Background: an optimization exercise with open tools, aiming at small area and a short achievable clock period. Do not read the settings as production practice.
The RTL was checked by simulation tests, not by an equivalence proof against the original design.
The series may have gaps, and a smaller design here may also do less where the tests do not look.
Power is estimated from default activity; no workload was simulated.

==> run_1/clock_map.png <==
Scale bar: 100 um.
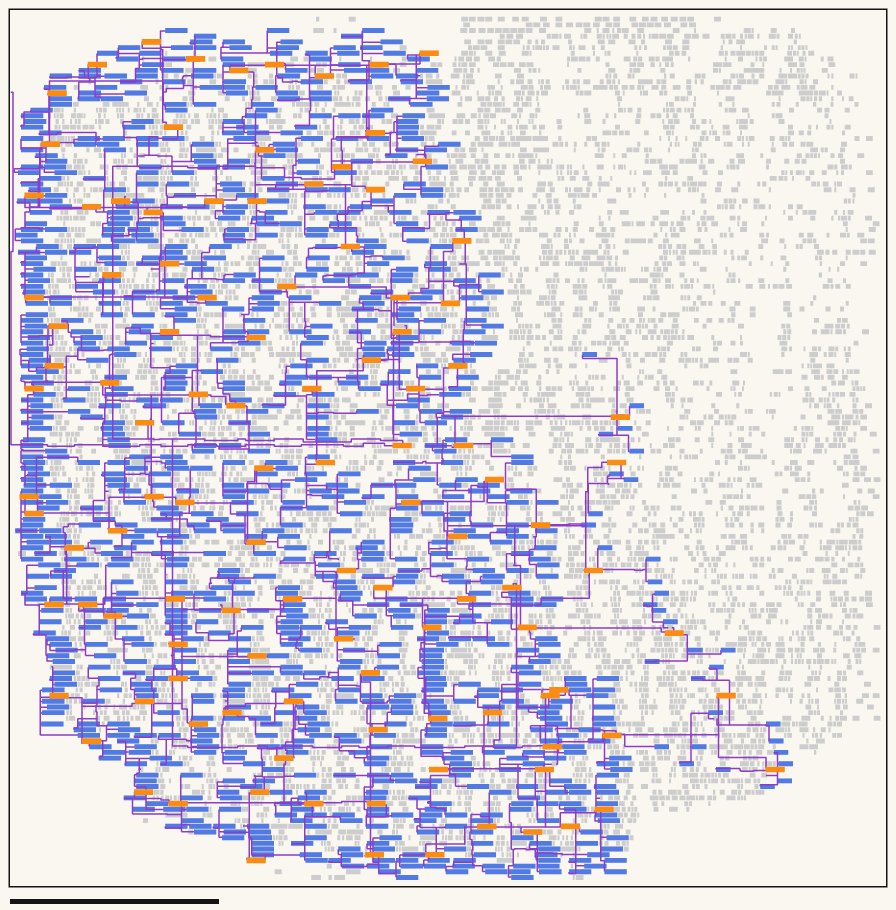
==> run_1/final_placement.png <==
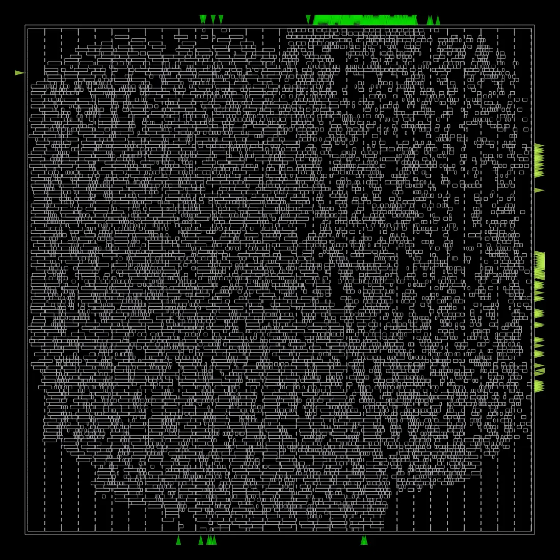
==> run_1/port_nets.png <==
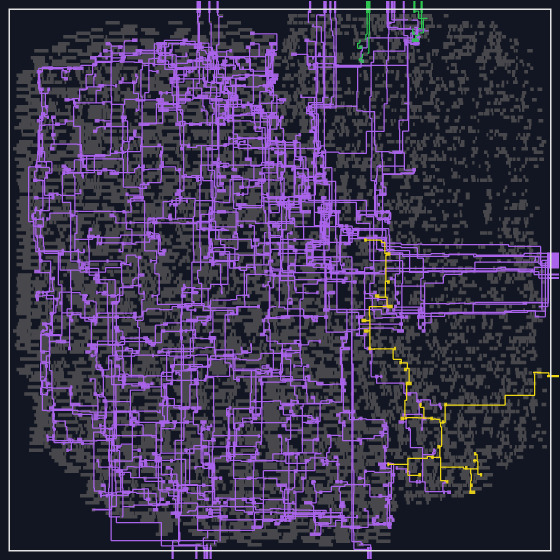
==> design.v <==
module alu(
    input [31:0] input1,
    input [31:0] input2,
    input [3:0] alucon,
    output reg zero_,
    output reg [31:0] out
    );
    always @ (*) begin
        case (alucon)
            4'b0000 : out <= input1 + input2;  
            4'b1000 : out <= input1 - input2;  
            4'b0001 : out <= input1 << input2[4:0];  
            4'b0101 : out <= input1 >> input2[4:0];  
            4'b0010 : out <= $signed(input1) < $signed(input2);  
            4'b0011 : out <= input1 < input2;  
            4'b0100 : out <= input1 ^ input2;  
            4'b0110 : out <= input1 | input2;  
            4'b0111 : out <= input1 & input2;  
            4'b1101 : out <= $signed(input1) >>> input2[4:0];  
            default : out <= 32'b0;
        endcase
        if(out == 0) begin
            zero_ <= 1'b1;                
        end else begin
            zero_ <= 1'b0;
        end
    end 
endmodule
module alucontrol(
    input [1:0] aluop,
    input [6:0] funct7,
    input [2:0] funct3,
    input [31:0] idata,
    output reg [3:0] alucon
    );
    always @ (*) begin
        alucon <= 4'b1010;  
        if (aluop == 2'b00) begin  
            alucon <= 4'b0000;  
        end
        if (aluop == 2'b01) begin  
            case (funct3)
            3'b000: alucon<=4'b1000;  
            3'b001: alucon<=4'b1000;
            3'b100: alucon<=4'b0010;  
            3'b101: alucon<=4'b0010;
            3'b110: alucon<=4'b0011;  
            3'b111: alucon<=4'b0011;
            endcase   
        end
        if (aluop == 2'b10) begin  
            if (idata[6:0] == 7'b0010011 && (funct3 != 3'b001) && (funct3 != 3'b101) ) begin
                alucon[2:0] <= funct3[2:0];
                alucon[3] <= idata[5];
            end
            else begin
                alucon[2:0] <= funct3[2:0];
                alucon[3] <= funct7[5];
            end
        end
    end
endmodule
module control(
    input [31:0] idata,  
    output reg [1:0] aluop,  
    output reg regwrite,  
    output reg [1:0] alusrc,  
    output reg memtoreg, 
    output reg branch, 
    output reg jump 
    );
    always @ (*) begin
        memtoreg <= (idata[6:0] == 7'b0000011);  
        case(idata[6:0])
            7'b1100011: aluop <= 2'b01;  
            7'b0010011: aluop <= 2'b10;  
            7'b0110011: aluop <= 2'b10;  
            default: aluop <= 2'b00;
        endcase
        case(idata[6:0])
            7'b0010111: alusrc <= 2'b11;  
            7'b0100011: alusrc <= 2'b01;  
            7'b0000011: alusrc <= 2'b01;
            7'b0010011: alusrc <= 2'b01;
            7'b0110111: alusrc <= 2'b01;  
            default: alusrc <= 2'b00;
        endcase
        case(idata[6:0])
            7'b0110011: regwrite<= 1'b1;
            7'b0000011: regwrite<= 1'b1;
            7'b0010011: regwrite<= 1'b1;
            7'b1101111: regwrite<= 1'b1;
            7'b1100111: regwrite<= 1'b1;
            7'b0010111: regwrite<= 1'b1;
            7'b0110111: regwrite<= 1'b1;
            default: regwrite<= 1'b0;
        endcase
        case(idata[6:0])
            7'b1100011: branch<= 1'b1;
            default: branch<= 1'b0;
        endcase
        case(idata[6:0])
            7'b1100111: jump<= 1'b1;
            7'b1101111: jump<= 1'b1;
            default: jump<= 1'b0;
        endcase
    end
endmodule
module immgen(
    input [31:0] idata,
    output reg [31:0] imm
    );
    always @ (*) begin
        case (idata[6:0])
            7'b0110111,  
            7'b0010111:  
                imm <= {idata[31:12], 12'd0};
            7'b1101111:  
                imm <= {{12{idata[31]}}, idata[19:12], idata[20], idata[30:21], 1'b0};
            7'b1100011:  
                imm <= {{20{idata[31]}}, idata[7], idata[30:25], idata[11:8], 1'b0};  
            7'b0100011:  
                imm <= {{20{idata[31]}}, idata[31:25], idata[11:7]};
            7'b1100111:  
                imm <= {{20{idata[31]}},idata[31:20]};
            7'b0000011:  
                case (idata[14:12])
                    3'b000,  
                    3'b001,
                    3'b010,
                    3'b100,
                    3'b101:
                        imm <= {{20{idata[31]}},idata[31:20]};
                    default:
                        imm <= 32'b0;
                endcase
            7'b0010011: 
                case (idata[14:12])
                    3'b000,  
                    3'b010,
                    3'b011,
                    3'b100,
                    3'b110,
                    3'b111:
                        imm <= {{20{idata[31]}},idata[31:20]};
                    3'b001,  
                    3'b101:
                        imm <= {{27{1'b0}},idata[24:20]};
                    default:
                        imm <= 32'b0;
                endcase
            default:  
                imm <= 32'b0;
        endcase
    end
endmodule
module registers(
    input [4:0] rs1,
    input [4:0] rs2,
    input [4:0] rd,
    input [31:0] wdata,
    input regwrite,
    input clk,
    output [31:0] rv1,
    output [31:0] rv2
    );
    reg [31:0] register[31:0];
    always @ (posedge clk) begin
        if (regwrite == 1'b1) begin
            if (rd != 5'b0) begin  
                register[rd] <= wdata;
            end
        end
    end
    assign rv1 = (rs1 == 5'b0) ? 32'b0 : register[rs1];
    assign rv2 = (rs2 == 5'b0) ? 32'b0 : register[rs2];
endmodule
module cpu (
    input clk,  
    input reset,  
    output reg [31:0] iaddr,  
    input [31:0] idata,  
    output [31:0] daddr,  
    input [31:0] drdata,  
    output reg [31:0] dwdata,  
    output reg [3:0] dwe  
);
    wire [1:0] alusrc;
    wire [1:0] aluop;
    wire memtoreg;
    wire branch;
    wire jump;
    wire regwrite;
    wire [3:0] alucon;    
    wire [31:0] immgen;
    wire zero;
    wire [31:0] aluout;
    reg [31:0] drdataload;
    wire [31:0] rv1;
    wire [31:0] rv2;
    wire [31:0] rv1_r;
    wire [31:0] PC_branch;
    assign PC_branch = iaddr + immgen;
    wire [31:0] JALR_pc;
    assign JALR_pc = immgen+rv1_r;
    always @(posedge clk) begin
        if (reset) begin
            iaddr <= 0;  
        end else begin 
            iaddr <= iaddr + 4;  
            if(branch) begin
                if( (idata[14:12] == 3'b000 ||idata[14:12] == 3'b101 ||idata[14:12] == 3'b111) && (zero==1'b1) ) begin  
                    iaddr <= PC_branch;
                end
                if( (idata[14:12] == 3'b001 ||idata[14:12] == 3'b100 ||idata[14:12] == 3'b110) && (zero==1'b0) ) begin  
                    iaddr <= PC_branch;
                end           
            end
            if(jump) begin
                if( idata[6:0]== 7'b1100111 ) begin  
                    iaddr <= {JALR_pc[31:1], 1'b0};
                end
                if( idata[6:0]== 7'b1101111 ) begin  
                    iaddr <= PC_branch;
                end           
            end
        end
    end
    control CONTROL(
        .idata(idata),
        .alusrc(alusrc),
        .aluop(aluop),
        .memtoreg(memtoreg),
        .branch(branch),
        .jump(jump),
        .regwrite(regwrite)
    );
    alucontrol ALUCONTROL(
        .aluop(aluop),
        .funct7(idata[31:25]),
        .funct3(idata[14:12]),
        .idata(idata),
        .alucon(alucon)
    );
    immgen IMMGEN(
        .idata(idata),
        .imm(immgen)
    );
    assign rv1 = ((idata[6:0] == 7'b1101111) || (idata[6:0] == 7'b1100111)) ? iaddr+4 : (alusrc[1]) ? iaddr : rv1_r; 
    alu ALU(
        .input1(rv1), 
        .input2((alusrc[0]) ? immgen : rv2), 
        .alucon(alucon),
        .zero_(zero),
        .out(aluout)   
    ); 
    registers REGISTERS(
        .rs1( ((idata[6:0] == 7'b1101111) || (idata[6:0] == 7'b0010111) || (idata[6:0] == 7'b0110111)) ? 5'b0 : idata[19:15]),  
        .rs2( ((idata[6:0] == 7'b1101111) || (idata[6:0] == 7'b0010111) || (idata[6:0] == 7'b0110111)  || (idata[6:0] == 7'b1100111)) ? 5'b0 : idata[24:20]),  
        .rd( (idata[6:0] == 7'b1100011) ? 5'b0 : idata[11:7]),  
        .wdata((memtoreg) ? drdataload : aluout),  
        .regwrite(regwrite),
        .clk(clk),
        .rv1(rv1_r),
        .rv2(rv2)
    );
    assign daddr= aluout;
    always @(*) begin
        if (idata[6:0] == 7'b0000011) begin  
            case(idata[14:12]) 
                3'b000: begin  
                    case(daddr[1:0])
                        2'b00: 
                            drdataload <= $signed(drdata[7:0]);
                        2'b01: 
                            drdataload <= $signed(drdata[15:8]);
                        2'b10: 
                            drdataload <= $signed(drdata[23:16]);
                        2'b11: 
                            drdataload <= $signed(drdata[31:24]);
                        default: 
                            drdataload <= 32'b0;
                    endcase
                end
                3'b001: begin  
                    case(daddr[1:0])
                        2'b00: 
                            drdataload <= $signed(drdata[15:0]);
                        2'b10: 
                            drdataload <= $signed(drdata[31:16]);
                        default: 
                            drdataload <= 32'b0;
                    endcase
                end
                3'b010: 
                    drdataload <= drdata;  
                3'b100: begin  
                    case(daddr[1:0])
                        2'b00: 
                            drdataload <= drdata[7:0];
                        2'b01: 
                            drdataload <= drdata[15:8];
                        2'b10: 
                            drdataload <= drdata[23:16];
                        2'b11: 
                            drdataload <= drdata[31:24];
                        default: 
                            drdataload <= 32'b0;
                    endcase
                end
                3'b101: begin  
                    case(daddr[1:0])
                        2'b00: 
                            drdataload <= drdata[15:0];
                        2'b10: 
                            drdataload <= drdata[31:16];
                        default: 
                            drdataload <= 32'b0;
                    endcase
                end
                default: 
                    drdataload <= 32'b0;
            endcase
        end
        else drdataload <= 32'b0;
        if (idata[6:0] == 7'b0100011) begin  
            dwdata <= (rv2 << daddr[1:0] *8);
            case(idata[14:12])
                3'b000: begin  
                    case(daddr[1:0])
                        2'b00: 
                            dwe <= 4'b0001;
                        2'b01: 
                            dwe <= 4'b0010;
                        2'b10: 
                            dwe <= 4'b0100;
                        2'b11: 
                            dwe <= 4'b1000;
                        default: 
                            dwe <= 4'b0000;
                    endcase
                end
                3'b001: begin  
                    case(daddr[1:0])
                        2'b00: 
                            dwe <= 4'b0011;
                        2'b10: 
                            dwe <= 4'b1100;
                        default: 
                            dwe <= 4'b0000;
                    endcase
                end
                3'b010: begin  
                    case(daddr[1:0])
                        2'b00: 
                            dwe <= 4'b1111;
                        default: 
                            dwe <= 4'b0000;
                    endcase
                end
                default: 
                    dwe <= 4'b0000;
            endcase
        end
        else begin
            dwe <= 4'b0000;
            dwdata <= rv2;
        end
    end
endmodule
==> run.sh <==
#!/bin/bash
# synth_recipe.tcl (not shown) runs the flow's synth.tcl, then flattens the netlist and writes it again
# the make line also repeats each setting of config.mk as NAME=value (left out here)
make -C /OpenROAD-flow-scripts/flow DESIGN_CONFIG=/design/flow/config.mk WORK_HOME=/design/flow/orfs CLKGATE_MAP_FILE= SYNTH_SCRIPT=/design/flow/synth_recipe.tcl finish
==> config.mk <==
export PLATFORM = sky130hd
export DESIGN_NAME = cpu
export DESIGN_NICKNAME = cpu
export VERILOG_FILES = /design/flow/design.v
export SDC_FILE = /design/flow/constraint.sdc
export NUM_CORES = 4
export LEC_CHECK = 0
export ABC_CLOCK_PERIOD_IN_PS = 10000
export CAP_MARGIN = 20
export CORE_MARGIN = 2
export CORE_UTILIZATION = 40
export SETUP_SLACK_MARGIN = 1.0
export SLEW_MARGIN = 20
==> constraint.sdc <==
create_clock -name core_clock -period 15.0 [get_ports {clk}]
set_input_delay 3.0000 -clock core_clock [delete_from_list [all_inputs] [get_ports {clk}]]
set_output_delay 3.0000 -clock core_clock [all_outputs]
set_load 0.01 [all_outputs]
==> metrics.md, run 1 <==
| Metric | Value |
|---|---|
| Outcome | `timing/DRC/antenna clean` |
| Post-synthesis sequential element count | `1,055` |
| Top power group | `combinational cells` |
| Io pins | `166` |
| Pin count of the biggest net entering global routing | `81` |
| Sequential-to-total area share from yosys stat | `0.455` |
| Reg2Reg Depth | `33` |
| Max Buffers Root-to-Sink | `3` |
| Psw | `3.95 mW` |
| Critical Path AT | `11.03 ns` |
| Setup_tns | `0 ns` |
| Cts bufs inserted | `112` |
| Die footprint | `0.176 mm2` |
| Worst setup path category | `primary input to output pin` |
| Top layer in use | `met5` |
| First-pass GRT wire length | `549,000 um` |
| CP max FO | `27` |
| Placed insts | `9,802` |
| Async S/R FF share, synth | `0` |
| Slew HR | `0.152` |
| Crit path buf inv count | `7` |
| Crit path from | `idata[18]` |
| Most used cell, CP | `buf_4` |
| Worst R2R Setup Slack | `5.44 ns` |
| Synth Instances | `7,278` |
| XOR/XNOR share of the synthesized area | `0.0113` |
| Worst EP required | `12.00 ns` |
| Global-route met2 utilization | `0.661` |
| DRT Wirelength | `409,000 um` |
| Met3 GRT Util | `0.143` |
| Sink Count | `1,055` |
| Metal2 WL | `170,000 um` |
| Drt drc | `0` |
| Synth Flop Type | `edfxtp_1` |
| Met1 WL | `138,000 um` |
| Crit path max-delay family | `compound AO/OA/AOI/OAI gates` |
| Die height | `419 um` |
| CP Launch Type | `primary input` |
| Synth warnings | `6` |
| CTS tree | `yes` |
| GRT Total Usage | `0.450` |
| Design Area, Final | `0.0814 mm2` |
| Final Hold Slack | `0.709 ns` |
| Pint | `6.38 mW` |
| Synth Cell Area | `0.0690 mm2` |
| Clock root buffer | `clkbuf_16` |
| DR iter-0 viols | `11,542` |
| Finished Layout Cells | `10,079` |
| Instance count on the critical path | `26` |
| Slew Viols, Final | `0` |
-- clock_map.png (at the start) --
legend:
  purple:
    item: clock wires
    length: 13,900 um
  orange:
    item: cells driving clock nets
    count: 112
  blue:
    item: flip-flops
    count: 1,055
routed clock nets: 113
clk pwr: 2.85 mW
power share of the clock group: 0.276
clk_skew: 0.0481 ns
Clk Latency, worst-skew pair: 0.80 ns

-- final_placement.png (at the start) --
Final Util: 0.475
Tapcells: 2,310

-- port_nets.png (at the start) --
legend:
  yellow:
    port: reset
    bits: 1
    direction: input
    end_cells: 28
    buffers: 2
    wire: 602 um
  purple:
    port: idata
    bits: 32
    direction: input
    end_cells: 1,047
    buffers: 77
    wire: 28.4 mm
  green:
    port: dwe
    bits: 4
    direction: output
    end_cells: 4
    buffers: 5
    wire: 136 um

-- run 1: repair_timing --
action / in CTS / in global routing
setup buffers: 12 / 16
cloned: 1 / 5
hold buffers: 0 / 0
endpoints found under the hold margin: 0 / 0
pin swaps: 6 / 14
endpoints found under the setup margin: 53 / 47
resized for setup: 51 / 79
-- run 1: synth_stat cells, types with 57 or more instances --
master / number / area share
nand2_1: 1007 / 0.055
o211ai_1: 133 / 0.014
o21a_1: 64 / 0.0070
mux2i_1: 170 / 0.025
nor2_1: 572 / 0.031
nor2b_1: 95 / 0.0086
ha_1: 161 / 0.029
or3_1: 72 / 0.0065
a211oi_1: 209 / 0.023
buf_1: 85 / 0.0046
edfxtp_1: 1023 / 0.45
a21o_1: 75 / 0.0082
nand3_1: 191 / 0.014
nor3_1: 213 / 0.015
a2111oi_0: 61 / 0.0077
a221oi_1: 100 / 0.013
buf_2: 115 / 0.0083
clkbuf_1: 335 / 0.018
xnor2_1: 57 / 0.0072
o21ai_0: 341 / 0.025
o22ai_1: 150 / 0.014
a21oi_1: 544 / 0.039
inv_1: 149 / 0.0081
a31oi_1: 167 / 0.015
and3_1: 77 / 0.0070
o221ai_1: 77 / 0.0098
-- run 1: layout make-up --
cell class              count  area, um2  area share
multi-input cells        5501      35600       0.437
clock buffers             129       2890      0.0355
diodes                     33       82.6     0.00101
inverters                 159        611     0.00750
flip-flops and latches   1055      31400       0.385
clock inverters            76        738     0.00907
well taps                2310       2890      0.0355
repair buffers            816       7300      0.0896
-- run 1: cell families (layout without fill, tap and decap cells) --
family,Yosys count,count (layout)
muxes,247,247
and+or+nand+nor,2489,2489
buffers and inverters,752,1180
adders and majority gates,165,165
AOI/OAI and AO/OA,2480,2480
DFF,1055,1055
xor gates and xnor gates,89,89
other,1,64
-- run 1: state kept, by name, summed over array words and instances, names as in the netlist --
signal              flops
iaddr                  32
REGISTERS.register   1023
-- run 1: cells in the final DEF (no fill, tap or decap), drive strengths merged, types with 102 or more instances in the layout --
| cell type | n |
|---|---|
| a211oi | 211 |
| a21oi | 549 |
| a221oi | 102 |
| a31oi | 167 |
| buf | 652 |
| clkbuf | 136 |
| clkdlybuf4s50 | 155 |
| edfxtp | 1023 |
| ha | 161 |
| inv | 163 |
| mux2i | 173 |
| nand2 | 1007 |
| nand3 | 194 |
| nor2 | 573 |
| nor3 | 217 |
| o211ai | 134 |
| o21ai | 372 |
| o22ai | 151 |
## Run 2: files that changed since run 1, shown whole
==> design.v <==
module registers(
    input clk,
    input [4:0] rs1,
    input [4:0] rs2,
    input [4:0] rd,
    input we,
    input [31:0] wdata,
    output [31:0] rv1,
    output [31:0] rv2
    );
    reg [31:0] rf [1:31];
    wire [31:0] sel1 = 32'b1 << rs1;
    wire [31:0] sel2 = 32'b1 << rs2;
    wire [31:0] selw = 32'b1 << rd;
    genvar i;
    generate
        for (i = 1; i < 32; i = i + 1) begin : g_wr
            always @(posedge clk)
                if (we & selw[i]) rf[i] <= wdata;
        end
    endgenerate
    genvar b;
    generate
        for (b = 0; b < 32; b = b + 1) begin : g_rd
            wire [30:0] col;
            for (i = 1; i < 32; i = i + 1) begin : g_col
                assign col[i - 1] = rf[i][b];
            end
            rdbit R1(.d(col), .s(sel1[31:1]), .y(rv1[b]));
            rdbit R2(.d(col), .s(sel2[31:1]), .y(rv2[b]));
        end
    endgenerate
endmodule
module rdbit(
    input [30:0] d,
    input [30:0] s,
    output y
    );
    assign y = |(d & s);
endmodule
module cpu (
    input clk,
    input reset,
    output [31:0] iaddr,
    input [31:0] idata,
    output [31:0] daddr,
    input [31:0] drdata,
    output [31:0] dwdata,
    output [3:0] dwe
);
    wire [6:0] op = idata[6:0];
    wire [2:0] f3 = idata[14:12];
    wire is_load   = ~op[6] & ~op[5] & ~op[4];
    wire is_store  = ~op[6] &  op[5] & ~op[4];
    wire is_branch =  op[6] & ~op[2];
    wire is_jal    =  op[6] &  op[3];
    wire is_jalr   =  op[6] &  op[2] & ~op[3];
    wire is_lui    = ~op[6] &  op[5] &  op[2];
    wire is_auipc  = ~op[6] & ~op[5] &  op[2];
    wire regwrite  = ~is_branch & ~is_store;
    wire s = idata[31];
    wire [31:0] imm_i  = {{20{s}}, idata[31:20]};
    wire [31:0] imm_ls = {{20{s}}, idata[31:25], is_store ? idata[11:7] : idata[24:20]};
    wire [31:0] imm_u  = {idata[31:12], 12'b0};
    wire [31:0] imm_b  = {{20{s}}, idata[7], idata[30:25], idata[11:8], 1'b0};
    wire [31:0] imm_j  = {{12{s}}, idata[19:12], idata[20], idata[30:21], 1'b0};
    wire [31:0] imm_pc = op[6] ? (op[2] ? imm_j : imm_b) : imm_u;    
    reg [31:1] pc;
    assign iaddr = {pc, 1'b0};
    wire [31:0] rv1, rv2;
    reg [31:0] wdata;
    registers REGISTERS(
        .clk(clk), .rs1(idata[19:15]), .rs2(idata[24:20]), .rd(idata[11:7]),
        .we(regwrite), .wdata(wdata), .rv1(rv1), .rv2(rv2)
    );
    wire [31:0] agu = rv1 + imm_ls;
    assign daddr = agu;
    wire [31:0] a = rv1;
    wire [31:0] b = op[5] ? rv2 : imm_i;
    wire sub = ~(op[4] & (f3 == 3'b000) & ~(op[5] & idata[30]));
    wire [32:0] sum = {1'b0, a} + {1'b0, b ^ {32{sub}}} + {32'b0, sub};
    wire eq  = (a == b);
    wire ltu = ~sum[32];
    wire lt  = (a[31] ^ b[31]) ? a[31] : sum[31];
    wire left = ~f3[2];
    wire [31:0] arev, srev, sh;
    genvar i;
    generate
        for (i = 0; i < 32; i = i + 1) begin : g_rev
            assign arev[i] = a[31 - i];
            assign srev[i] = sh[31 - i];
        end
    endgenerate
    wire [31:0] sin = left ? arev : a;
    assign sh = $signed({idata[30] & a[31], sin}) >>> b[4:0];
    wire [31:0] shres = left ? srev : sh;
    reg [31:0] aluout;
    always @(*) begin
        case (f3)
            3'b000: aluout = sum[31:0];
            3'b001: aluout = shres;
            3'b010: aluout = {31'b0, lt};
            3'b011: aluout = {31'b0, ltu};
            3'b100: aluout = a ^ b;
            3'b101: aluout = shres;
            3'b110: aluout = a | b;
            default: aluout = a & b;
        endcase
    end
    wire [31:0] pc4 = {pc[31:2] + 30'd1, pc[1], 1'b0};
    wire [31:0] pcimm = {pc, 1'b0} + imm_pc;
    wire taken = (f3[2] ? (f3[1] ? ltu : lt) : eq) ^ f3[0];
    wire [31:0] npc = is_jalr ? agu : ((is_jal | (is_branch & taken)) ? pcimm : pc4);
    always @(posedge clk) begin
        if (reset) pc <= 31'b0;
        else pc <= npc[31:1];
    end
    wire [1:0] ea = agu[1:0];
    wire [7:0] lb = ea[1] ? (ea[0] ? drdata[31:24] : drdata[23:16])
                          : (ea[0] ? drdata[15:8]  : drdata[7:0]);
    wire [15:0] lh = ea[1] ? drdata[31:16] : drdata[15:0];
    wire hmis = f3[0] & ea[0];
    wire lsign = ~f3[2] & ~hmis & (f3[0] ? lh[15] : lb[7]);
    wire [31:0] ld;
    assign ld[7:0]   = f3[1] ? drdata[7:0]   : (f3[0] ? (hmis ? 8'b0 : lh[7:0])  : lb);
    assign ld[15:8]  = f3[1] ? drdata[15:8]  : (f3[0] ? (hmis ? 8'b0 : lh[15:8]) : {8{lsign}});
    assign ld[31:16] = f3[1] ? drdata[31:16] : {16{lsign}};
    always @(*) begin
        if (is_load) wdata = ld;
        else if (is_lui) wdata = imm_u;
        else if (is_auipc) wdata = pcimm;
        else if (op[6]) wdata = pc4;           
        else wdata = aluout;
    end
    assign dwdata[7:0]   = rv2[7:0];
    assign dwdata[15:8]  = ea[0] ? rv2[7:0] : rv2[15:8];
    assign dwdata[23:16] = ea[1] ? rv2[7:0] : rv2[23:16];
    assign dwdata[31:24] = ea[1] ? (ea[0] ? rv2[7:0] : rv2[15:8]) : rv2[31:24];
    wire a0 = (ea == 2'b00);
    assign dwe[0] = is_store & a0;
    assign dwe[1] = is_store & ((f3[1] | f3[0]) ? a0 : (ea == 2'b01));
    assign dwe[2] = is_store & (f3[1] ? a0 : (ea == 2'b10));
    assign dwe[3] = is_store & (f3[1] ? a0 : (f3[0] ? (ea == 2'b10) : (ea == 2'b11)));
endmodule
==> config.mk <==
export PLATFORM = sky130hd
export DESIGN_NAME = cpu
export DESIGN_NICKNAME = cpu
export VERILOG_FILES = /design/flow/design.v
export SDC_FILE = /design/flow/constraint.sdc
export NUM_CORES = 4
export LEC_CHECK = 0
export ABC_CLOCK_PERIOD_IN_PS = 10000
export CAP_MARGIN = 20
export CORE_MARGIN = 2
export CORE_UTILIZATION = 40
export SETUP_SLACK_MARGIN = 5
export SLEW_MARGIN = 20
export SYNTH_HIERARCHICAL = 1
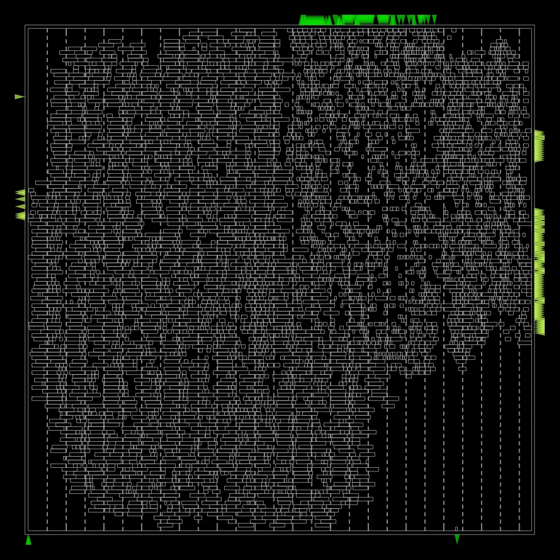
(run_2/final_placement.png)
sequential fraction of total cell area: 0.457
seq_cells: 1,023
Finished Layout Cells: 6,850

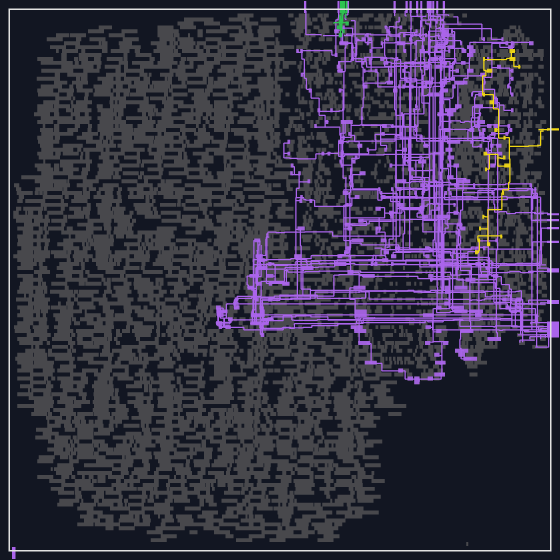
(run_2/port_nets.png)
legend:
  purple:
    port: idata
    bits: 32
    direction: input
    end_cells: 415
    buffers: 47
    wire: 13,900 um
  green:
    port: dwe
    bits: 4
    direction: output
    end_cells: 4
    buffers: 4
    wire: 64.2 um
  yellow:
    port: reset
    bits: 1
    direction: input
    end_cells: 23
    buffers: 2
    wire: 335 um
io pins: 166
port buffer count: 162

==> run 2 against run 1 <==
Worst setup slack better by 3.3 ns. Register-to-register slack better by 2.8 ns. Via count is 33% lower. Clock skew is 0.016 ns lower. Area after synthesis is 21% lower. Total power is 19% lower.
==> metrics.md, run 2 <==
| Metric | Value |
|---|---|
| Outcome | `timing/DRC/antenna clean (unchanged)` |
| Top power group | `sequential cells (was combinational cells)` |
| Setup_tns | `0 ns (unchanged)` |
| Largest registers | `REGISTERS.rf x992, pc x31 (was REGISTERS.register x1023, iaddr x32)` |
| Slew HR | `0.104 (was 0.152)` |
| CP Launch Type | `primary input (unchanged)` |
| Commonest non-fill, non-tap cell in the layout | `edfxtp_1 (unchanged)` |
| DR iter-0 viols | `7,980 (was 11,542)` |
| Psw | `2.84 mW (was 3.95 mW)` |
| Final Util | `0.492 (was 0.475)` |
| Critical Path AT | `7.71 ns (was 11.03 ns)` |
| Async S/R FF share, synth | `0 (unchanged)` |
| Design Area, Final | `0.0665 mm2 (was 0.0814 mm2)` |
| Die height | `372 um (was 419 um)` |
| First-pass GRT wire length | `359,000 um (was 549,000 um)` |
| Die footprint | `0.139 mm2 (was 0.176 mm2)` |
| Slew Viols, Final | `0 (unchanged)` |
| Synth Instances | `4,453 (was 7,278)` |
| Reg2Reg Depth | `18 (was 33)` |
| Crit path from | `idata[16] (was idata[18])` |
| Drt drc | `0 (unchanged)` |
| Top reg by flops | `REGISTERS.rf (was REGISTERS.register)` |
| Cts bufs inserted | `106 (was 112)` |
| Synth warnings | `9 (was 6)` |
| Placed insts | `6,482 (was 9,802)` |
| Worst EP required | `12.00 ns (about the same)` |
| Tmin final | `10.71 ns (was 14.03 ns)` |
| Synth Cell Area | `0.0543 mm2 (was 0.0690 mm2)` |
| Top-count cell post-synth | `edfxtp_1 (unchanged)` |
| Commonest cells post-synth | `edfxtp_1, a22oi_1, nor2_1, nand2_1, a21oi_1 (was edfxtp_1, nand2_1, nor2_1, a21oi_1, o21ai_0)` |
| Max Buffers Root-to-Sink | `3 (unchanged)` |
| Clk pwr | `2.52 mW (was 2.85 mW)` |
| Sink Count | `1,023 (was 1,055)` |
| Clock root buffer | `clkbuf_16 (unchanged)` |
| Post-synth top area share | `0.549 (was 0.446)` |
| FP Rows | `135 (was 152)` |
| Pint | `5.50 mW (was 6.38 mW)` |
| Synth Flop Type | `edfxtp_1 (unchanged)` |
| Crit path buf inv count | `5 (was 7)` |
| Drt via density | `7.05 (was 7.14)` |
| CTS tree | `yes (unchanged)` |
| Sequential-to-total area share from yosys stat | `0.560 (was 0.455)` |
| Post-synthesis sequential element count | `1,023 (was 1,055)` |
| Worst setup path category | `primary input to output pin (unchanged)` |
| Worst R2R Setup Slack | `8.23 ns (was 5.44 ns)` |
| Area leader, netlist | `edfxtp_1 (unchanged)` |
| Most used cell, CP | `a21oi_2 (was buf_4)` |
| GRT Total Usage | `0.375 (was 0.450)` |
| Sw frac | `0.340 (was 0.382)` |
| Instance count on the critical path | `21 (was 26)` |
| Largest register FFs | `992 (was 1,023)` |
| HPWL Detailed | `180,000 um (was 283,000 um)` |
| Most frequent cells in the layout | `edfxtp_1, a22oi_1, buf_4 (was edfxtp_1, nand2_1, buf_4)` |
| Crit path max-delay family | `simple AND/OR/NAND/NOR gates (was compound AO/OA/AOI/OAI gates)` |
| TritonRoute pass-1 iters | `9 (unchanged)` |
| Ranking of synthesized cells by area | `edfxtp_1, a22oi_1, ha_1, nor2_1, a21oi_1 (was edfxtp_1, nand2_1, a21oi_1, nor2_1, ha_1)` |
| Pin count of the biggest net entering global routing | `49 (was 81)` |
| Launching point of the worst reg2reg path | `REGISTERS.rf[5][7] (was iaddr[3])` |
| DRT Wirelength | `267,000 um (was 409,000 um)` |
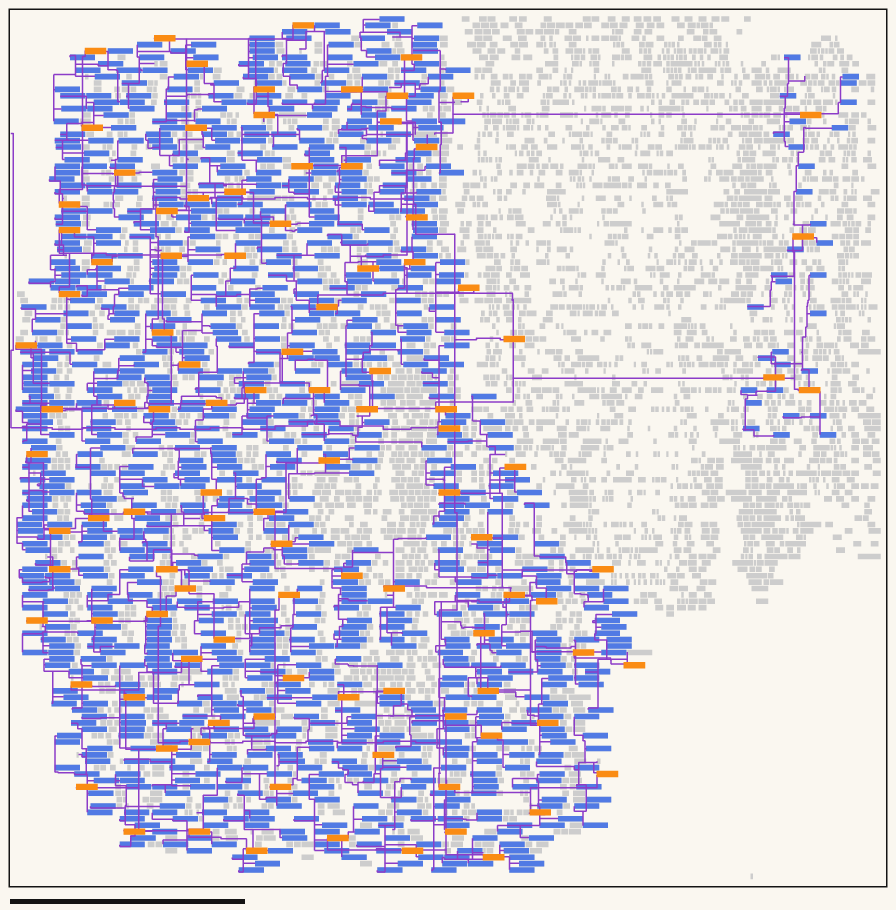
(run_2/clock_map.png)
Scale bar: 100 um.
Clk Latency, worst-skew pair: 0.75 ns
power share of the clock group: 0.302
clk_skew: 0.0320 ns

==> run 2: cell types whose count changed after synthesis, moves of 119 or more <==
cell / previous run / this run
nand2_1: 1007 / 213
a22oi_1: 53 / 776
a21oi_1: 544 / 196
nor2_1: 572 / 273
clkbuf_1: 335 / 97
a211oi_1: 209 / 33
nor3_1: 213 / 40
o21ai_0: 341 / 193
a31oi_1: 167 / 22
o22ai_1: 150 / 17
o211ai_1: 133 / 14
==> run 2: cells by family (layout without fill, tap and decap cells) <==
group / Yosys count / after routing / synth area share
AOI/OAI and AO/OA: 1668 / 1668 / 0.229
and+or+nand+nor: 1063 / 1069 / 0.0984
DFF: 1023 / 1023 / 0.560
buffers and inverters: 237 / 832 / 0.0170
adders and majority gates: 161 / 161 / 0.0375
muxes: 156 / 156 / 0.0342
xor gates and xnor gates: 144 / 144 / 0.0232
other: 1 / 16 / 0.0000691
==> run 2: area by class of cell <==
cell class / instances / area, um2
multi-input cells: 3199 / 25200
inverters: 107 / 410
flip-flops and latches: 1023 / 30400
repair buffers: 532 / 4970
well taps: 1781 / 2230
diodes: 15 / 37.5
fillers: 11874 / 68600
clock inverters: 61 / 494
clock buffers: 132 / 2750
==> run 2: stage by stage <==
| step | hold slack (ns) | worst slack (ns) | total power [mW] |
|---|---|---|---|
| finish | 0.639 | 4.29 | 8.34 |
| global placement | 0.617 | 1.51 | 5.56 |
| floorplan | 0.583 | 4.93 | 4.51 |
| CTS | 0.623 | 4.35 | 8.16 |
| detailed placement | 0.615 | 1.48 | 5.56 |
| global route | 0.640 | 4.24 | 8.51 |
==> run 2: modules after synthesis (local to each module, per instance) <==
module / cells inside / cell area (um2)
cpu: 2043 / 14000
rdbit: 20 / 154
registers: 1130 / 30400
==> run 2: layer usage <==
metal	up-vias	wire length (um)	GRT usage
li1	19653	-	-
met1	23879	93100	0.459
met2	3791	112000	0.540
met3	917	34300	0.116
met4	24	26800	0.314
met5	-	157	0
==> run 2: repair_timing <==
item	4_1_cts	5_1_grt
setup buffers	106	41
pin swaps	101	91
setup endpoints to repair	929	186
hold buffers	0	0
cloned	8	1
resized for setup	373	94
==> run 2: tightest hold or removal path, stage by stage (launching register included) <==
cell	delay, ns
dfxtp_1	0.37
mux2i_1	0.14
a21oi_1	0.08
## Run 3: what changed since run 2
--- a/design.v
+++ b/design.v
@@ -10,3 +10,3 @@
     );
-    reg [31:0] rf [1:31];
+    wire [31:0] rf [1:31];
     wire [31:0] sel1 = 32'b1 << rs1;
@@ -14,2 +14,3 @@
     wire [31:0] selw = 32'b1 << rd;
+    wire [31:0] we_n = ~({32{we}} & selw);
     genvar i;
@@ -17,4 +18,3 @@
         for (i = 1; i < 32; i = i + 1) begin : g_wr
-            always @(posedge clk)
-                if (we & selw[i]) rf[i] <= wdata;
+            regword W(.clk(clk), .we(we & selw[i]), .hold(we_n[i]), .d(wdata), .q(rf[i]));
         end
@@ -39,2 +39,12 @@
     assign y = |(d & s);
+endmodule
+module regword(
+    input clk,
+    input we,
+    input hold,
+    input [31:0] d,
+    output reg [31:0] q
+    );
+    always @(posedge clk)
+        q <= ({32{we}} & d) | ({32{hold}} & q);
 endmodule
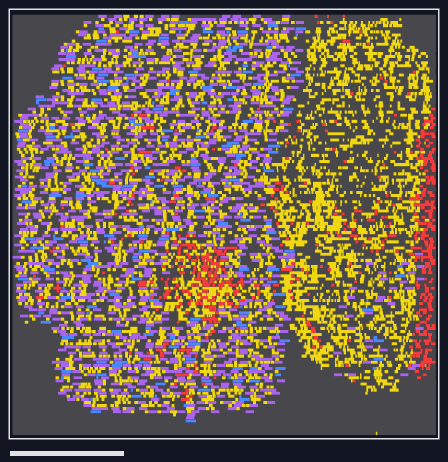
(run_3/cell_classes.png)
Scale bar: 100 um. Fill, decap, tap and diode cells in grey.
legend:
  red:
    class: other buffers and delay cells
    cells: 534
  purple:
    class: flip-flops
    cells: 1,023
  blue:
    class: clock drivers and dummy loads
    cells: 201
  yellow:
    class: all other logic
    cells: 4,327

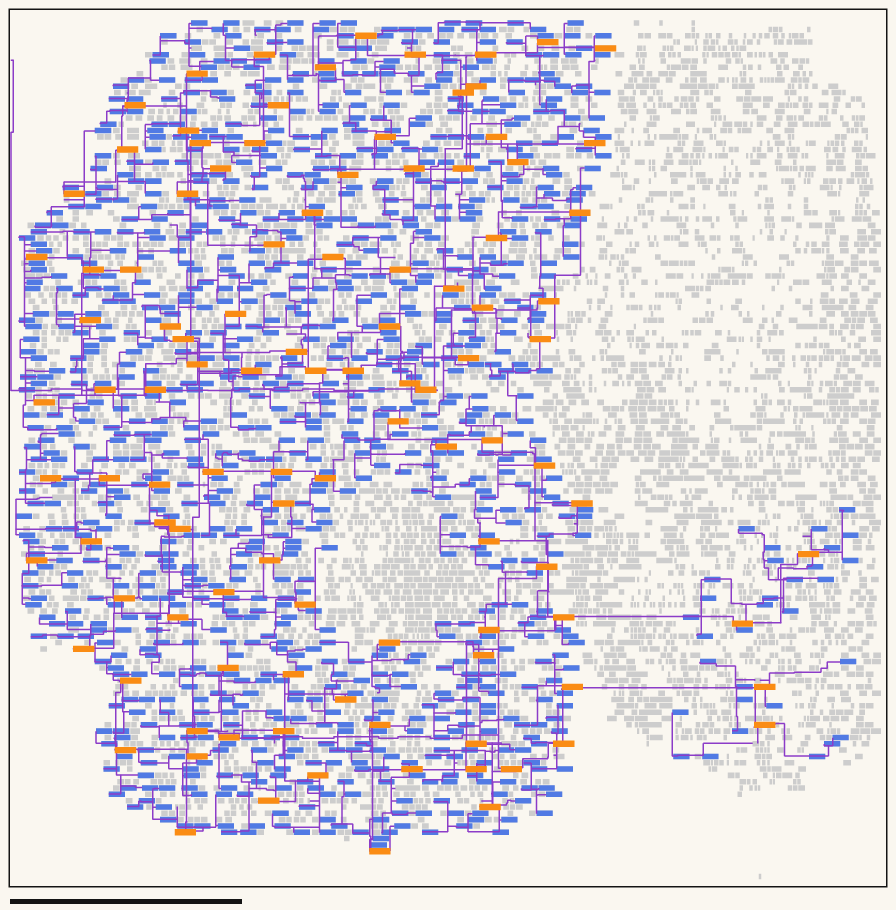
(run_3/clock_map.png)
Scale bar: 100 um.
legend:
  orange:
    item: cells driving clock nets
    count: 108
  purple:
    item: clock wires
    length: 13,200 um
  blue:
    item: flip-flops
    count: 1,023
routed clock nets: 109
clk pwr: 2.82 mW
Clk Latency, worst-skew pair: 0.78 ns
power share of the clock group: 0.257
clk_skew: 0.0436 ns

==> run 3 against run 2 <==
Still clean. Total power up 31%. Clock power up 12%. Worst setup slack worse by 0.17 ns. Count of clock-buffer cells in the layout up 24. Sequential share of layout area down 15 points. Critical path depth up 2. First-iteration DRC count up 12%. Critical endpoint is now daddr[30].
==> metrics.md, run 3 <==
| Metric | Value |
|---|---|
| Placed insts | `7,539 (was 6,482)` |
| Largest registers | `REGISTERS.g_wr.W.q x992, pc x31 (was REGISTERS.rf x992, pc x31)` |
| CP max FO | `5 (was 8)` |
| CP Launch Type | `primary input (unchanged)` |
| Drt drc | `0 (unchanged)` |
| # hold bufs at CTS | `0 (unchanged)` |
| TritonRoute pass-1 iters | `12 (was 9)` |
| Largest register FFs | `992 (unchanged)` |
| Final Power | `11.0 mW (was 8.34 mW)` |
| Post-route setup slack | `4.12 ns (was 4.29 ns)` |
| HPWL Detailed | `197,000 um (was 180,000 um)` |
| Area occupied by multi-input gates | `0.0342 mm2 (was 0.0252 mm2)` |
| Pin count of the biggest net entering global routing | `63 (was 49)` |
| Area leader, netlist | `dfxtp_1 (was edfxtp_1)` |
| Post-Synth Simple-Gate Area | `0.0986 (was 0.0984)` |
| DR iter-0 viols | `8,972 (was 7,980)` |
| Synth Cell Area | `0.0556 mm2 (was 0.0543 mm2)` |
| Top reg by flops | `REGISTERS.g_wr.W.q (was REGISTERS.rf)` |
| Top-count cell post-synth | `dfxtp_1 (was edfxtp_1)` |
| Combinational family with the most area after synthesis | `compound AO/OA/AOI/OAI gates (unchanged)` |
| GR peak layer | `met2 (unchanged)` |
| XOR/XNOR share of the synthesized area | `0.0228 (was 0.0232)` |
| Reg area | `0.0205 mm2 (was 0.0304 mm2)` |
| Io pins | `166 (unchanged)` |
| Synth warnings | `9 (unchanged)` |
| Reg2Reg Depth | `16 (was 18)` |
| Synth Instances | `5,672 (was 4,453)` |
| Sink Count | `1,023 (unchanged)` |
| Synth Flop Type | `dfxtp_1 (was edfxtp_1)` |
| Psw | `4.34 mW (was 2.84 mW)` |
| Critical Path AT | `7.88 ns (was 7.71 ns)` |
| Worst EP required | `12.00 ns (about the same)` |
| Setup_tns | `0 ns (unchanged)` |
| Port buffer count | `162 (unchanged)` |
| Met3 GRT Util | `0.137 (was 0.116)` |
| Clock root buffer | `clkbuf_16 (unchanged)` |
| Outcome | `timing/DRC/antenna clean (unchanged)` |
| Commonest non-fill, non-tap cell in the layout | `dfxtp_1 (was edfxtp_1)` |
| Synth Area in Compound Gates | `0.380 (was 0.229)` |
| Max Buffers Root-to-Sink | `3 (unchanged)` |
| First-pass GRT wire length | `418,000 um (was 359,000 um)` |
| Worst setup path category | `primary input to output pin (unchanged)` |
| Finished Layout Cells | `7,886 (was 6,850)` |
| Slew Viols, Final | `0 (unchanged)` |
| Async S/R FF share, synth | `0 (unchanged)` |
| CTS tree | `yes (unchanged)` |
| Ranking of synthesized cells by area | `dfxtp_1, a22o_1, a22oi_1, buf_6, ha_1 (was edfxtp_1, a22oi_1, ha_1, nor2_1, a21oi_1)` |
| Commonest cells post-synth | `dfxtp_1, a22o_1, a22oi_1, nor2_1, nand2_1 (was edfxtp_1, a22oi_1, nor2_1, nand2_1, a21oi_1)` |
| Global-route met2 utilization | `0.586 (was 0.540)` |
| Sequential-to-total area share from yosys stat | `0.368 (was 0.560)` |
| M1 GR Usage | `0.504 (was 0.459)` |
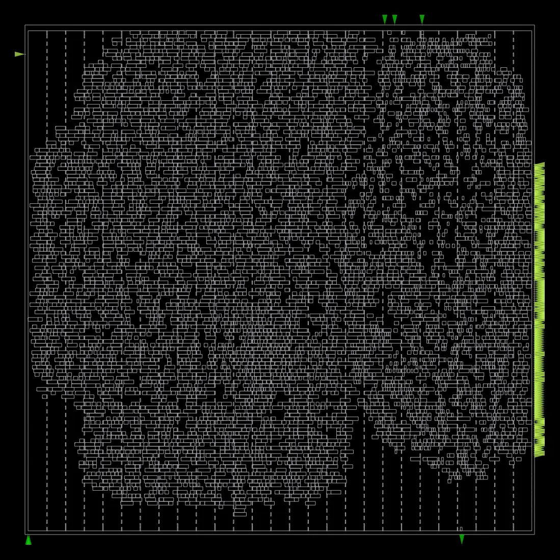
(run_3/final_placement.png)
FP Rows: 136
Final Util: 0.479

-- run 3: kinds of logic after synthesis --
kind of cell    count (synthesis)
compound gates               2645
xor+xnor                      145
fa+ha+maj                     161
buf+inv                       432
flops                        1023
mux                           186
other cells                     1
simple gates                 1079
-- run 3: timing repair --
item | CTS | global route
gates cloned | 10 | 1
setup endpoints to repair | 605 | 499
pin swaps | 92 | 55
resized for setup | 362 | 101
buffers inserted | 90 | 36
-- run 3: final timing paths --
kind,from,end,slack [ns]
max,idata[18],daddr[30],4.12
min,REGISTERS.g_wr[13].W.q[28],REGISTERS.g_wr[13].W.q[28],0.50
max reg2reg,REGISTERS.g_wr[12].W.q[0],REGISTERS.g_wr[22].W.q[10],8.04
min reg2reg,REGISTERS.g_wr[13].W.q[28],REGISTERS.g_wr[13].W.q[28],0.50
-- run 3: worst max-delay path, delay by kind of cell --
kind                     cells  cell delay, ns
XOR/XNOR                     1            0.27
AND/OR/NAND/NOR              6            1.87
adder cells (fa/ha/maj)      2            0.39
AO/OA/AOI/OAI                7            1.56
buffers and inverters        7            0.76
-- run 3: cell type report --
cell class,instances,area share
multi-input cells,4220,0.517
repair inverters,1,0.000114
well taps,1794,0.0340
clock buffers,156,0.0479
diodes,7,0.000265
clock inverters,45,0.00818
repair buffers,534,0.0763
flip-flops and latches,1023,0.310
inverters,106,0.00617
-- run 3: power by group through the flow --
| stage | Sequential [mW] | Clock (mW) | Combinational (mW) |
|---|---|---|---|
| global placement | 4.07 | 0 | 3.55 |
| finish | 4.08 | 2.82 | 4.07 |
| global route | 4.16 | 2.93 | 4.19 |
| floorplan | 3.96 | 0 | 2.06 |
| CTS | 4.05 | 2.82 | 3.79 |
| detailed placement | 4.09 | 0 | 3.57 |
-- run 3: per-layer routing --
metal	vias up	wire, um
met5	-	176
met4	23	27400
met3	1077	42100
met2	4740	123000
met1	28391	110000
li1	23765	-
-- run 3: per-module statistics from Yosys (local to each module, per instance) --
module | flip-flops and latches | cells inside
regword | 32 | 70
rdbit | 0 | 20
cpu | 31 | 2034
registers | 0 | 188
## Run 4: what changed since run 3
--- a/design.v
+++ b/design.v
@@ -1 +1,126 @@
+module ksadd(
+    input [31:0] a,
+    input [31:0] b,
+    output [31:0] y
+    );
+    wire [31:0] gn, pn, x, c;
+    genvar i;
+    generate
+        for (i = 0; i < 32; i = i + 1) begin : g_in
+            nand2g G(.a(a[i]), .b(b[i]), .y(gn[i]));
+            nor2g  P(.a(a[i]), .b(b[i]), .y(pn[i]));
+            xor2g  X(.a(a[i]), .b(b[i]), .y(x[i]));
+        end
+        assign y[0] = x[0];
+        for (i = 1; i < 32; i = i + 1) begin : g_s
+            xor2g S(.a(x[i]), .b(c[i - 1]), .y(y[i]));
+        end
+    endgenerate
+    ksprefix K(.gn(gn), .pn(pn), .c(c));
+endmodule
+module ksaddc(
+    input [31:0] a,
+    input [31:0] b,
+    input cin,
+    output [31:0] y,
+    output cout
+    );
+    wire [31:0] gn, pn, x, c;
+    genvar i;
+    generate
+        majn M0(.a(a[0]), .b(b[0]), .c(cin), .y(gn[0]));
+        assign pn[0] = 1'b1;
+        xor2g X0(.a(a[0]), .b(b[0]), .y(x[0]));
+        for (i = 1; i < 32; i = i + 1) begin : g_in
+            nand2g G(.a(a[i]), .b(b[i]), .y(gn[i]));
+            nor2g  P(.a(a[i]), .b(b[i]), .y(pn[i]));
+            xor2g  X(.a(a[i]), .b(b[i]), .y(x[i]));
+        end
+        xor2g S0(.a(x[0]), .b(cin), .y(y[0]));
+        for (i = 1; i < 32; i = i + 1) begin : g_s
+            xor2g S(.a(x[i]), .b(c[i - 1]), .y(y[i]));
+        end
+    endgenerate
+    ksprefix K(.gn(gn), .pn(pn), .c(c));
+    assign cout = c[31];
+endmodule
+module ksprefix(
+    input [31:0] gn,
+    input [31:0] pn,
+    output [31:0] c
+    );
+    wire [31:0] g [0:5];
+    wire [31:0] p [0:5];
+    wire [31:0] gf;      
+    wire [31:0] gfi;     
+    assign g[0] = gn;
+    assign p[0] = pn;
+    genvar i, l;
+    generate
+        for (l = 0; l < 5; l = l + 1) begin : g_lv
+            for (i = 0; i < 32; i = i + 1) begin : g_n
+                if (i >= (1 << l)) begin : g_node
+                    wire glo;
+                    if (l == 0 || (i - (1 << l)) >= (1 << (l - 1))) begin : g_dir
+                        assign glo = g[l][i - (1 << l)];
+                    end else if ((LV(i - (1 << l)) % 2) == (l % 2)) begin : g_same
+                        assign glo = gf[i - (1 << l)];
+                    end else begin : g_inv
+                        assign glo = gfi[i - (1 << l)];
+                    end
+                    if (l % 2 == 0) begin : g_e
+                        oai21g GG(.a(g[l][i]), .b(p[l][i]), .c(glo), .y(g[l+1][i]));
+                        nor2g  PP(.a(p[l][i]), .b(p[l][i - (1 << l)]), .y(p[l+1][i]));
+                    end else begin : g_o
+                        aoi21g GG(.a(g[l][i]), .b(p[l][i]), .c(glo), .y(g[l+1][i]));
+                        nand2g PP(.a(p[l][i]), .b(p[l][i - (1 << l)]), .y(p[l+1][i]));
+                    end
+                end else begin : g_none
+                    assign g[l+1][i] = 1'b0;
+                    assign p[l+1][i] = 1'b0;
+                end
+            end
+        end
+        for (i = 0; i < 32; i = i + 1) begin : g_f
+            assign gf[i] = g[LV(i)][i];
+            invg GI(.a(gf[i]), .y(gfi[i]));
+            if (LV(i) % 2 == 1) begin : g_hi
+                assign c[i] = gf[i];
+            end else begin : g_lo
+                assign c[i] = gfi[i];
+            end
+        end
+    endgenerate
+    function integer LV(input integer n);
+        begin
+            if (n == 0) LV = 0;
+            else if (n < 2) LV = 1;
+            else if (n < 4) LV = 2;
+            else if (n < 8) LV = 3;
+            else if (n < 16) LV = 4;
+            else LV = 5;
+        end
+    endfunction
+endmodule
+module invg(input a, output y);
+    assign y = ~a;
+endmodule
+module nand2g(input a, input b, output y);
+    assign y = ~(a & b);
+endmodule
+module nor2g(input a, input b, output y);
+    assign y = ~(a | b);
+endmodule
+module xor2g(input a, input b, output y);
+    assign y = a ^ b;
+endmodule
+module aoi21g(input a, input b, input c, output y);
+    assign y = ~(a | (b & c));
+endmodule
+module oai21g(input a, input b, input c, output y);
+    assign y = ~(a & (b | c));
+endmodule
+module majn(input a, input b, input c, output y);
+    assign y = ~((a & b) | (a & c) | (b & c));
+endmodule
 module registers(
@@ -36,2 +161,24 @@
     input [30:0] s,
+    output y
+    );
+    wire [3:0] u;
+    wire [1:0] vn;
+    rdgrp8 G0(.d(d[7:0]),   .s(s[7:0]),   .y(u[0]));
+    rdgrp8 G1(.d(d[15:8]),  .s(s[15:8]),  .y(u[1]));
+    rdgrp8 G2(.d(d[23:16]), .s(s[23:16]), .y(u[2]));
+    rdgrp7 G3(.d(d[30:24]), .s(s[30:24]), .y(u[3]));
+    nor2g  V0(.a(u[0]), .b(u[1]), .y(vn[0]));
+    nor2g  V1(.a(u[2]), .b(u[3]), .y(vn[1]));
+    nand2g Y(.a(vn[0]), .b(vn[1]), .y(y));
+endmodule
+module rdgrp8(
+    input [7:0] d,
+    input [7:0] s,
+    output y
+    );
+    assign y = |(d & s);
+endmodule
+module rdgrp7(
+    input [6:0] d,
+    input [6:0] s,
     output y
@@ -85,3 +232,4 @@
     );
-    wire [31:0] agu = rv1 + imm_ls;
+    wire [31:0] agu;
+    ksadd AGU(.a(rv1), .b(imm_ls), .y(agu));
     assign daddr = agu;
@@ -90,3 +238,4 @@
     wire sub = ~(op[4] & (f3 == 3'b000) & ~(op[5] & idata[30]));
-    wire [32:0] sum = {1'b0, a} + {1'b0, b ^ {32{sub}}} + {32'b0, sub};
+    wire [32:0] sum;
+    ksaddc ADDSUB(.a(a), .b(b ^ {32{sub}}), .cin(sub), .y(sum[31:0]), .cout(sum[32]));
     wire eq  = (a == b);
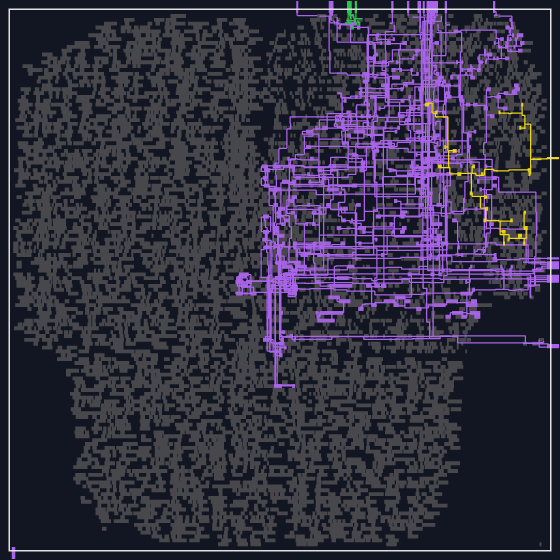
(run_4/port_nets.png)
legend:
  green:
    port: dwe
    bits: 4
    direction: output
    end_cells: 4
    buffers: 4
    wire: 54.9 um
  purple:
    port: idata
    bits: 32
    direction: input
    end_cells: 432
    buffers: 46
    wire: 13,000 um
  yellow:
    port: reset
    bits: 1
    direction: input
    end_cells: 25
    buffers: 2
    wire: 387 um

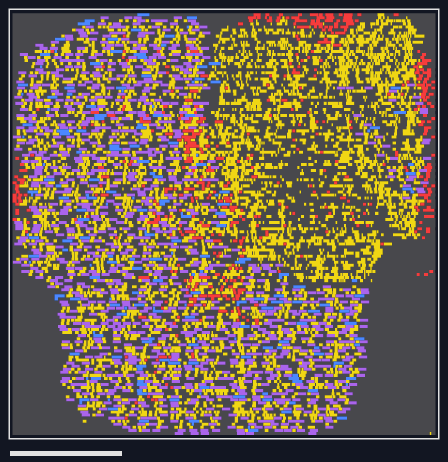
(run_4/cell_classes.png)
Scale bar: 100 um. Fill, decap, tap and diode cells in grey.
core area: 0.141 mm2
FP Rows: 138
Final Util: 0.478
sequential fraction of total cell area: 0.304

==> run 4 against run 3 <==
Clock skew is 0.011 ns higher. Clock power is 6% higher. Register-to-register slack better by 0.11 ns. Critical path depth is 4 higher. Global-route usage hardly changed.
==> metrics.md, run 4 <==
| Metric | Value |
|---|---|
| Outcome | `timing/DRC/antenna clean (unchanged)` |
| Slew Viols, Final | `0 (unchanged)` |
| Worst EP required | `15.65 ns (was 12.00 ns)` |
| Drt via density | `7.14 (was 7.35)` |
| Crit path buf inv count | `3 (was 7)` |
| Synth Cell Area | `0.0568 mm2 (was 0.0556 mm2)` |
| Sink Count | `1,023 (unchanged)` |
| Largest registers | `REGISTERS.g_wr.W.q x992, pc x31 (unchanged)` |
| Commonest non-fill, non-tap cell in the layout | `dfxtp_1 (unchanged)` |
| # hold bufs at CTS | `0 (unchanged)` |
| Largest register FFs | `992 (unchanged)` |
| First-pass GRT wire length | `429,000 um (was 418,000 um)` |
| HP Start | `REGISTERS.g_wr[2].W.q[22] (was REGISTERS.g_wr[13].W.q[28])` |
| Synth warnings | `10 (was 9)` |
| Tmin final | `10.25 ns (was 10.88 ns)` |
| Worst R2R Setup Slack | `8.15 ns (was 8.04 ns)` |
| Slew HR | `0.184 (was 0.114)` |
| Most used cell, CP | `nor2_1 (was buf_6)` |
| CTS tree | `yes (unchanged)` |
| Port buffer count | `162 (unchanged)` |
| Launching point of the worst reg2reg path | `REGISTERS.g_wr[25].W.q[19] (was REGISTERS.g_wr[12].W.q[0])` |
| Die height | `381 um (was 377 um)` |
| Max Buffers Root-to-Sink | `3 (unchanged)` |
| Clk Latency, worst-skew pair | `0.78 ns (about the same)` |
| Pin count of the biggest net entering global routing | `67 (was 63)` |
| GRT Total Usage | `0.407 (about the same)` |
| CP max FO | `32 (was 5)` |
| Worst setup path category | `primary input to flop (was primary input to output pin)` |
| TritonRoute pass-1 iters | `8 (was 12)` |
| DR iter-0 viols | `9,800 (was 8,972)` |
| Hold EP | `REGISTERS.g_wr[2].W.q[22] (was REGISTERS.g_wr[13].W.q[28])` |
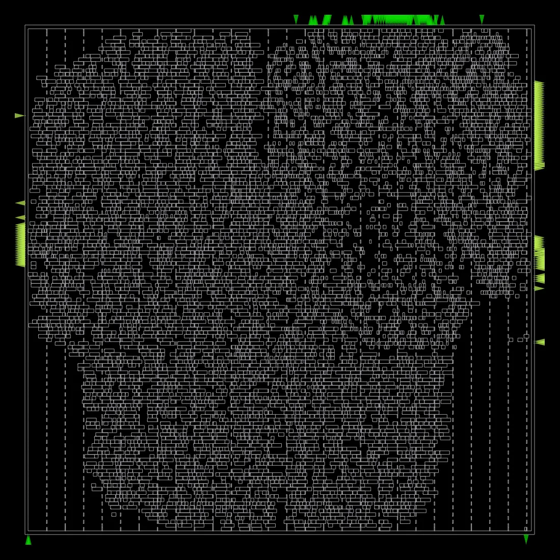
(run_4/final_placement.png)
# fillers: 13,570
Finished Layout Cells: 8,481
Tapcells: 1,890

## run 4: per-layer routing
metal | wire (um) | part of all wire | up-vias | track usage
met5 | 276 | 0.00089 | - | 0.0116
met4 | 28800 | 0.093 | 10 | 0.304
li1 | - | - | 25186 | -
met3 | 44500 | 0.14 | 1095 | 0.153
met1 | 114000 | 0.37 | 29363 | 0.506
met2 | 123000 | 0.40 | 4911 | 0.566
## run 4: worst max path at each step
stage | startpoint | end | slack, ns | depth (start not counted)
6_report | idata[22] | pc[3] | 4.75 | 27
5_1_grt | idata[15] | daddr[24] | 4.95 | 17
4_1_cts | idata[20] | dwdata[29] | 4.92 | 13
3_5_place_dp | idata[18] | dwdata[29] | 2.65 | 14
3_3_place_gp | idata[18] | dwdata[29] | 2.69 | 14
2_1_floorplan | idata[17] | dwdata[16] | 5.03 | 15
## run 4: what timing repair did
item / CTS / global route
resized for setup: 243 / 142
pin swaps: 57 / 52
gates cloned: 13 / 3
endpoints found under the setup margin: 953 / 134
setup buffers: 82 / 31
## run 4: cell type report
class,count,area [um2]
timing repair buffer,505,4900
antenna,7,17.5
clock buffer,142,3050
tap,1890,2360
clock inverter,57,861
sequential,1023,20500
fill,13570,73800
inverter,130,492
multi-input combinational,4727,35300
## run 4: report_power, final
group          internal [mW]  switching, mW  leakage (nW)  total, mW
clock network           1.73           1.26          1.91       2.99
logic                   1.33           2.39          15.9       3.72
registers               3.39          0.540          8.46       3.93
total                   6.45           4.19          26.3       10.6
## run 4: through the flow
step	setup WS, ns	instances	power, mW	hold slack, ns	cell area [um2]
after detailed placement	2.65	8134	7.31	0.479	60700
after global placement	2.69	8131	7.26	0.474	60700
final	4.75	8481	10.6	0.497	67500
after global routing	4.95	8474	10.9	0.509	67400
after CTS	4.92	8428	10.4	0.497	66300
after floorplan	5.03	6208	5.80	0.461	56900
## Run 5: what changed since run 4
--- a/config.mk
+++ b/config.mk
@@ -10,3 +10,4 @@
 export CORE_MARGIN = 2
-export CORE_UTILIZATION = 40
+export CORE_UTILIZATION = 55
+export CTS_BUF_LIST = sky130_fd_sc_hd__clkbuf_8
 export SETUP_SLACK_MARGIN = 5
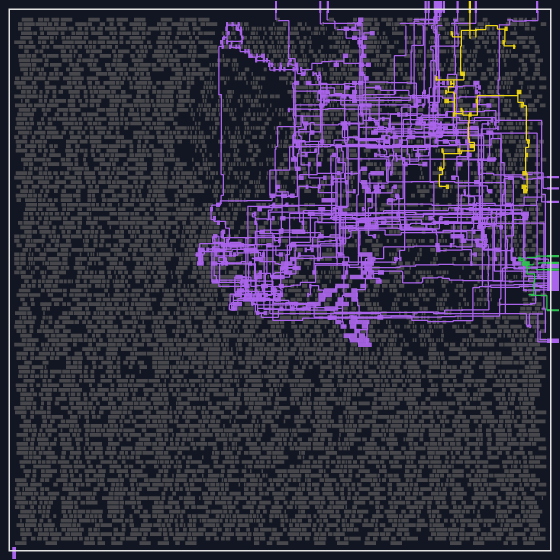
(run_5/port_nets.png)
legend:
  yellow:
    port: reset
    bits: 1
    direction: input
    end_cells: 25
    buffers: 2
    wire: 370 um
  green:
    port: dwe
    bits: 4
    direction: output
    end_cells: 4
    buffers: 4
    wire: 96.1 um
  purple:
    port: idata
    bits: 32
    direction: input
    end_cells: 432
    buffers: 45
    wire: 12,600 um

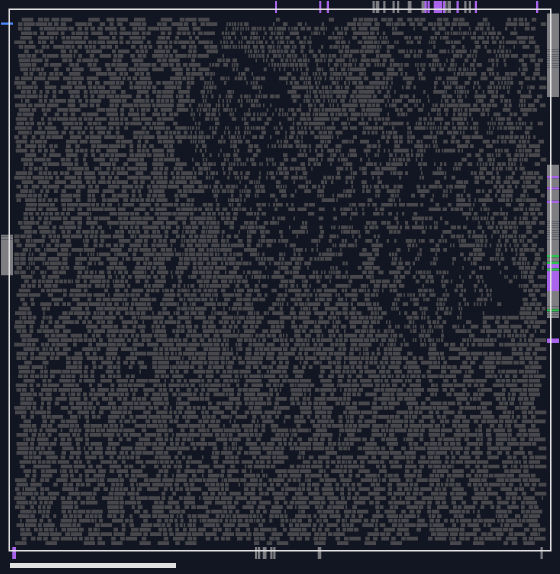
(run_5/pins.png)
Scale bar: 100 um. Pins as bars across the die edge, other pins in grey.
legend:
  green:
    port: dwe
    pins: 4
    direction: output
    edge: east
  purple:
    port: idata
    pins: 32
    direction: input
    edge: 16 east, 14 north, 2 south
  blue:
    port: clk
    pins: 1
    direction: input
    edge: west

==> run 5 against run 4 <==
Sequential share of layout area is 0.59 points higher. Clock power is 15% lower. Non-clock buffer count increased by 14. Sequential power about the same. Final area decreased by 1.9%. Global-route usage up 13 points. Combinational power barely moved. Area after synthesis stayed put. Total power fell by 3.9%. Sequential cell count is the same. Count of clock-buffer cells in the layout increased by 70. Register-to-register slack got worse by 0.02 ns.
==> metrics.md, run 5 <==
| Metric | Value |
|---|---|
| # fillers | `8,769 (was 13,570)` |
| VDD IR max | `0.000104 V (was 0.000102 V)` |
| Largest register FFs | `992 (unchanged)` |
| Clock root buffer | `clkbuf_8 (was clkbuf_16)` |
| Worst setup path category | `primary input to output pin (was primary input to flop)` |
| Synth warnings | `10 (unchanged)` |
| Port buffer count | `162 (unchanged)` |
| Synth Cell Area | `0.0568 mm2 (unchanged)` |
| Slew Viols, Final | `0 (unchanged)` |
| Io pins | `166 (unchanged)` |
| Dpl ws | `2.59 ns (was 2.65 ns)` |
| Launching point of the worst reg2reg path | `REGISTERS.g_wr[9].W.q[4] (was REGISTERS.g_wr[25].W.q[19])` |
| Reg area | `0.0205 mm2 (unchanged)` |
| Die footprint | `0.106 mm2 (was 0.145 mm2)` |
| Clock transition at path regs | `0.06 ns (was 0.07 ns)` |
| CTS tree | `yes (unchanged)` |
| # hold bufs at CTS | `0 (unchanged)` |
| TritonRoute pass-1 iters | `10 (was 8)` |
| Post-route setup slack | `4.63 ns (was 4.75 ns)` |
| Tmin final | `10.37 ns (was 10.25 ns)` |
| First-pass GRT wire length | `417,000 um (was 429,000 um)` |
| Power per standard cell area | `154 mW/mm2 (was 158 mW/mm2)` |
| Drt drc | `0 (unchanged)` |
| HPWL Detailed | `188,000 um (was 202,000 um)` |
| Cts bufs inserted | `169 (was 109)` |
| FP Rows | `117 (was 138)` |
| Setup_tns | `0 ns (unchanged)` |
| Die height | `325 um (was 381 um)` |
| Worst EP required | `12.00 ns (was 15.65 ns)` |
| DR iter-0 viols | `13,028 (was 9,800)` |
| Total global routing overflow | `0 (unchanged)` |
| Routed WL per cell | `37.4 um (was 36.7 um)` |
| Sink Count | `1,023 (unchanged)` |
| Outcome | `timing/DRC/antenna clean (unchanged)` |
| Drt via density | `7.80 (was 7.14)` |
| Most frequent cells in the layout | `dfxtp_1, a22o_1, a22oi_1 (unchanged)` |
| DRT Wirelength | `302,000 um (was 311,000 um)` |
| Largest registers | `REGISTERS.g_wr.W.q x992, pc x31 (unchanged)` |
| Synth Instances | `6,208 (unchanged)` |
| Max Buffers Root-to-Sink | `3 (unchanged)` |
| Top reg by flops | `REGISTERS.g_wr.W.q (unchanged)` |
| HP Start | `REGISTERS.g_wr[13].W.q[14] (was REGISTERS.g_wr[2].W.q[22])` |
| Initial Util | `0.556 (was 0.402)` |
| Area occupied by multi-input gates | `0.0352 mm2 (was 0.0353 mm2)` |
| Commonest non-fill, non-tap cell in the layout | `dfxtp_1 (unchanged)` |
| GRT Total Usage | `0.539 (was 0.407)` |
| CP Launch Type | `primary input (unchanged)` |
| Crit. End Element | `output pin (was flop)` |
| Pin count of the biggest net entering global routing | `67 (unchanged)` |
| Critical Path AT | `7.37 ns (was 10.90 ns)` |
| Crit path from | `idata[18] (was idata[22])` |
| Slew HR | `0.140 (was 0.184)` |
| Core area | `0.102 mm2 (was 0.141 mm2)` |
| Final setup fails | `0 (unchanged)` |
| CP max FO | `14 (was 32)` |
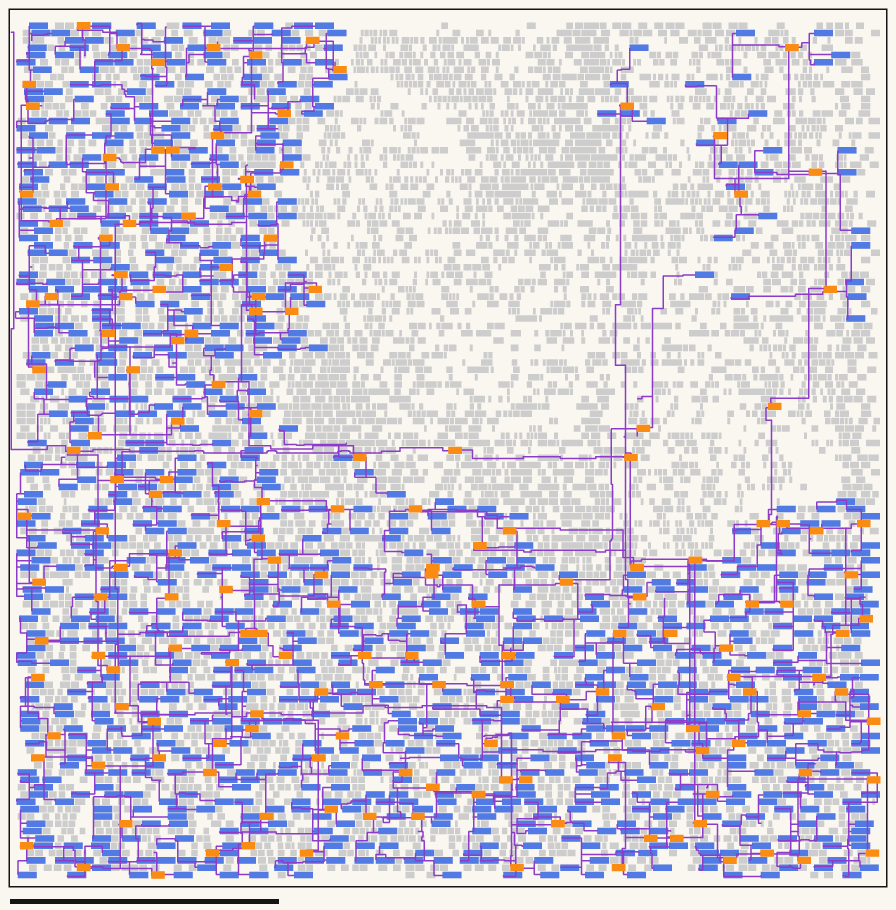
(run_5/clock_map.png)
Scale bar: 100 um.
legend:
  purple:
    item: clock wires
    length: 13,700 um
  blue:
    item: flip-flops
    count: 1,023
  orange:
    item: cells driving clock nets
    count: 169
routed clock nets: 170
Clk Latency, worst-skew pair: 0.92 ns
clk pwr: 2.55 mW
power share of the clock group: 0.249
clk_skew: 0.0565 ns

## run 5: cell types whose count changed in the layout (fill, tap and decap cells not counted), sizes merged, moves of 9 or more
cell	change
clkbuf	+72
bufinv	-14
clkdlybuf4s50	-14
inv	+57
buf	+14
clkinv	-18
nor2	-9
dlygate4sd2	+9
## run 5: worst paths after layout
kind	to	slack (ns)	cells past startpoint
hold / removal	REGISTERS.g_wr[13].W.q[14]	0.50	1
setup reg to reg	pc[31]	8.13	24
setup / recovery	daddr[28]	4.63	20
hold reg to reg	REGISTERS.g_wr[13].W.q[14]	0.50	1
## run 5: through the flow
stage | hold slack (ns) | utilization | power, mW | instances | instance area, um2
after floorplan | 0.461 | - | 5.80 | 6208 | 56900
after global placement | 0.475 | 0.587 | 7.20 | 7610 | 60000
after detailed placement | 0.477 | 0.587 | 7.26 | 7610 | 60000
after CTS | 0.496 | 0.639 | 9.86 | 8015 | 65300
after global routing | 0.508 | 0.648 | 10.5 | 8055 | 66200
final | 0.495 | 0.648 | 10.2 | 8061 | 66200
## run 5: cell type report
class                           instances  share of cell area
Inverter                              130             0.00749
Antenna cell                            9            0.000340
Timing Repair Buffer                  519              0.0731
Clock inverter                         82             0.00728
Clock buffer                          212              0.0441
Tap cell                             1368              0.0259
Sequential cell                      1023               0.309
Multi-Input combinational cell       4718               0.532
## run 5: power by group
group	total, mW	internal [mW]	switching (mW)
Clock	2.55	1.32	1.23
Sequential	3.93	3.39	0.544
Combinational	3.74	1.32	2.42
## run 5: routing by layer
layer  vias up  global-route usage  wire (um)
met4        10               0.382      29000
met2      6293               0.720     113000
li1      25322                   -          -
met1     29747               0.663     104000
met5         -              0.0177        315
met3      1514               0.271      55200
## run 5: worst max-delay path: stages
cell	delay, ns
clkbuf_4	0.24
nand2b_4	0.22
buf_4	0.19
nor2_4	0.03
buf_4	0.17
buf_4	0.22
a22oi_1	0.18
nand4_1	0.59
nor2_4	0.41
nand2_1	0.09
buf_4	0.22
nand2_1	0.12
o21ai_1	0.14
a21oi_2	0.24
inv_1	0.15
a21oi_2	0.20
o21ai_2	0.10
xor2_2	0.12
buf_4	0.16
clkdlybuf4s50_1	0.54
## run 5: timing repair
item | in CTS | in global routing
cloned | 5 | 2
pin swaps | 82 | 34
endpoints found under the setup margin | 762 | 212
resized for setup | 273 | 86
buffers inserted | 106 | 28
## Run 6: what changed since run 5
--- a/design.v
+++ b/design.v
@@ -25,9 +25,14 @@
     output [31:0] y,
-    output cout
+    output cout,
+    output [31:0] gn,    
+    output [31:0] pn,    
+    output [31:0] x      
     );
-    wire [31:0] gn, pn, x, c;
+    wire [31:0] c;
     genvar i;
     generate
-        majn M0(.a(a[0]), .b(b[0]), .c(cin), .y(gn[0]));
-        assign pn[0] = 1'b1;
+        wire g0n, p0n;
+        majn M0(.a(a[0]), .b(b[0]), .c(cin), .y(g0n));
+        nand2g G0(.a(a[0]), .b(b[0]), .y(gn[0]));
+        nor2g  P0(.a(a[0]), .b(b[0]), .y(pn[0]));
         xor2g X0(.a(a[0]), .b(b[0]), .y(x[0]));
@@ -43,3 +48,3 @@
     endgenerate
-    ksprefix K(.gn(gn), .pn(pn), .c(c));
+    ksprefix K(.gn({gn[31:1], g0n}), .pn({pn[31:1], 1'b1}), .c(c));
     assign cout = c[31];
@@ -125,2 +130,25 @@
 endmodule
+module shifter(
+    input [31:0] a,
+    input left,
+    input [4:0] sh,
+    input f,
+    output [31:0] y
+    );
+    wire [31:0] s0, s1, s2, s3, s4;
+    genvar i;
+    generate
+        for (i = 0; i < 32; i = i + 1) begin : g_m
+            mux2ig M0(.a(a[i]),  .b(a[31 - i]), .s(left), .y(s0[i]));
+            mux2ig M1(.a(s0[i]), .b(i + 1  < 32 ? s0[(i + 1) % 32]  : ~f), .s(sh[0]), .y(s1[i]));
+            mux2ig M2(.a(s1[i]), .b(i + 2  < 32 ? s1[(i + 2) % 32]  :  f), .s(sh[1]), .y(s2[i]));
+            mux2ig M3(.a(s2[i]), .b(i + 4  < 32 ? s2[(i + 4) % 32]  : ~f), .s(sh[2]), .y(s3[i]));
+            mux2ig M4(.a(s3[i]), .b(i + 8  < 32 ? s3[(i + 8) % 32]  :  f), .s(sh[3]), .y(s4[i]));
+            mux2ig M5(.a(s4[i]), .b(i + 16 < 32 ? s4[(i + 16) % 32] : ~f), .s(sh[4]), .y(y[i]));
+        end
+    endgenerate
+endmodule
+module mux2ig(input a, input b, input s, output y);
+    assign y = ~(s ? b : a);
+endmodule
 module registers(
@@ -237,10 +265,12 @@
     wire [31:0] b = op[5] ? rv2 : imm_i;
-    wire sub = ~(op[4] & (f3 == 3'b000) & ~(op[5] & idata[30]));
+    wire sub = op[6] | (~f3[2] & f3[1]) | ((f3 == 3'b000) & op[5] & idata[30]);
     wire [32:0] sum;
-    ksaddc ADDSUB(.a(a), .b(b ^ {32{sub}}), .cin(sub), .y(sum[31:0]), .cout(sum[32]));
-    wire eq  = (a == b);
+    wire [31:0] gn, pn, x;
+    ksaddc ADDSUB(.a(a), .b(b ^ {32{sub}}), .cin(sub), .y(sum[31:0]), .cout(sum[32]),
+                  .gn(gn), .pn(pn), .x(x));
+    wire eq  = &x;               
     wire ltu = ~sum[32];
     wire lt  = (a[31] ^ b[31]) ? a[31] : sum[31];
-    wire left = ~f3[2];
-    wire [31:0] arev, srev, sh;
+    wire [31:0] sh, srev;
+    shifter SHIFT(.a(a), .left(~f3[2]), .sh(b[4:0]), .f(idata[30] & a[31]), .y(sh));
     genvar i;
@@ -248,3 +278,2 @@
         for (i = 0; i < 32; i = i + 1) begin : g_rev
-            assign arev[i] = a[31 - i];
             assign srev[i] = sh[31 - i];
@@ -252,5 +281,2 @@
     endgenerate
-    wire [31:0] sin = left ? arev : a;
-    assign sh = $signed({idata[30] & a[31], sin}) >>> b[4:0];
-    wire [31:0] shres = left ? srev : sh;
     reg [31:0] aluout;
@@ -259,9 +285,9 @@
             3'b000: aluout = sum[31:0];
-            3'b001: aluout = shres;
+            3'b001: aluout = srev;
             3'b010: aluout = {31'b0, lt};
             3'b011: aluout = {31'b0, ltu};
-            3'b100: aluout = a ^ b;
-            3'b101: aluout = shres;
-            3'b110: aluout = a | b;
-            default: aluout = a & b;
+            3'b100: aluout = x;
+            3'b101: aluout = sh;
+            3'b110: aluout = ~pn;
+            default: aluout = ~gn;
         endcase
--- a/config.mk
+++ b/config.mk
@@ -10,4 +10,3 @@
 export CORE_MARGIN = 2
-export CORE_UTILIZATION = 55
-export CTS_BUF_LIST = sky130_fd_sc_hd__clkbuf_8
+export CORE_UTILIZATION = 40
 export SETUP_SLACK_MARGIN = 5
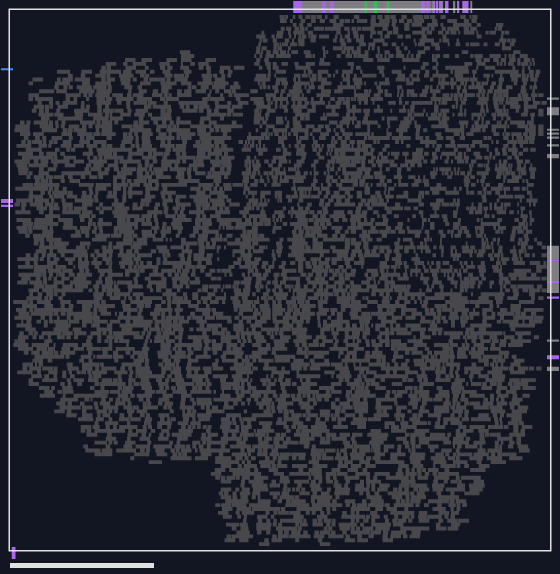
(run_6/pins.png)
Scale bar: 100 um. Pins as bars across the die edge, other pins in grey.
Die X: 376 um
die height: 376 um

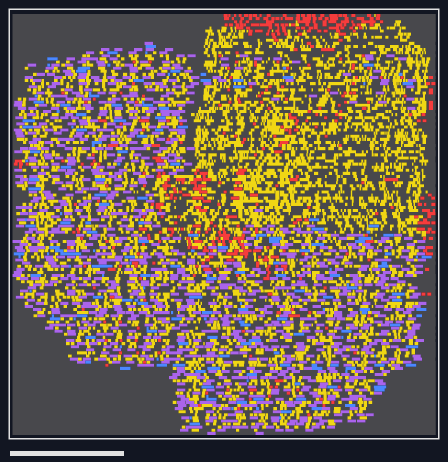
(run_6/cell_classes.png)
Scale bar: 100 um. Fill, decap, tap and diode cells in grey.
FP Rows: 136
sequential fraction of total cell area: 0.310
core area: 0.137 mm2
Design Area, Final: 0.0660 mm2
Final Util: 0.480

==> run 6 against run 5 <==
Die area rose by 34%. Area after synthesis fell by 2.5%. Critical path depth down 9. Critical endpoint is now dwdata[18]. Highest routed layer unchanged.
==> metrics.md, run 6 <==
| Metric | Value |
|---|---|
| Outcome | `timing/DRC/antenna clean (unchanged)` |
| Area occupied by multi-input gates | `0.0345 mm2 (was 0.0352 mm2)` |
| Largest registers | `REGISTERS.g_wr.W.q x992, pc x31 (unchanged)` |
| Setup_tns | `0 ns (unchanged)` |
| Critical path cell sequence | `clkdlybuf4s50_1, buf_4, nand3b_1, nor2_4, buf_4, a22oi_1, nand4_1, nor2_1, nand2_1, mux2_2, clkdlybuf4s50_1 (was clkbuf_4, nand2b_4, buf_4, nor2_4, buf_4, buf_4, a22oi_1, nand4_1, nor2_4, nand2_1, buf_4, nand2_1, o21ai_1, a21oi_2, inv_1, a21oi_2, o21ai_2, xor2_2, buf_4, clkdlybuf4s50_1)` |
| Die footprint | `0.142 mm2 (was 0.106 mm2)` |
| Cts bufs inserted | `106 (was 169)` |
| # hold bufs at CTS | `0 (unchanged)` |
| Most frequent cells in the layout | `dfxtp_1, a22o_1, a22oi_1 (unchanged)` |
| Reg area | `0.0205 mm2 (unchanged)` |
| CP max stage cell | `nor2_1 (was nand4_1)` |
| HPWL Detailed | `184,000 um (was 188,000 um)` |
| Clk Latency, worst-skew pair | `0.78 ns (was 0.92 ns)` |
| Hold EP | `REGISTERS.g_wr[16].W.q[19] (was REGISTERS.g_wr[13].W.q[14])` |
| Sink Count | `1,023 (unchanged)` |
| Clk_skew | `0.0430 ns (was 0.0565 ns)` |
| Synth Instances | `5,925 (was 6,208)` |
| # fillers | `13,146 (was 8,769)` |
| Critical Path AT | `7.16 ns (was 7.37 ns)` |
| Total global routing overflow | `0 (unchanged)` |
| Clock root buffer | `clkbuf_16 (was clkbuf_8)` |
| Clock transition at path regs | `0.06 ns (about the same)` |
| Worst R2R Setup Slack | `8.45 ns (was 8.13 ns)` |
| Routed WL per cell | `36.2 um (was 37.4 um)` |
| Final setup fails | `0 (unchanged)` |
| Io pins | `166 (unchanged)` |
| Worst EP required | `12.00 ns (about the same)` |
| CTS tree | `yes (unchanged)` |
| Power per standard cell area | `155 mW/mm2 (was 154 mW/mm2)` |
| Crit. End Element | `output pin (unchanged)` |
| Slew Viols, Final | `0 (unchanged)` |
| Largest register FFs | `992 (unchanged)` |
| First-pass GRT wire length | `406,000 um (was 417,000 um)` |
| Max Buffers Root-to-Sink | `3 (unchanged)` |
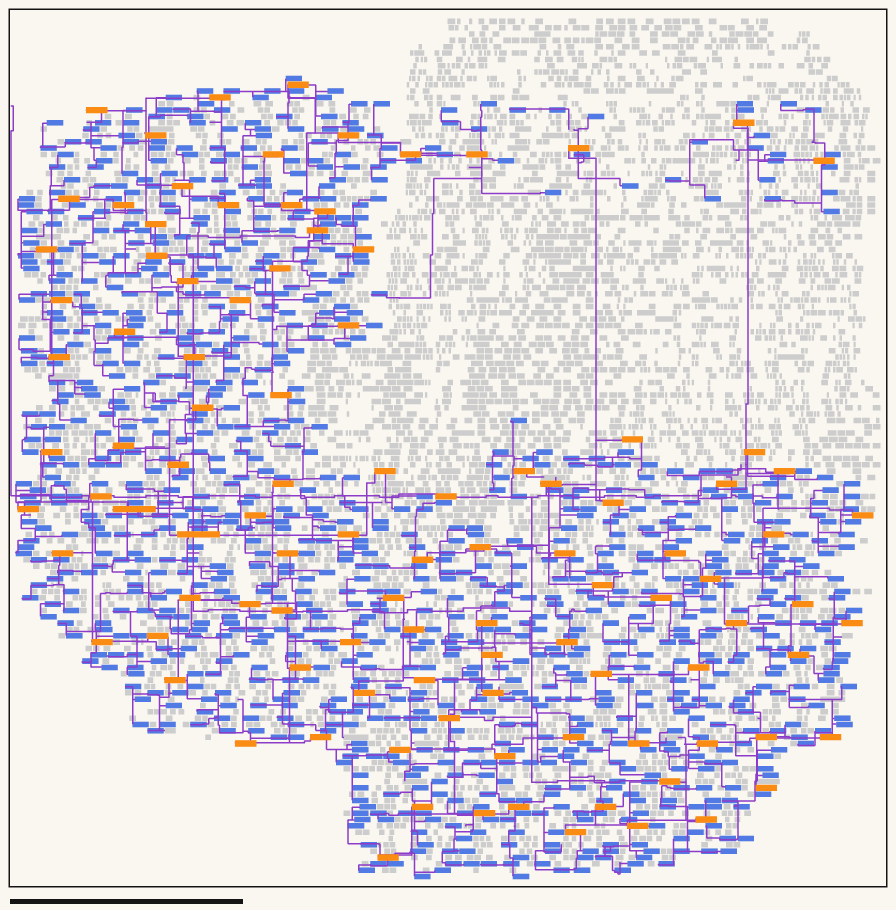
(run_6/clock_map.png)
Scale bar: 100 um.
legend:
  orange:
    item: cells driving clock nets
    count: 106
  purple:
    item: clock wires
    length: 13,400 um
  blue:
    item: flip-flops
    count: 1,023
routed clock nets: 107

run 6: cell count changes in the layout (fill, tap and decap cells not counted), sizes merged, moves of 40 or more:
cell,before,now
xor2,145,186
clkbuf,215,148
inv,189,58
nor2,583,510
mux2i,96,247
ha,95,31
nand2,423,383
xnor2,71,30
run 6: metrics by stage:
stage / area (um2) / worst slack, ns / instances / power (mW)
6_report: 66000 / 4.84 / 8123 / 10.2
2_1_floorplan: 55500 / 5.01 / 5925 / 5.70
5_1_grt: 66000 / 5.00 / 8118 / 10.5
3_3_place_gp: 59200 / 2.92 / 7764 / 6.95
3_5_place_dp: 59300 / 2.87 / 7768 / 7.00
4_1_cts: 65500 / 4.89 / 8094 / 10.0
run 6: final cells by class:
| cell class | count | area share |
|---|---|---|
| clock buffer | 136 | 0.0437 |
| multi-input combinational | 4539 | 0.523 |
| antenna | 7 | 0.000265 |
| clock inverter | 56 | 0.0122 |
| tap | 1794 | 0.0340 |
| inverter | 56 | 0.00319 |
| sequential | 1023 | 0.310 |
| timing repair buffer | 512 | 0.0737 |
run 6: power by group:
group / internal (mW) / switching (mW)
clock network: 1.64 / 1.23
logic: 1.28 / 2.15
registers: 3.40 / 0.542
run 6: worst reg2reg max path: cells and delay by family (launching register included):
| family | cells | cell delay, ns |
|---|---|---|
| buffers and inverters | 1 | 0.30 |
| AOI/OAI and AO/OA | 9 | 2.74 |
| xor gates and xnor gates | 2 | 0.49 |
| DFF | 1 | 0.33 |
| and+or+nand+nor | 9 | 2.55 |
run 6: worst max-delay path by stage:
| stage | start | to | depth (start not counted) |
|---|---|---|---|
| 2_1_floorplan | idata[17] | dwdata[16] | 15 |
| 3_3_place_gp | idata[18] | daddr[11] | 16 |
| 3_5_place_dp | idata[18] | daddr[11] | 16 |
| 4_1_cts | idata[24] | dwdata[30] | 12 |
| 5_1_grt | idata[24] | dwdata[30] | 12 |
| 6_report | idata[24] | dwdata[18] | 11 |
run 6: repair_timing:
action / in CTS / in global routing
setup endpoints to repair: 960 / 582
gates resized for setup: 337 / 92
cloned: 10 / 4
pin swaps: 77 / 30
buffers inserted: 124 / 18
run 6: layer usage:
metal,track usage,wire length [um],up-vias
met5,0.00583,153,-
met4,0.273,24300,8
met3,0.167,43000,1074
met2,0.549,117000,4631
met1,0.489,109000,28416
li1,-,-,24228
## Run 7: what changed since run 6
==> flow/run.sh (new file) <==
#!/bin/bash
# Layout flow: the standard ORFS flow (standard.sh, unchanged synthesis,
# floorplan, power grid, placement, CTS and routing), run with a larger setup
# repair margin so that timing repair keeps improving the critical paths, and
# with buf_2 cells as the port buffers. The make output goes to orfs_make.log;
# each ORFS step keeps its own log under orfs/logs/.
set -euo pipefail
bash standard.sh \
    SETUP_SLACK_MARGIN=6.5 \
    "BUFFER_PORTS_ARGS=-buffer_cell sky130_fd_sc_hd__buf_2" \
    finish > orfs_make.log 2>&1
==> standard.sh (new file) <==
#!/bin/bash
# synth_recipe.tcl (not shown) runs the flow's synth.tcl, then flattens the netlist and writes it again
# the make line also repeats each setting of config.mk as NAME=value (left out here)
make -C /OpenROAD-flow-scripts/flow DESIGN_CONFIG=/design/flow/config.mk WORK_HOME=/design/flow/orfs CLKGATE_MAP_FILE= SYNTH_SCRIPT=/design/flow/synth_recipe.tcl "${@:-finish}"
--- a/config.mk
+++ b/config.mk
@@ -11,3 +11,2 @@
 export CORE_UTILIZATION = 40
-export SETUP_SLACK_MARGIN = 5
 export SLEW_MARGIN = 20
removed: run.sh
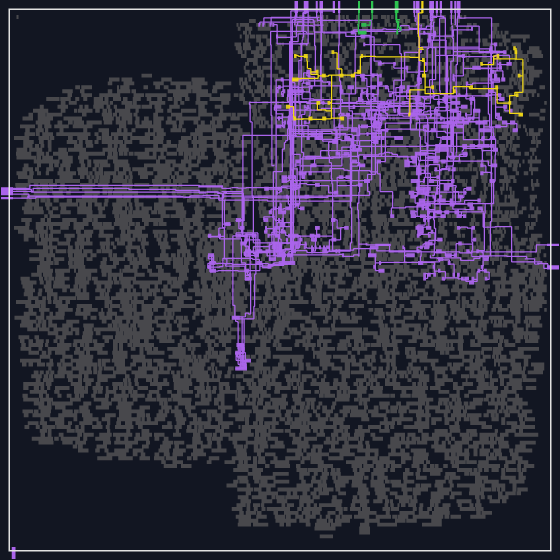
(run_7/port_nets.png)
legend:
  purple:
    port: idata
    bits: 32
    direction: input
    end_cells: 465
    buffers: 41
    wire: 12,900 um
  green:
    port: dwe
    bits: 4
    direction: output
    end_cells: 4
    buffers: 4
    wire: 63.5 um
  yellow:
    port: reset
    bits: 1
    direction: input
    end_cells: 32
    buffers: 1
    wire: 545 um

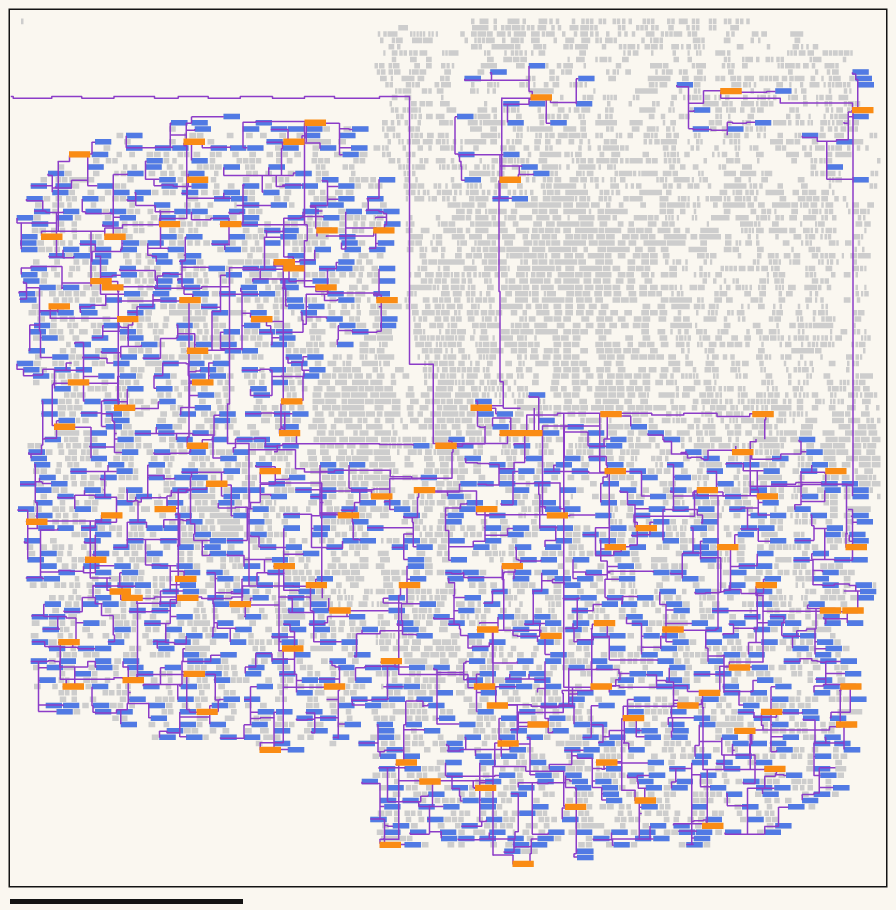
(run_7/clock_map.png)
Scale bar: 100 um.
legend:
  orange:
    item: cells driving clock nets
    count: 108
  blue:
    item: flip-flops
    count: 1,023
  purple:
    item: clock wires
    length: 13,400 um
routed clock nets: 109
flops lie: widely spread

==> run 7 against run 6 <==
Core utilization increased by 1.8 points. Largest cell class unchanged. Critical path depth increased by 8. Final area increased by 3.8%. Critical endpoint is now daddr[28]. Via count increased by 0.25%. Area after synthesis unchanged. Cell count increased by 0.47%. Still clean. Combinational power increased by 9.6%. First-iteration DRC count increased by 5.2%. Worst setup slack improved by 0.61 ns. Clock skew increased by 0.021 ns.
==> metrics.md, run 7 <==
| Metric | Value |
|---|---|
| FP Rows | `136 (unchanged)` |
| CP Launch Type | `primary input (unchanged)` |
| Largest registers | `REGISTERS.g_wr.W.q x992, pc x31 (unchanged)` |
| Tmin final | `9.55 ns (was 10.16 ns)` |
| VDD IR max | `0.000113 V (was 0.000124 V)` |
| # fillers | `12,740 (was 13,146)` |
| Worst EP required | `12.00 ns (about the same)` |
| Cts bufs inserted | `108 (was 106)` |
| Pin count of the biggest net entering global routing | `68 (unchanged)` |
| HPWL Detailed | `177,000 um (was 184,000 um)` |
| Setup_tns | `0 ns (unchanged)` |
| Final setup fails | `0 (unchanged)` |
| Worst R2R Setup Slack | `9.24 ns (was 8.45 ns)` |
| Outcome | `timing/DRC/antenna clean (unchanged)` |
| Synth Cell Area | `0.0554 mm2 (unchanged)` |
| Sw frac | `0.385 (was 0.383)` |
| Clock transition at path regs | `0.05 ns (was 0.06 ns)` |
| Reg2Reg Depth | `21 (unchanged)` |
| Met1 WL | `110,000 um (was 109,000 um)` |
| DRT Wirelength | `292,000 um (was 294,000 um)` |
| Die X | `376 um (unchanged)` |
| Met3 routed WL | `41,800 um (was 43,000 um)` |
| Clock root buffer | `clkbuf_16 (unchanged)` |
| Io pins | `166 (unchanged)` |
| HP Start | `REGISTERS.g_wr[22].W.q[17] (was REGISTERS.g_wr[16].W.q[19])` |
| Pint | `6.51 mW (was 6.31 mW)` |
| Reg2reg end | `REGISTERS.g_wr[6].W.q[29] (was REGISTERS.g_wr[28].W.q[28])` |
| Die footprint | `0.142 mm2 (unchanged)` |
| Initial Util | `0.403 (unchanged)` |
| Dpl ws | `3.64 ns (was 2.87 ns)` |
| Total global routing overflow | `0 (unchanged)` |
| Power per standard cell area | `155 mW/mm2 (about the same)` |
| Hold EP | `REGISTERS.g_wr[22].W.q[17] (was REGISTERS.g_wr[16].W.q[19])` |
| Metal2 WL | `117,000 um (about the same)` |
| Top layer in use | `met5 (unchanged)` |
| Top reg by flops | `REGISTERS.g_wr.W.q (unchanged)` |
| Sink Count | `1,023 (unchanged)` |
| CP max stage cell | `nor2_4 (was nor2_1)` |
| CTS tree | `yes (unchanged)` |
| Slew HR | `0.187 (was 0.194)` |
| Final Power | `10.6 mW (was 10.2 mW)` |
| GRT Total Usage | `0.390 (was 0.395)` |
| Sequential power share | `0.373 (was 0.385)` |
| Crit. End Element | `output pin (unchanged)` |
| Post-route setup slack | `5.45 ns (was 4.84 ns)` |
| Drt drc | `0 (unchanged)` |
| Synth warnings | `10 (unchanged)` |
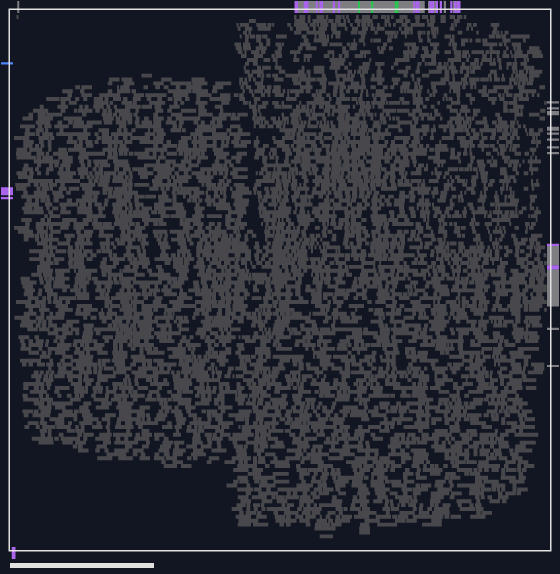
(run_7/pins.png)
Scale bar: 100 um. Pins as bars across the die edge, other pins in grey.
legend:
  blue:
    port: clk
    pins: 1
    direction: input
    edge: west
  green:
    port: dwe
    pins: 4
    direction: output
    edge: north
  purple:
    port: idata
    pins: 32
    direction: input
    edge: 22 north, 5 west, 3 east, 2 south
all pins by edge: 114 north, 44 east, 6 west, 2 south

run 7: worst max-delay path by stage:
| stage | startpoint | endpoint | cells past startpoint |
|---|---|---|---|
| detailed placement | idata[17] | daddr[14] | 16 |
| CTS | idata[15] | daddr[28] | 18 |
| global placement | idata[17] | daddr[14] | 16 |
| finish | idata[15] | daddr[28] | 19 |
| global route | idata[15] | daddr[28] | 19 |
| floorplan | idata[15] | dwdata[27] | 14 |
run 7: area by class of cell:
cell class	count	area share
Clock inverter	40	0.0101
Inverter	56	0.00323
Timing Repair inverter	1	0.0000731
Tap cell	1794	0.0328
Timing Repair Buffer	555	0.0850
Sequential cell	1023	0.299
Multi-Input combinational cell	4534	0.525
Antenna cell	8	0.000292
Clock buffer	150	0.0441
run 7: power groups by stage:
stage | logic (mW) | registers, mW | clock network, mW
floorplan | 1.90 | 3.84 | 0
global placement | 2.92 | 3.93 | 0
detailed placement | 2.94 | 3.95 | 0
CTS | 3.41 | 3.91 | 2.87
global route | 3.87 | 4.02 | 2.98
finish | 3.76 | 3.94 | 2.88
run 7: per-stage QoR:
step	util	cell area (um2)	hold slack, ns	std cells
6_report	0.498	68500	0.496	8161
5_1_grt	0.498	68500	0.506	8156
4_1_cts	0.487	66900	0.497	8106
3_5_place_dp	0.424	58200	0.478	7728
3_3_place_gp	0.423	58200	0.474	7727
2_1_floorplan	-	56200	0.461	5925
run 7: worst max-delay path, delay by kind of cell:
family,cells,cell delay (ns)
xor+xnor,1,0.28
compound gates,5,0.75
simple gates,7,1.55
buf+inv,6,0.92
run 7: routing by layer:
metal,track usage,up-vias
li1,-,24303
met1,0.498,28702
met2,0.544,4514
met3,0.145,962
met4,0.254,20
met5,0.00961,-
run 7: timing repair:
item / CTS / global route
buffers inserted: 164 / 34
cloned: 24 / 4
endpoints found under the setup margin: 1091 / 832
resized for setup: 668 / 214
pin swaps: 142 / 58
## Run 8: what changed since run 7
--- a/design.v
+++ b/design.v
@@ -164,5 +164,6 @@
     wire [31:0] rf [1:31];
-    wire [31:0] sel1 = 32'b1 << rs1;
-    wire [31:0] sel2 = 32'b1 << rs2;
-    wire [31:0] selw = 32'b1 << rd;
+    wire [31:0] sel1, sel2, selw;
+    dec5 D1(.a(rs1), .y(sel1));
+    dec5 D2(.a(rs2), .y(sel2));
+    dec5 DW(.a(rd), .y(selw));
     wire [31:0] we_n = ~({32{we}} & selw);
@@ -225,2 +226,28 @@
 endmodule
+module dec5(
+    input [4:0] a,
+    output [31:0] y
+    );
+    wire [4:0] an;
+    wire [7:0] hin;      
+    wire [3:0] lon;      
+    genvar i;
+    generate
+        for (i = 0; i < 5; i = i + 1) begin : g_inv
+            invg I(.a(a[i]), .y(an[i]));
+        end
+        for (i = 0; i < 8; i = i + 1) begin : g_hi
+            nand3g H(.a(i & 4 ? a[4] : an[4]), .b(i & 2 ? a[3] : an[3]), .c(i & 1 ? a[2] : an[2]), .y(hin[i]));
+        end
+        for (i = 0; i < 4; i = i + 1) begin : g_lo
+            nand2g L(.a(i & 2 ? a[1] : an[1]), .b(i & 1 ? a[0] : an[0]), .y(lon[i]));
+        end
+        for (i = 0; i < 32; i = i + 1) begin : g_y
+            nor2g Y(.a(hin[i / 4]), .b(lon[i % 4]), .y(y[i]));
+        end
+    endgenerate
+endmodule
+module nand3g(input a, input b, input c, output y);
+    assign y = ~(a & b & c);
+endmodule
 module cpu (
--- a/config.mk
+++ b/config.mk
@@ -11,2 +11,3 @@
 export CORE_UTILIZATION = 40
+export CTS_BUF_LIST = sky130_fd_sc_hd__clkbuf_8
 export SLEW_MARGIN = 20
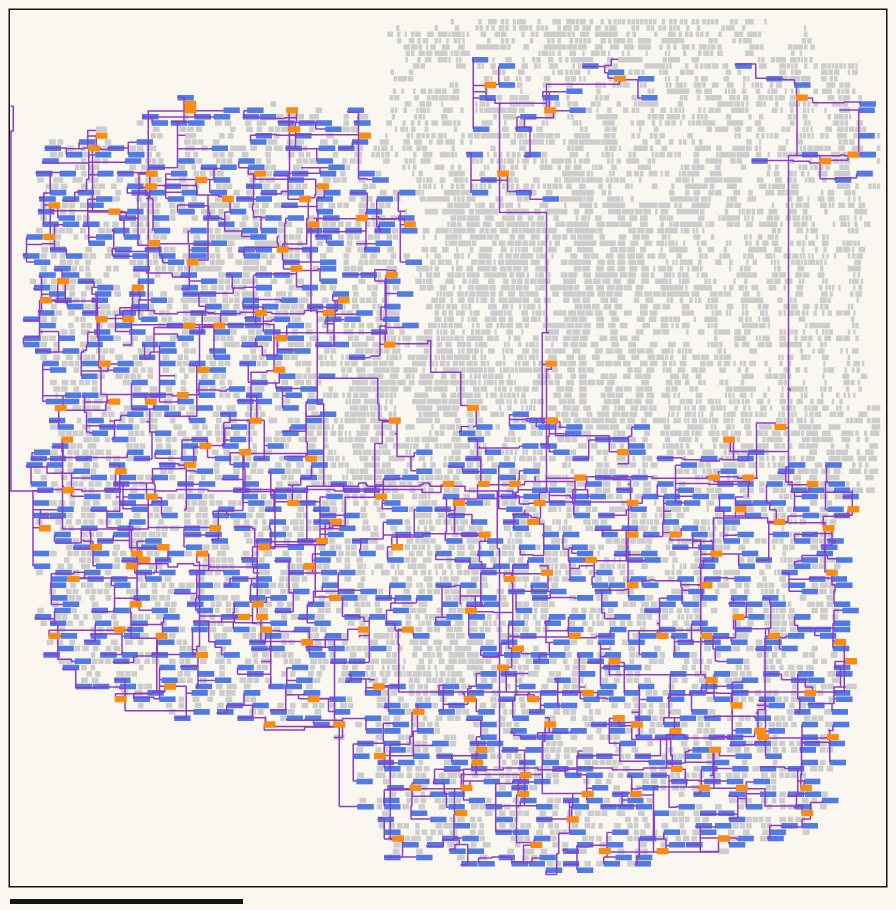
(run_8/clock_map.png)
Scale bar: 100 um.
legend:
  blue:
    item: flip-flops
    count: 1,023
  orange:
    item: cells driving clock nets
    count: 174
  purple:
    item: clock wires
    length: 14,600 um
flops lie: widely spread
routed clock nets: 175
Clk Latency, worst-skew pair: 0.94 ns
clk_skew: 0.0715 ns
clk pwr: 2.65 mW
power share of the clock group: 0.258

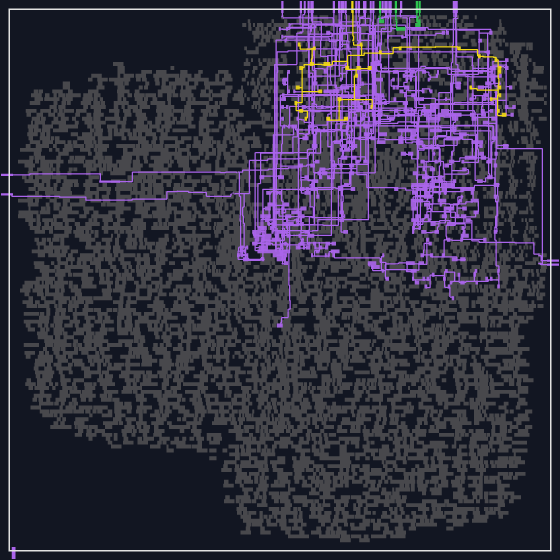
(run_8/port_nets.png)
legend:
  green:
    port: dwe
    bits: 4
    direction: output
    end_cells: 4
    buffers: 4
    wire: 47.3 um
  purple:
    port: idata
    bits: 32
    direction: input
    end_cells: 463
    buffers: 50
    wire: 12,100 um
  yellow:
    port: reset
    bits: 1
    direction: input
    end_cells: 32
    buffers: 1
    wire: 467 um

==> run 8 against run 7 <==
Clock skew rose by 0.0076 ns. Synthesized cell count rose by 0.42%. Routed wire length fell by 2.1%. Core utilization fell by 0.53 points. Now fails the layout checks on capacitance limit, slew limit. Area after synthesis barely moved. Critical endpoint is now daddr[27]. Cell count rose by 1.8%. Non-clock buffer count fell by 15. Final area fell by 1.1%. Clock power fell by 8.0%. Sequential share of layout area rose by 0.32 points. Global-route usage fell by 0.68 points. Worst setup slack improved by 0.067 ns. Highest routed layer unchanged.
==> metrics.md, run 8 <==
| Metric | Value |
|---|---|
| Worst EP required | `12.00 ns (about the same)` |
| Power per standard cell area | `152 mW/mm2 (was 155 mW/mm2)` |
| Fail Reasons | `capacitance limit, slew limit` |
| Slew Viols, Final | `10 (was 0)` |
| Crit path buf inv count | `4 (was 6)` |
| VDD IR max | `0.0000842 V (was 0.000113 V)` |
| Drt drc | `0 (unchanged)` |
| FP Rows | `136 (unchanged)` |
| Drt via density | `7.00 (was 7.17)` |
| Cts bufs inserted | `174 (was 108)` |
| Hold EP | `REGISTERS.g_wr[10].W.q[22] (was REGISTERS.g_wr[22].W.q[17])` |
| Sink Count | `1,023 (unchanged)` |
| Finished Layout Cells | `8,306 (was 8,161)` |
| Die footprint | `0.142 mm2 (about the same)` |
| Final setup fails | `0 (unchanged)` |
| Final Util | `0.493 (was 0.498)` |
| Max Buffers Root-to-Sink | `3 (unchanged)` |
| Total global routing overflow | `0 (unchanged)` |
| Critical path cell sequence | `buf_16, clkinvlp_4, nand2_8, nor2_4, bufbuf_16, a22oi_1, nand4_1, nor2_4, nand2_8, nand2_1, o21ai_1, a21oi_2, o21ai_1, a21oi_2, o21ai_2, xor2_2, buf_2 (was buf_16, or3b_4, buf_12, nor2_4, buf_12, buf_12, a22oi_2, nand4_1, nor2_4, nand2_2, buf_12, nor2_4, nor2_4, a21oi_4, o21ai_4, a21oi_4, o21ai_2, xor2_2, buf_2)` |
| Clock root buffer | `clkbuf_8 (was clkbuf_16)` |
| Placed insts | `7,790 (was 7,728)` |
| Top reg by flops | `REGISTERS.g_wr.W.q (unchanged)` |
| First-pass GRT wire length | `397,000 um (was 403,000 um)` |
| Max_cap viols | `1 (was 0)` |
| Worst path max stage delay | `0.49 ns (was 0.45 ns)` |
| # fillers | `12,941 (was 12,740)` |
| Synth Cell Area | `0.0554 mm2 (about the same)` |
| Routed WL per cell | `34.4 um (was 35.8 um)` |
| Outcome | `complete, but fails checks (was timing/DRC/antenna clean)` |
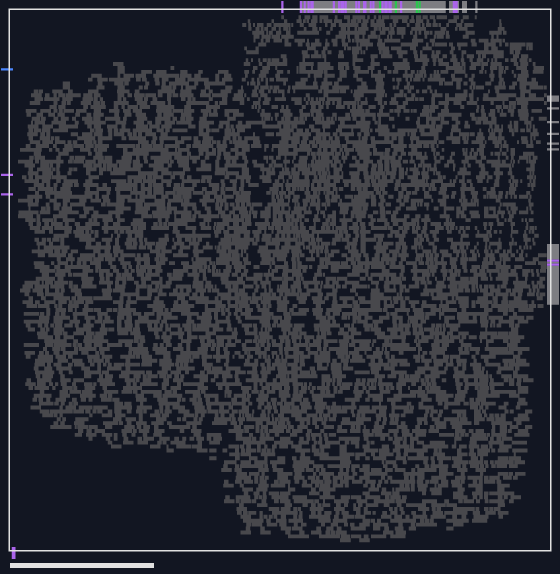
(run_8/pins.png)
Scale bar: 100 um. Pins as bars across the die edge, other pins in grey.
legend:
  purple:
    port: idata
    pins: 32
    direction: input
    edge: 26 north, 2 south, 2 west, 2 east
  blue:
    port: clk
    pins: 1
    direction: input
    edge: west
  green:
    port: dwe
    pins: 4
    direction: output
    edge: north
Die X: 376 um
die height: 376 um

-- run 8: layout make-up --
| cell class | count | area share |
|---|---|---|
| tap | 1794 | 0.0331 |
| inverter | 71 | 0.00447 |
| clock buffer | 228 | 0.0463 |
| timing repair buffer | 540 | 0.0755 |
| clock inverter | 83 | 0.00715 |
| antenna | 7 | 0.000259 |
| sequential | 1023 | 0.302 |
| multi-input combinational | 4559 | 0.531 |
| timing repair inverter | 1 | 0.0000739 |
-- run 8: report_power, final --
part / total [mW] / switching, mW / internal, mW / leakage, nW
combinational: 3.69 / 2.28 / 1.41 / 16.2
sequential: 3.94 / 0.541 / 3.40 / 8.48
clock: 2.65 / 1.25 / 1.40 / 2.07
-- run 8: how the worst max path moves through the flow --
| stage | from | endpoint | slack (ns) | cells after the start |
|---|---|---|---|---|
| after floorplan | idata[21] | REGISTERS.g_wr[10].W.q[9] | 6.51 | 23 |
| after detailed placement | idata[21] | REGISTERS.g_wr[23].W.q[24] | 3.90 | 29 |
| after CTS | idata[19] | daddr[10] | 5.73 | 18 |
| final | idata[16] | daddr[27] | 5.52 | 17 |
| after global placement | idata[21] | REGISTERS.g_wr[16].W.q[17] | 3.92 | 31 |
| after global routing | idata[19] | daddr[14] | 5.53 | 19 |
-- run 8: timing repair --
item,in CTS,in global routing
gates cloned,18,7
buffers inserted,137,36
gates resized for setup,583,244
pin swaps,143,129
endpoints found under the setup margin,1091,897
-- run 8: stage by stage --
step                cell area [um2]  setup slack (ns)  hold slack (ns)  power, mW
floorplan                     56300              6.51            0.461       5.73
CTS                           66100              5.73            0.497       9.88
detailed placement            58300              3.90            0.478       6.88
finish                        67700              5.52            0.495       10.3
global route                  67700              5.53            0.507       10.6
global placement              58300              3.92            0.476       6.84
-- run 8: routing by layer --
| layer | GRT usage | wire length (um) | vias to the layer above |
|---|---|---|---|
| met2 | 0.527 | 114000 | 4435 |
| met4 | 0.283 | 25300 | 14 |
| li1 | - | - | 24526 |
| met5 | 0 | 241 | - |
| met1 | 0.471 | 104000 | 28142 |
| met3 | 0.163 | 41900 | 1028 |
## Run 9: what changed since run 8
--- a/flow/run.sh
+++ b/flow/run.sh
@@ -8,3 +8,3 @@
 bash standard.sh \
-    SETUP_SLACK_MARGIN=6.5 \
+    SETUP_SLACK_MARGIN=5.8 \
     "BUFFER_PORTS_ARGS=-buffer_cell sky130_fd_sc_hd__buf_2" \
--- a/config.mk
+++ b/config.mk
@@ -12,2 +12,3 @@
 export CTS_BUF_LIST = sky130_fd_sc_hd__clkbuf_8
+export CTS_CLUSTER_SIZE = 20
 export SLEW_MARGIN = 20
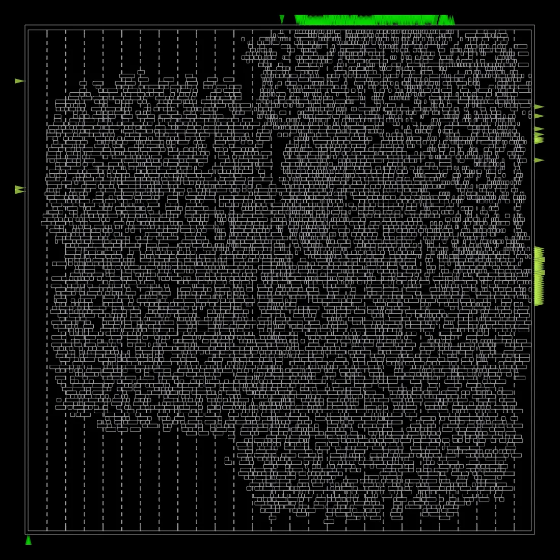
(run_9/final_placement.png)
Finished Layout Cells: 8,265
# fillers: 12,974

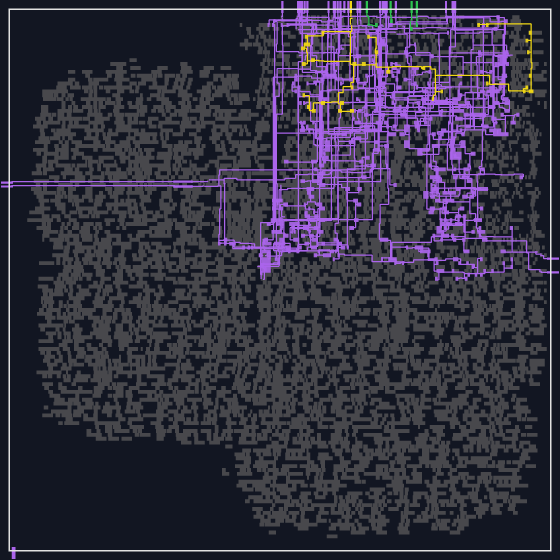
(run_9/port_nets.png)
legend:
  purple:
    port: idata
    bits: 32
    direction: input
    end_cells: 462
    buffers: 54
    wire: 11,600 um
  green:
    port: dwe
    bits: 4
    direction: output
    end_cells: 4
    buffers: 4
    wire: 50.4 um
  yellow:
    port: reset
    bits: 1
    direction: input
    end_cells: 32
    buffers: 2
    wire: 520 um

==> run 9 against run 8 <==
The run now finishes clean. Total power down 2.9%. Worst setup slack better by 0.10 ns. Highest routed layer unchanged. Critical endpoint is now dwdata[19]. Critical path depth down 6. Area after synthesis unchanged. Via count up 0.21%. Core utilization down 1.1 points. Sequential power about the same. Critical path type unchanged. Routed wire length down 1.9%.
==> metrics.md, run 9 <==
| Metric | Value |
|---|---|
| Die footprint | `0.142 mm2 (unchanged)` |
| Die height | `376 um (unchanged)` |
| Core area | `0.137 mm2 (unchanged)` |
| Launching point of the worst reg2reg path | `REGISTERS.g_wr[4].W.q[4] (was REGISTERS.g_wr[3].W.q[4])` |
| Io pins | `166 (unchanged)` |
| Power per standard cell area | `151 mW/mm2 (was 152 mW/mm2)` |
| Initial Util | `0.403 (unchanged)` |
| Most frequent cells in the layout | `dfxtp_1, a22o_1, a22oi_1 (unchanged)` |
| Crit. End Element | `output pin (unchanged)` |
| Die X | `376 um (unchanged)` |
| Pin count of the biggest net entering global routing | `68 (unchanged)` |
| Synth Cell Area | `0.0554 mm2 (unchanged)` |
| Most used cell, CP | `buf_2` |
| CP max stage cell | `nor2_1 (was nor2_4)` |
| Clk_skew | `0.0558 ns (was 0.0715 ns)` |
| Final Hold Slack | `0.493 ns (was 0.495 ns)` |
| Clock transition at path regs | `0.06 ns (was 0.05 ns)` |
| Crit path buf inv count | `4 (unchanged)` |
| DR iter-0 viols | `9,793 (was 9,686)` |
| Drt via density | `7.05 (was 7.00)` |
| Routed WL per cell | `33.9 um (was 34.4 um)` |
| Hold path depth | `1 (unchanged)` |
| CP Launch Type | `primary input (unchanged)` |
| Design Area, Final | `0.0662 mm2 (was 0.0677 mm2)` |
| Final Util | `0.482 (was 0.493)` |
| Worst setup path category | `primary input to output pin (unchanged)` |
| Critical Path AT | `6.38 ns (was 6.48 ns)` |
| Hold EP | `REGISTERS.g_wr[8].W.q[20] (was REGISTERS.g_wr[10].W.q[22])` |
| Clk Latency, worst-skew pair | `0.95 ns (was 0.94 ns)` |
| Slew Viols, Final | `0 (was 10)` |
| Clock root buffer | `clkbuf_8 (unchanged)` |
| Worst EP required | `12.00 ns (about the same)` |
| # hold bufs at CTS | `0 (unchanged)` |
| Outcome | `timing/DRC/antenna clean (was complete, but fails checks)` |
| First-pass GRT wire length | `385,000 um (was 397,000 um)` |
| Final setup fails | `0 (unchanged)` |
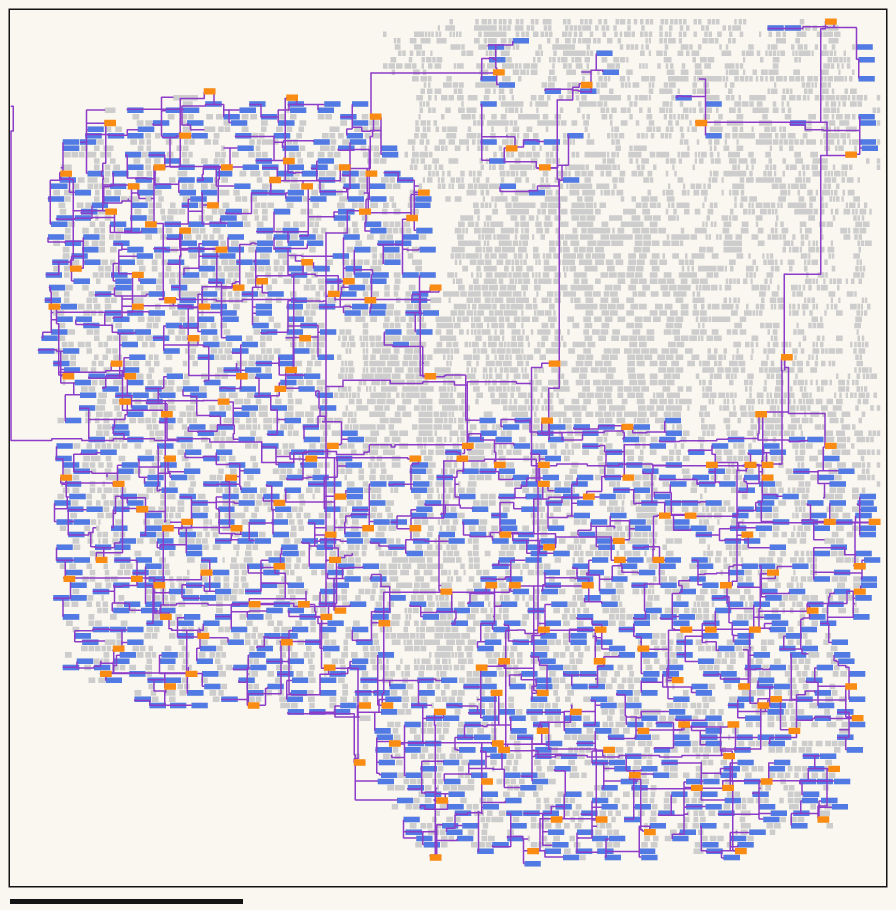
(run_9/clock_map.png)
Scale bar: 100 um.
legend:
  purple:
    item: clock wires
    length: 14,600 um
  orange:
    item: cells driving clock nets
    count: 173
  blue:
    item: flip-flops
    count: 1,023
routed clock nets: 174
flops lie: widely spread

[run 9: area by class of cell]
cell class	count	share of cell area
Sequential cell	1023	0.309
Inverter	71	0.00431
Multi-Input combinational cell	4554	0.533
Timing Repair Buffer	506	0.0657
Tap cell	1794	0.0339
Antenna cell	2	0.0000755
Clock inverter	99	0.00876
Clock buffer	216	0.0449
[run 9: power breakdown]
part,leakage (nW),total [mW],switching (mW),internal (mW)
sequential,8.48,3.95,0.548,3.40
combinational,15.7,3.43,2.16,1.26
clock,2.07,2.61,1.25,1.36
total,26.2,9.99,3.97,6.02
[run 9: timing repair]
action | CTS | global route
gates cloned | 7 | 10
resized for setup | 447 | 222
pin swaps | 117 | 153
setup endpoints to repair | 568 | 646
buffers inserted | 92 | 53
[run 9: how the worst max path moves through the flow]
| stage | startpoint | endpoint | slack, ns | cells after the start |
|---|---|---|---|---|
| after floorplan | idata[21] | REGISTERS.g_wr[10].W.q[0] | 5.80 | 22 |
| after global placement | idata[17] | daddr[31] | 3.89 | 16 |
| after detailed placement | idata[17] | daddr[31] | 3.85 | 16 |
| after CTS | idata[24] | dwdata[30] | 5.72 | 12 |
| after global routing | idata[16] | daddr[27] | 5.65 | 19 |
| final | idata[24] | dwdata[19] | 5.62 | 11 |
[run 9: worst reg2reg max path, delay by kind of cell (launching register included)]
kind            cells  cell delay [ns]
compound gates      9             2.19
simple gates        7             1.95
buf+inv             2             0.55
xor+xnor            2             0.52
fa+ha+maj           1             0.38
mux                 1             0.38
flops               1             0.33
[run 9: metal layers]
| layer | vias to the layer above | track usage | part of all wire |
|---|---|---|---|
| met4 | 20 | 0.259 | 0.080 |
| met2 | 4531 | 0.518 | 0.40 |
| met3 | 982 | 0.123 | 0.14 |
| met1 | 28316 | 0.477 | 0.38 |
| li1 | 24418 | - | - |
| met5 | - | 0 | 0.00057 |

## Gallery

Cell classes on the final placement.
Scale bar: 100 um. Fill, decap, tap and diode cells in grey.
Plate I
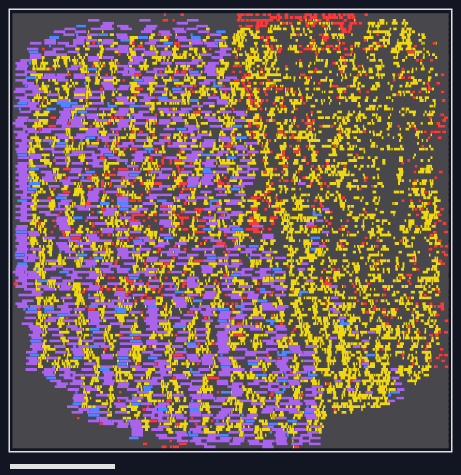
Plate II
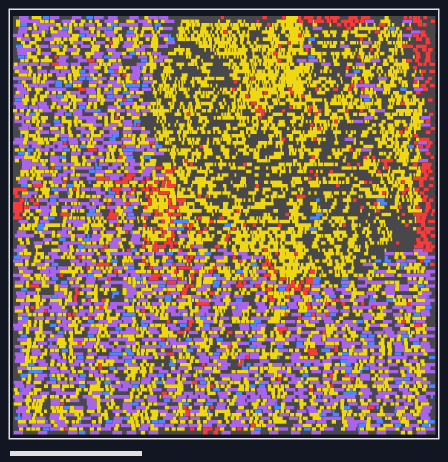
Plate III
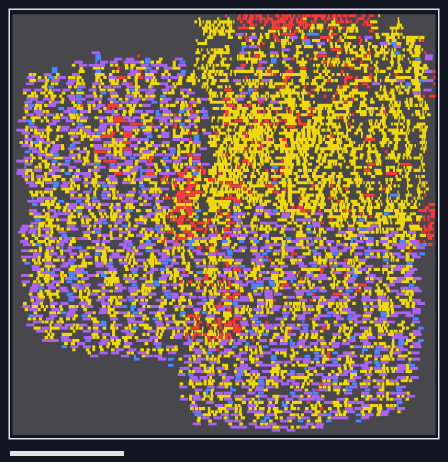
Plate IV
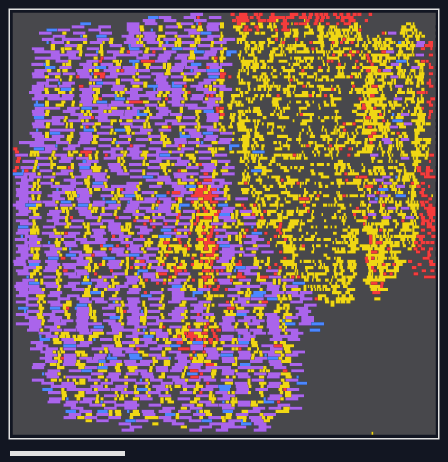
| from | picture |
|---|---|
| run 1 | Plate I |
| run 5 | Plate II |
| run 8 | Plate III |
| run 2 | Plate IV |
Of these, largest die: Plate I
Of these, smallest die: Plate II

Key to Plate IV:
legend:
  red:
    class: other buffers and delay cells
    cells: 532
  blue:
    class: clock drivers and dummy loads
    cells: 193
  purple:
    class: flip-flops
    cells: 1,023
  yellow:
    class: all other logic
    cells: 3,306


==> gallery <==
Cell outlines without signal wires.
picture 1
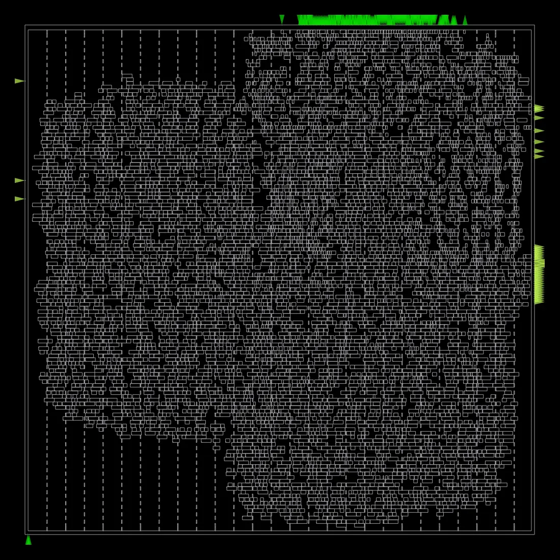
picture 2
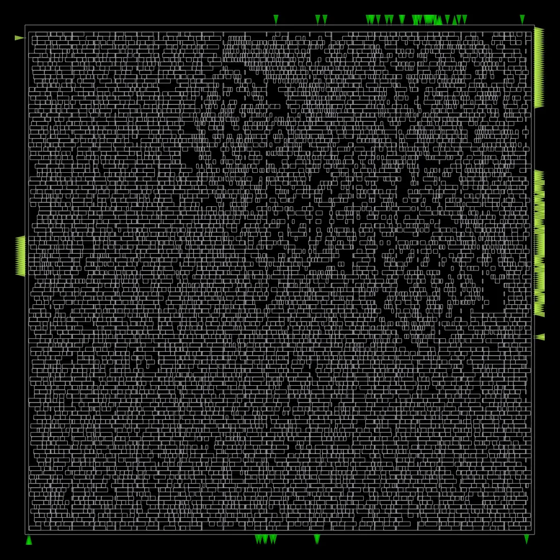
Picture 1 is run 8.
Picture 2 is run 5.
Of these, highest utilization: picture 2

==> port drivers added, routing unchanged <==
How much do the figures lean on ideal ports? The routed layouts below were timed once more, with nothing changed but the port constraints.
Step 1: set_driving_cell puts a clkbuf_16 on clk and a buf_2 on each other input, an assumption about the parent block.
Step 2 adds t to the input delays and takes it off the output delays; t is the mean of the earliest and latest rising clock arrival at the registers after step 1. Input paths then give back, and output paths get back, about the clock's delay inside the block.
a / b / c = no drivers / after step 1 / after step 2; a / b = the first two.
| run | t (ns) | slack for setup (ns) | hold WS [ns] | worst setup path after step 2 |
|---|---|---|---|---|
| run 1 | 0.858 | 0.974 / 0.867 / 0.867 | 0.709 / 0.709 / 0.709 | input to output |
| run 2 | 0.804 | 4.289 / 4.138 / 4.138 | 0.639 / 0.639 / 0.639 | input to output |
| run 3 | 0.829 | 4.120 / 3.967 / 3.967 | 0.496 / 0.496 / 0.496 | input to output |
| run 4 | 0.831 | 4.755 / 4.805 / 3.974 | 0.497 / 0.497 / 0.497 | input to register |
| run 5 | 0.974 | 4.632 / 4.608 / 3.884 | 0.495 / 0.495 / 0.495 | input to register |
| run 6 | 0.835 | 4.842 / 4.808 / 4.209 | 0.496 / 0.496 / 0.496 | input to register |
| run 7 | 0.832 | 5.455 / 5.315 / 5.315 | 0.496 / 0.496 / 0.496 | input to output |
| run 8 | 0.977 | 5.521 / 5.416 / 5.416 | 0.495 / 0.495 / 0.495 | input to output |
| run 9 | 0.991 | 5.624 / 5.534 / 4.693 | 0.493 / 0.493 / 0.493 | input to register |
For run 9, which loses most, drivers alone change the setup slack by -0.090 ns; drivers and shift together by -0.931 ns.
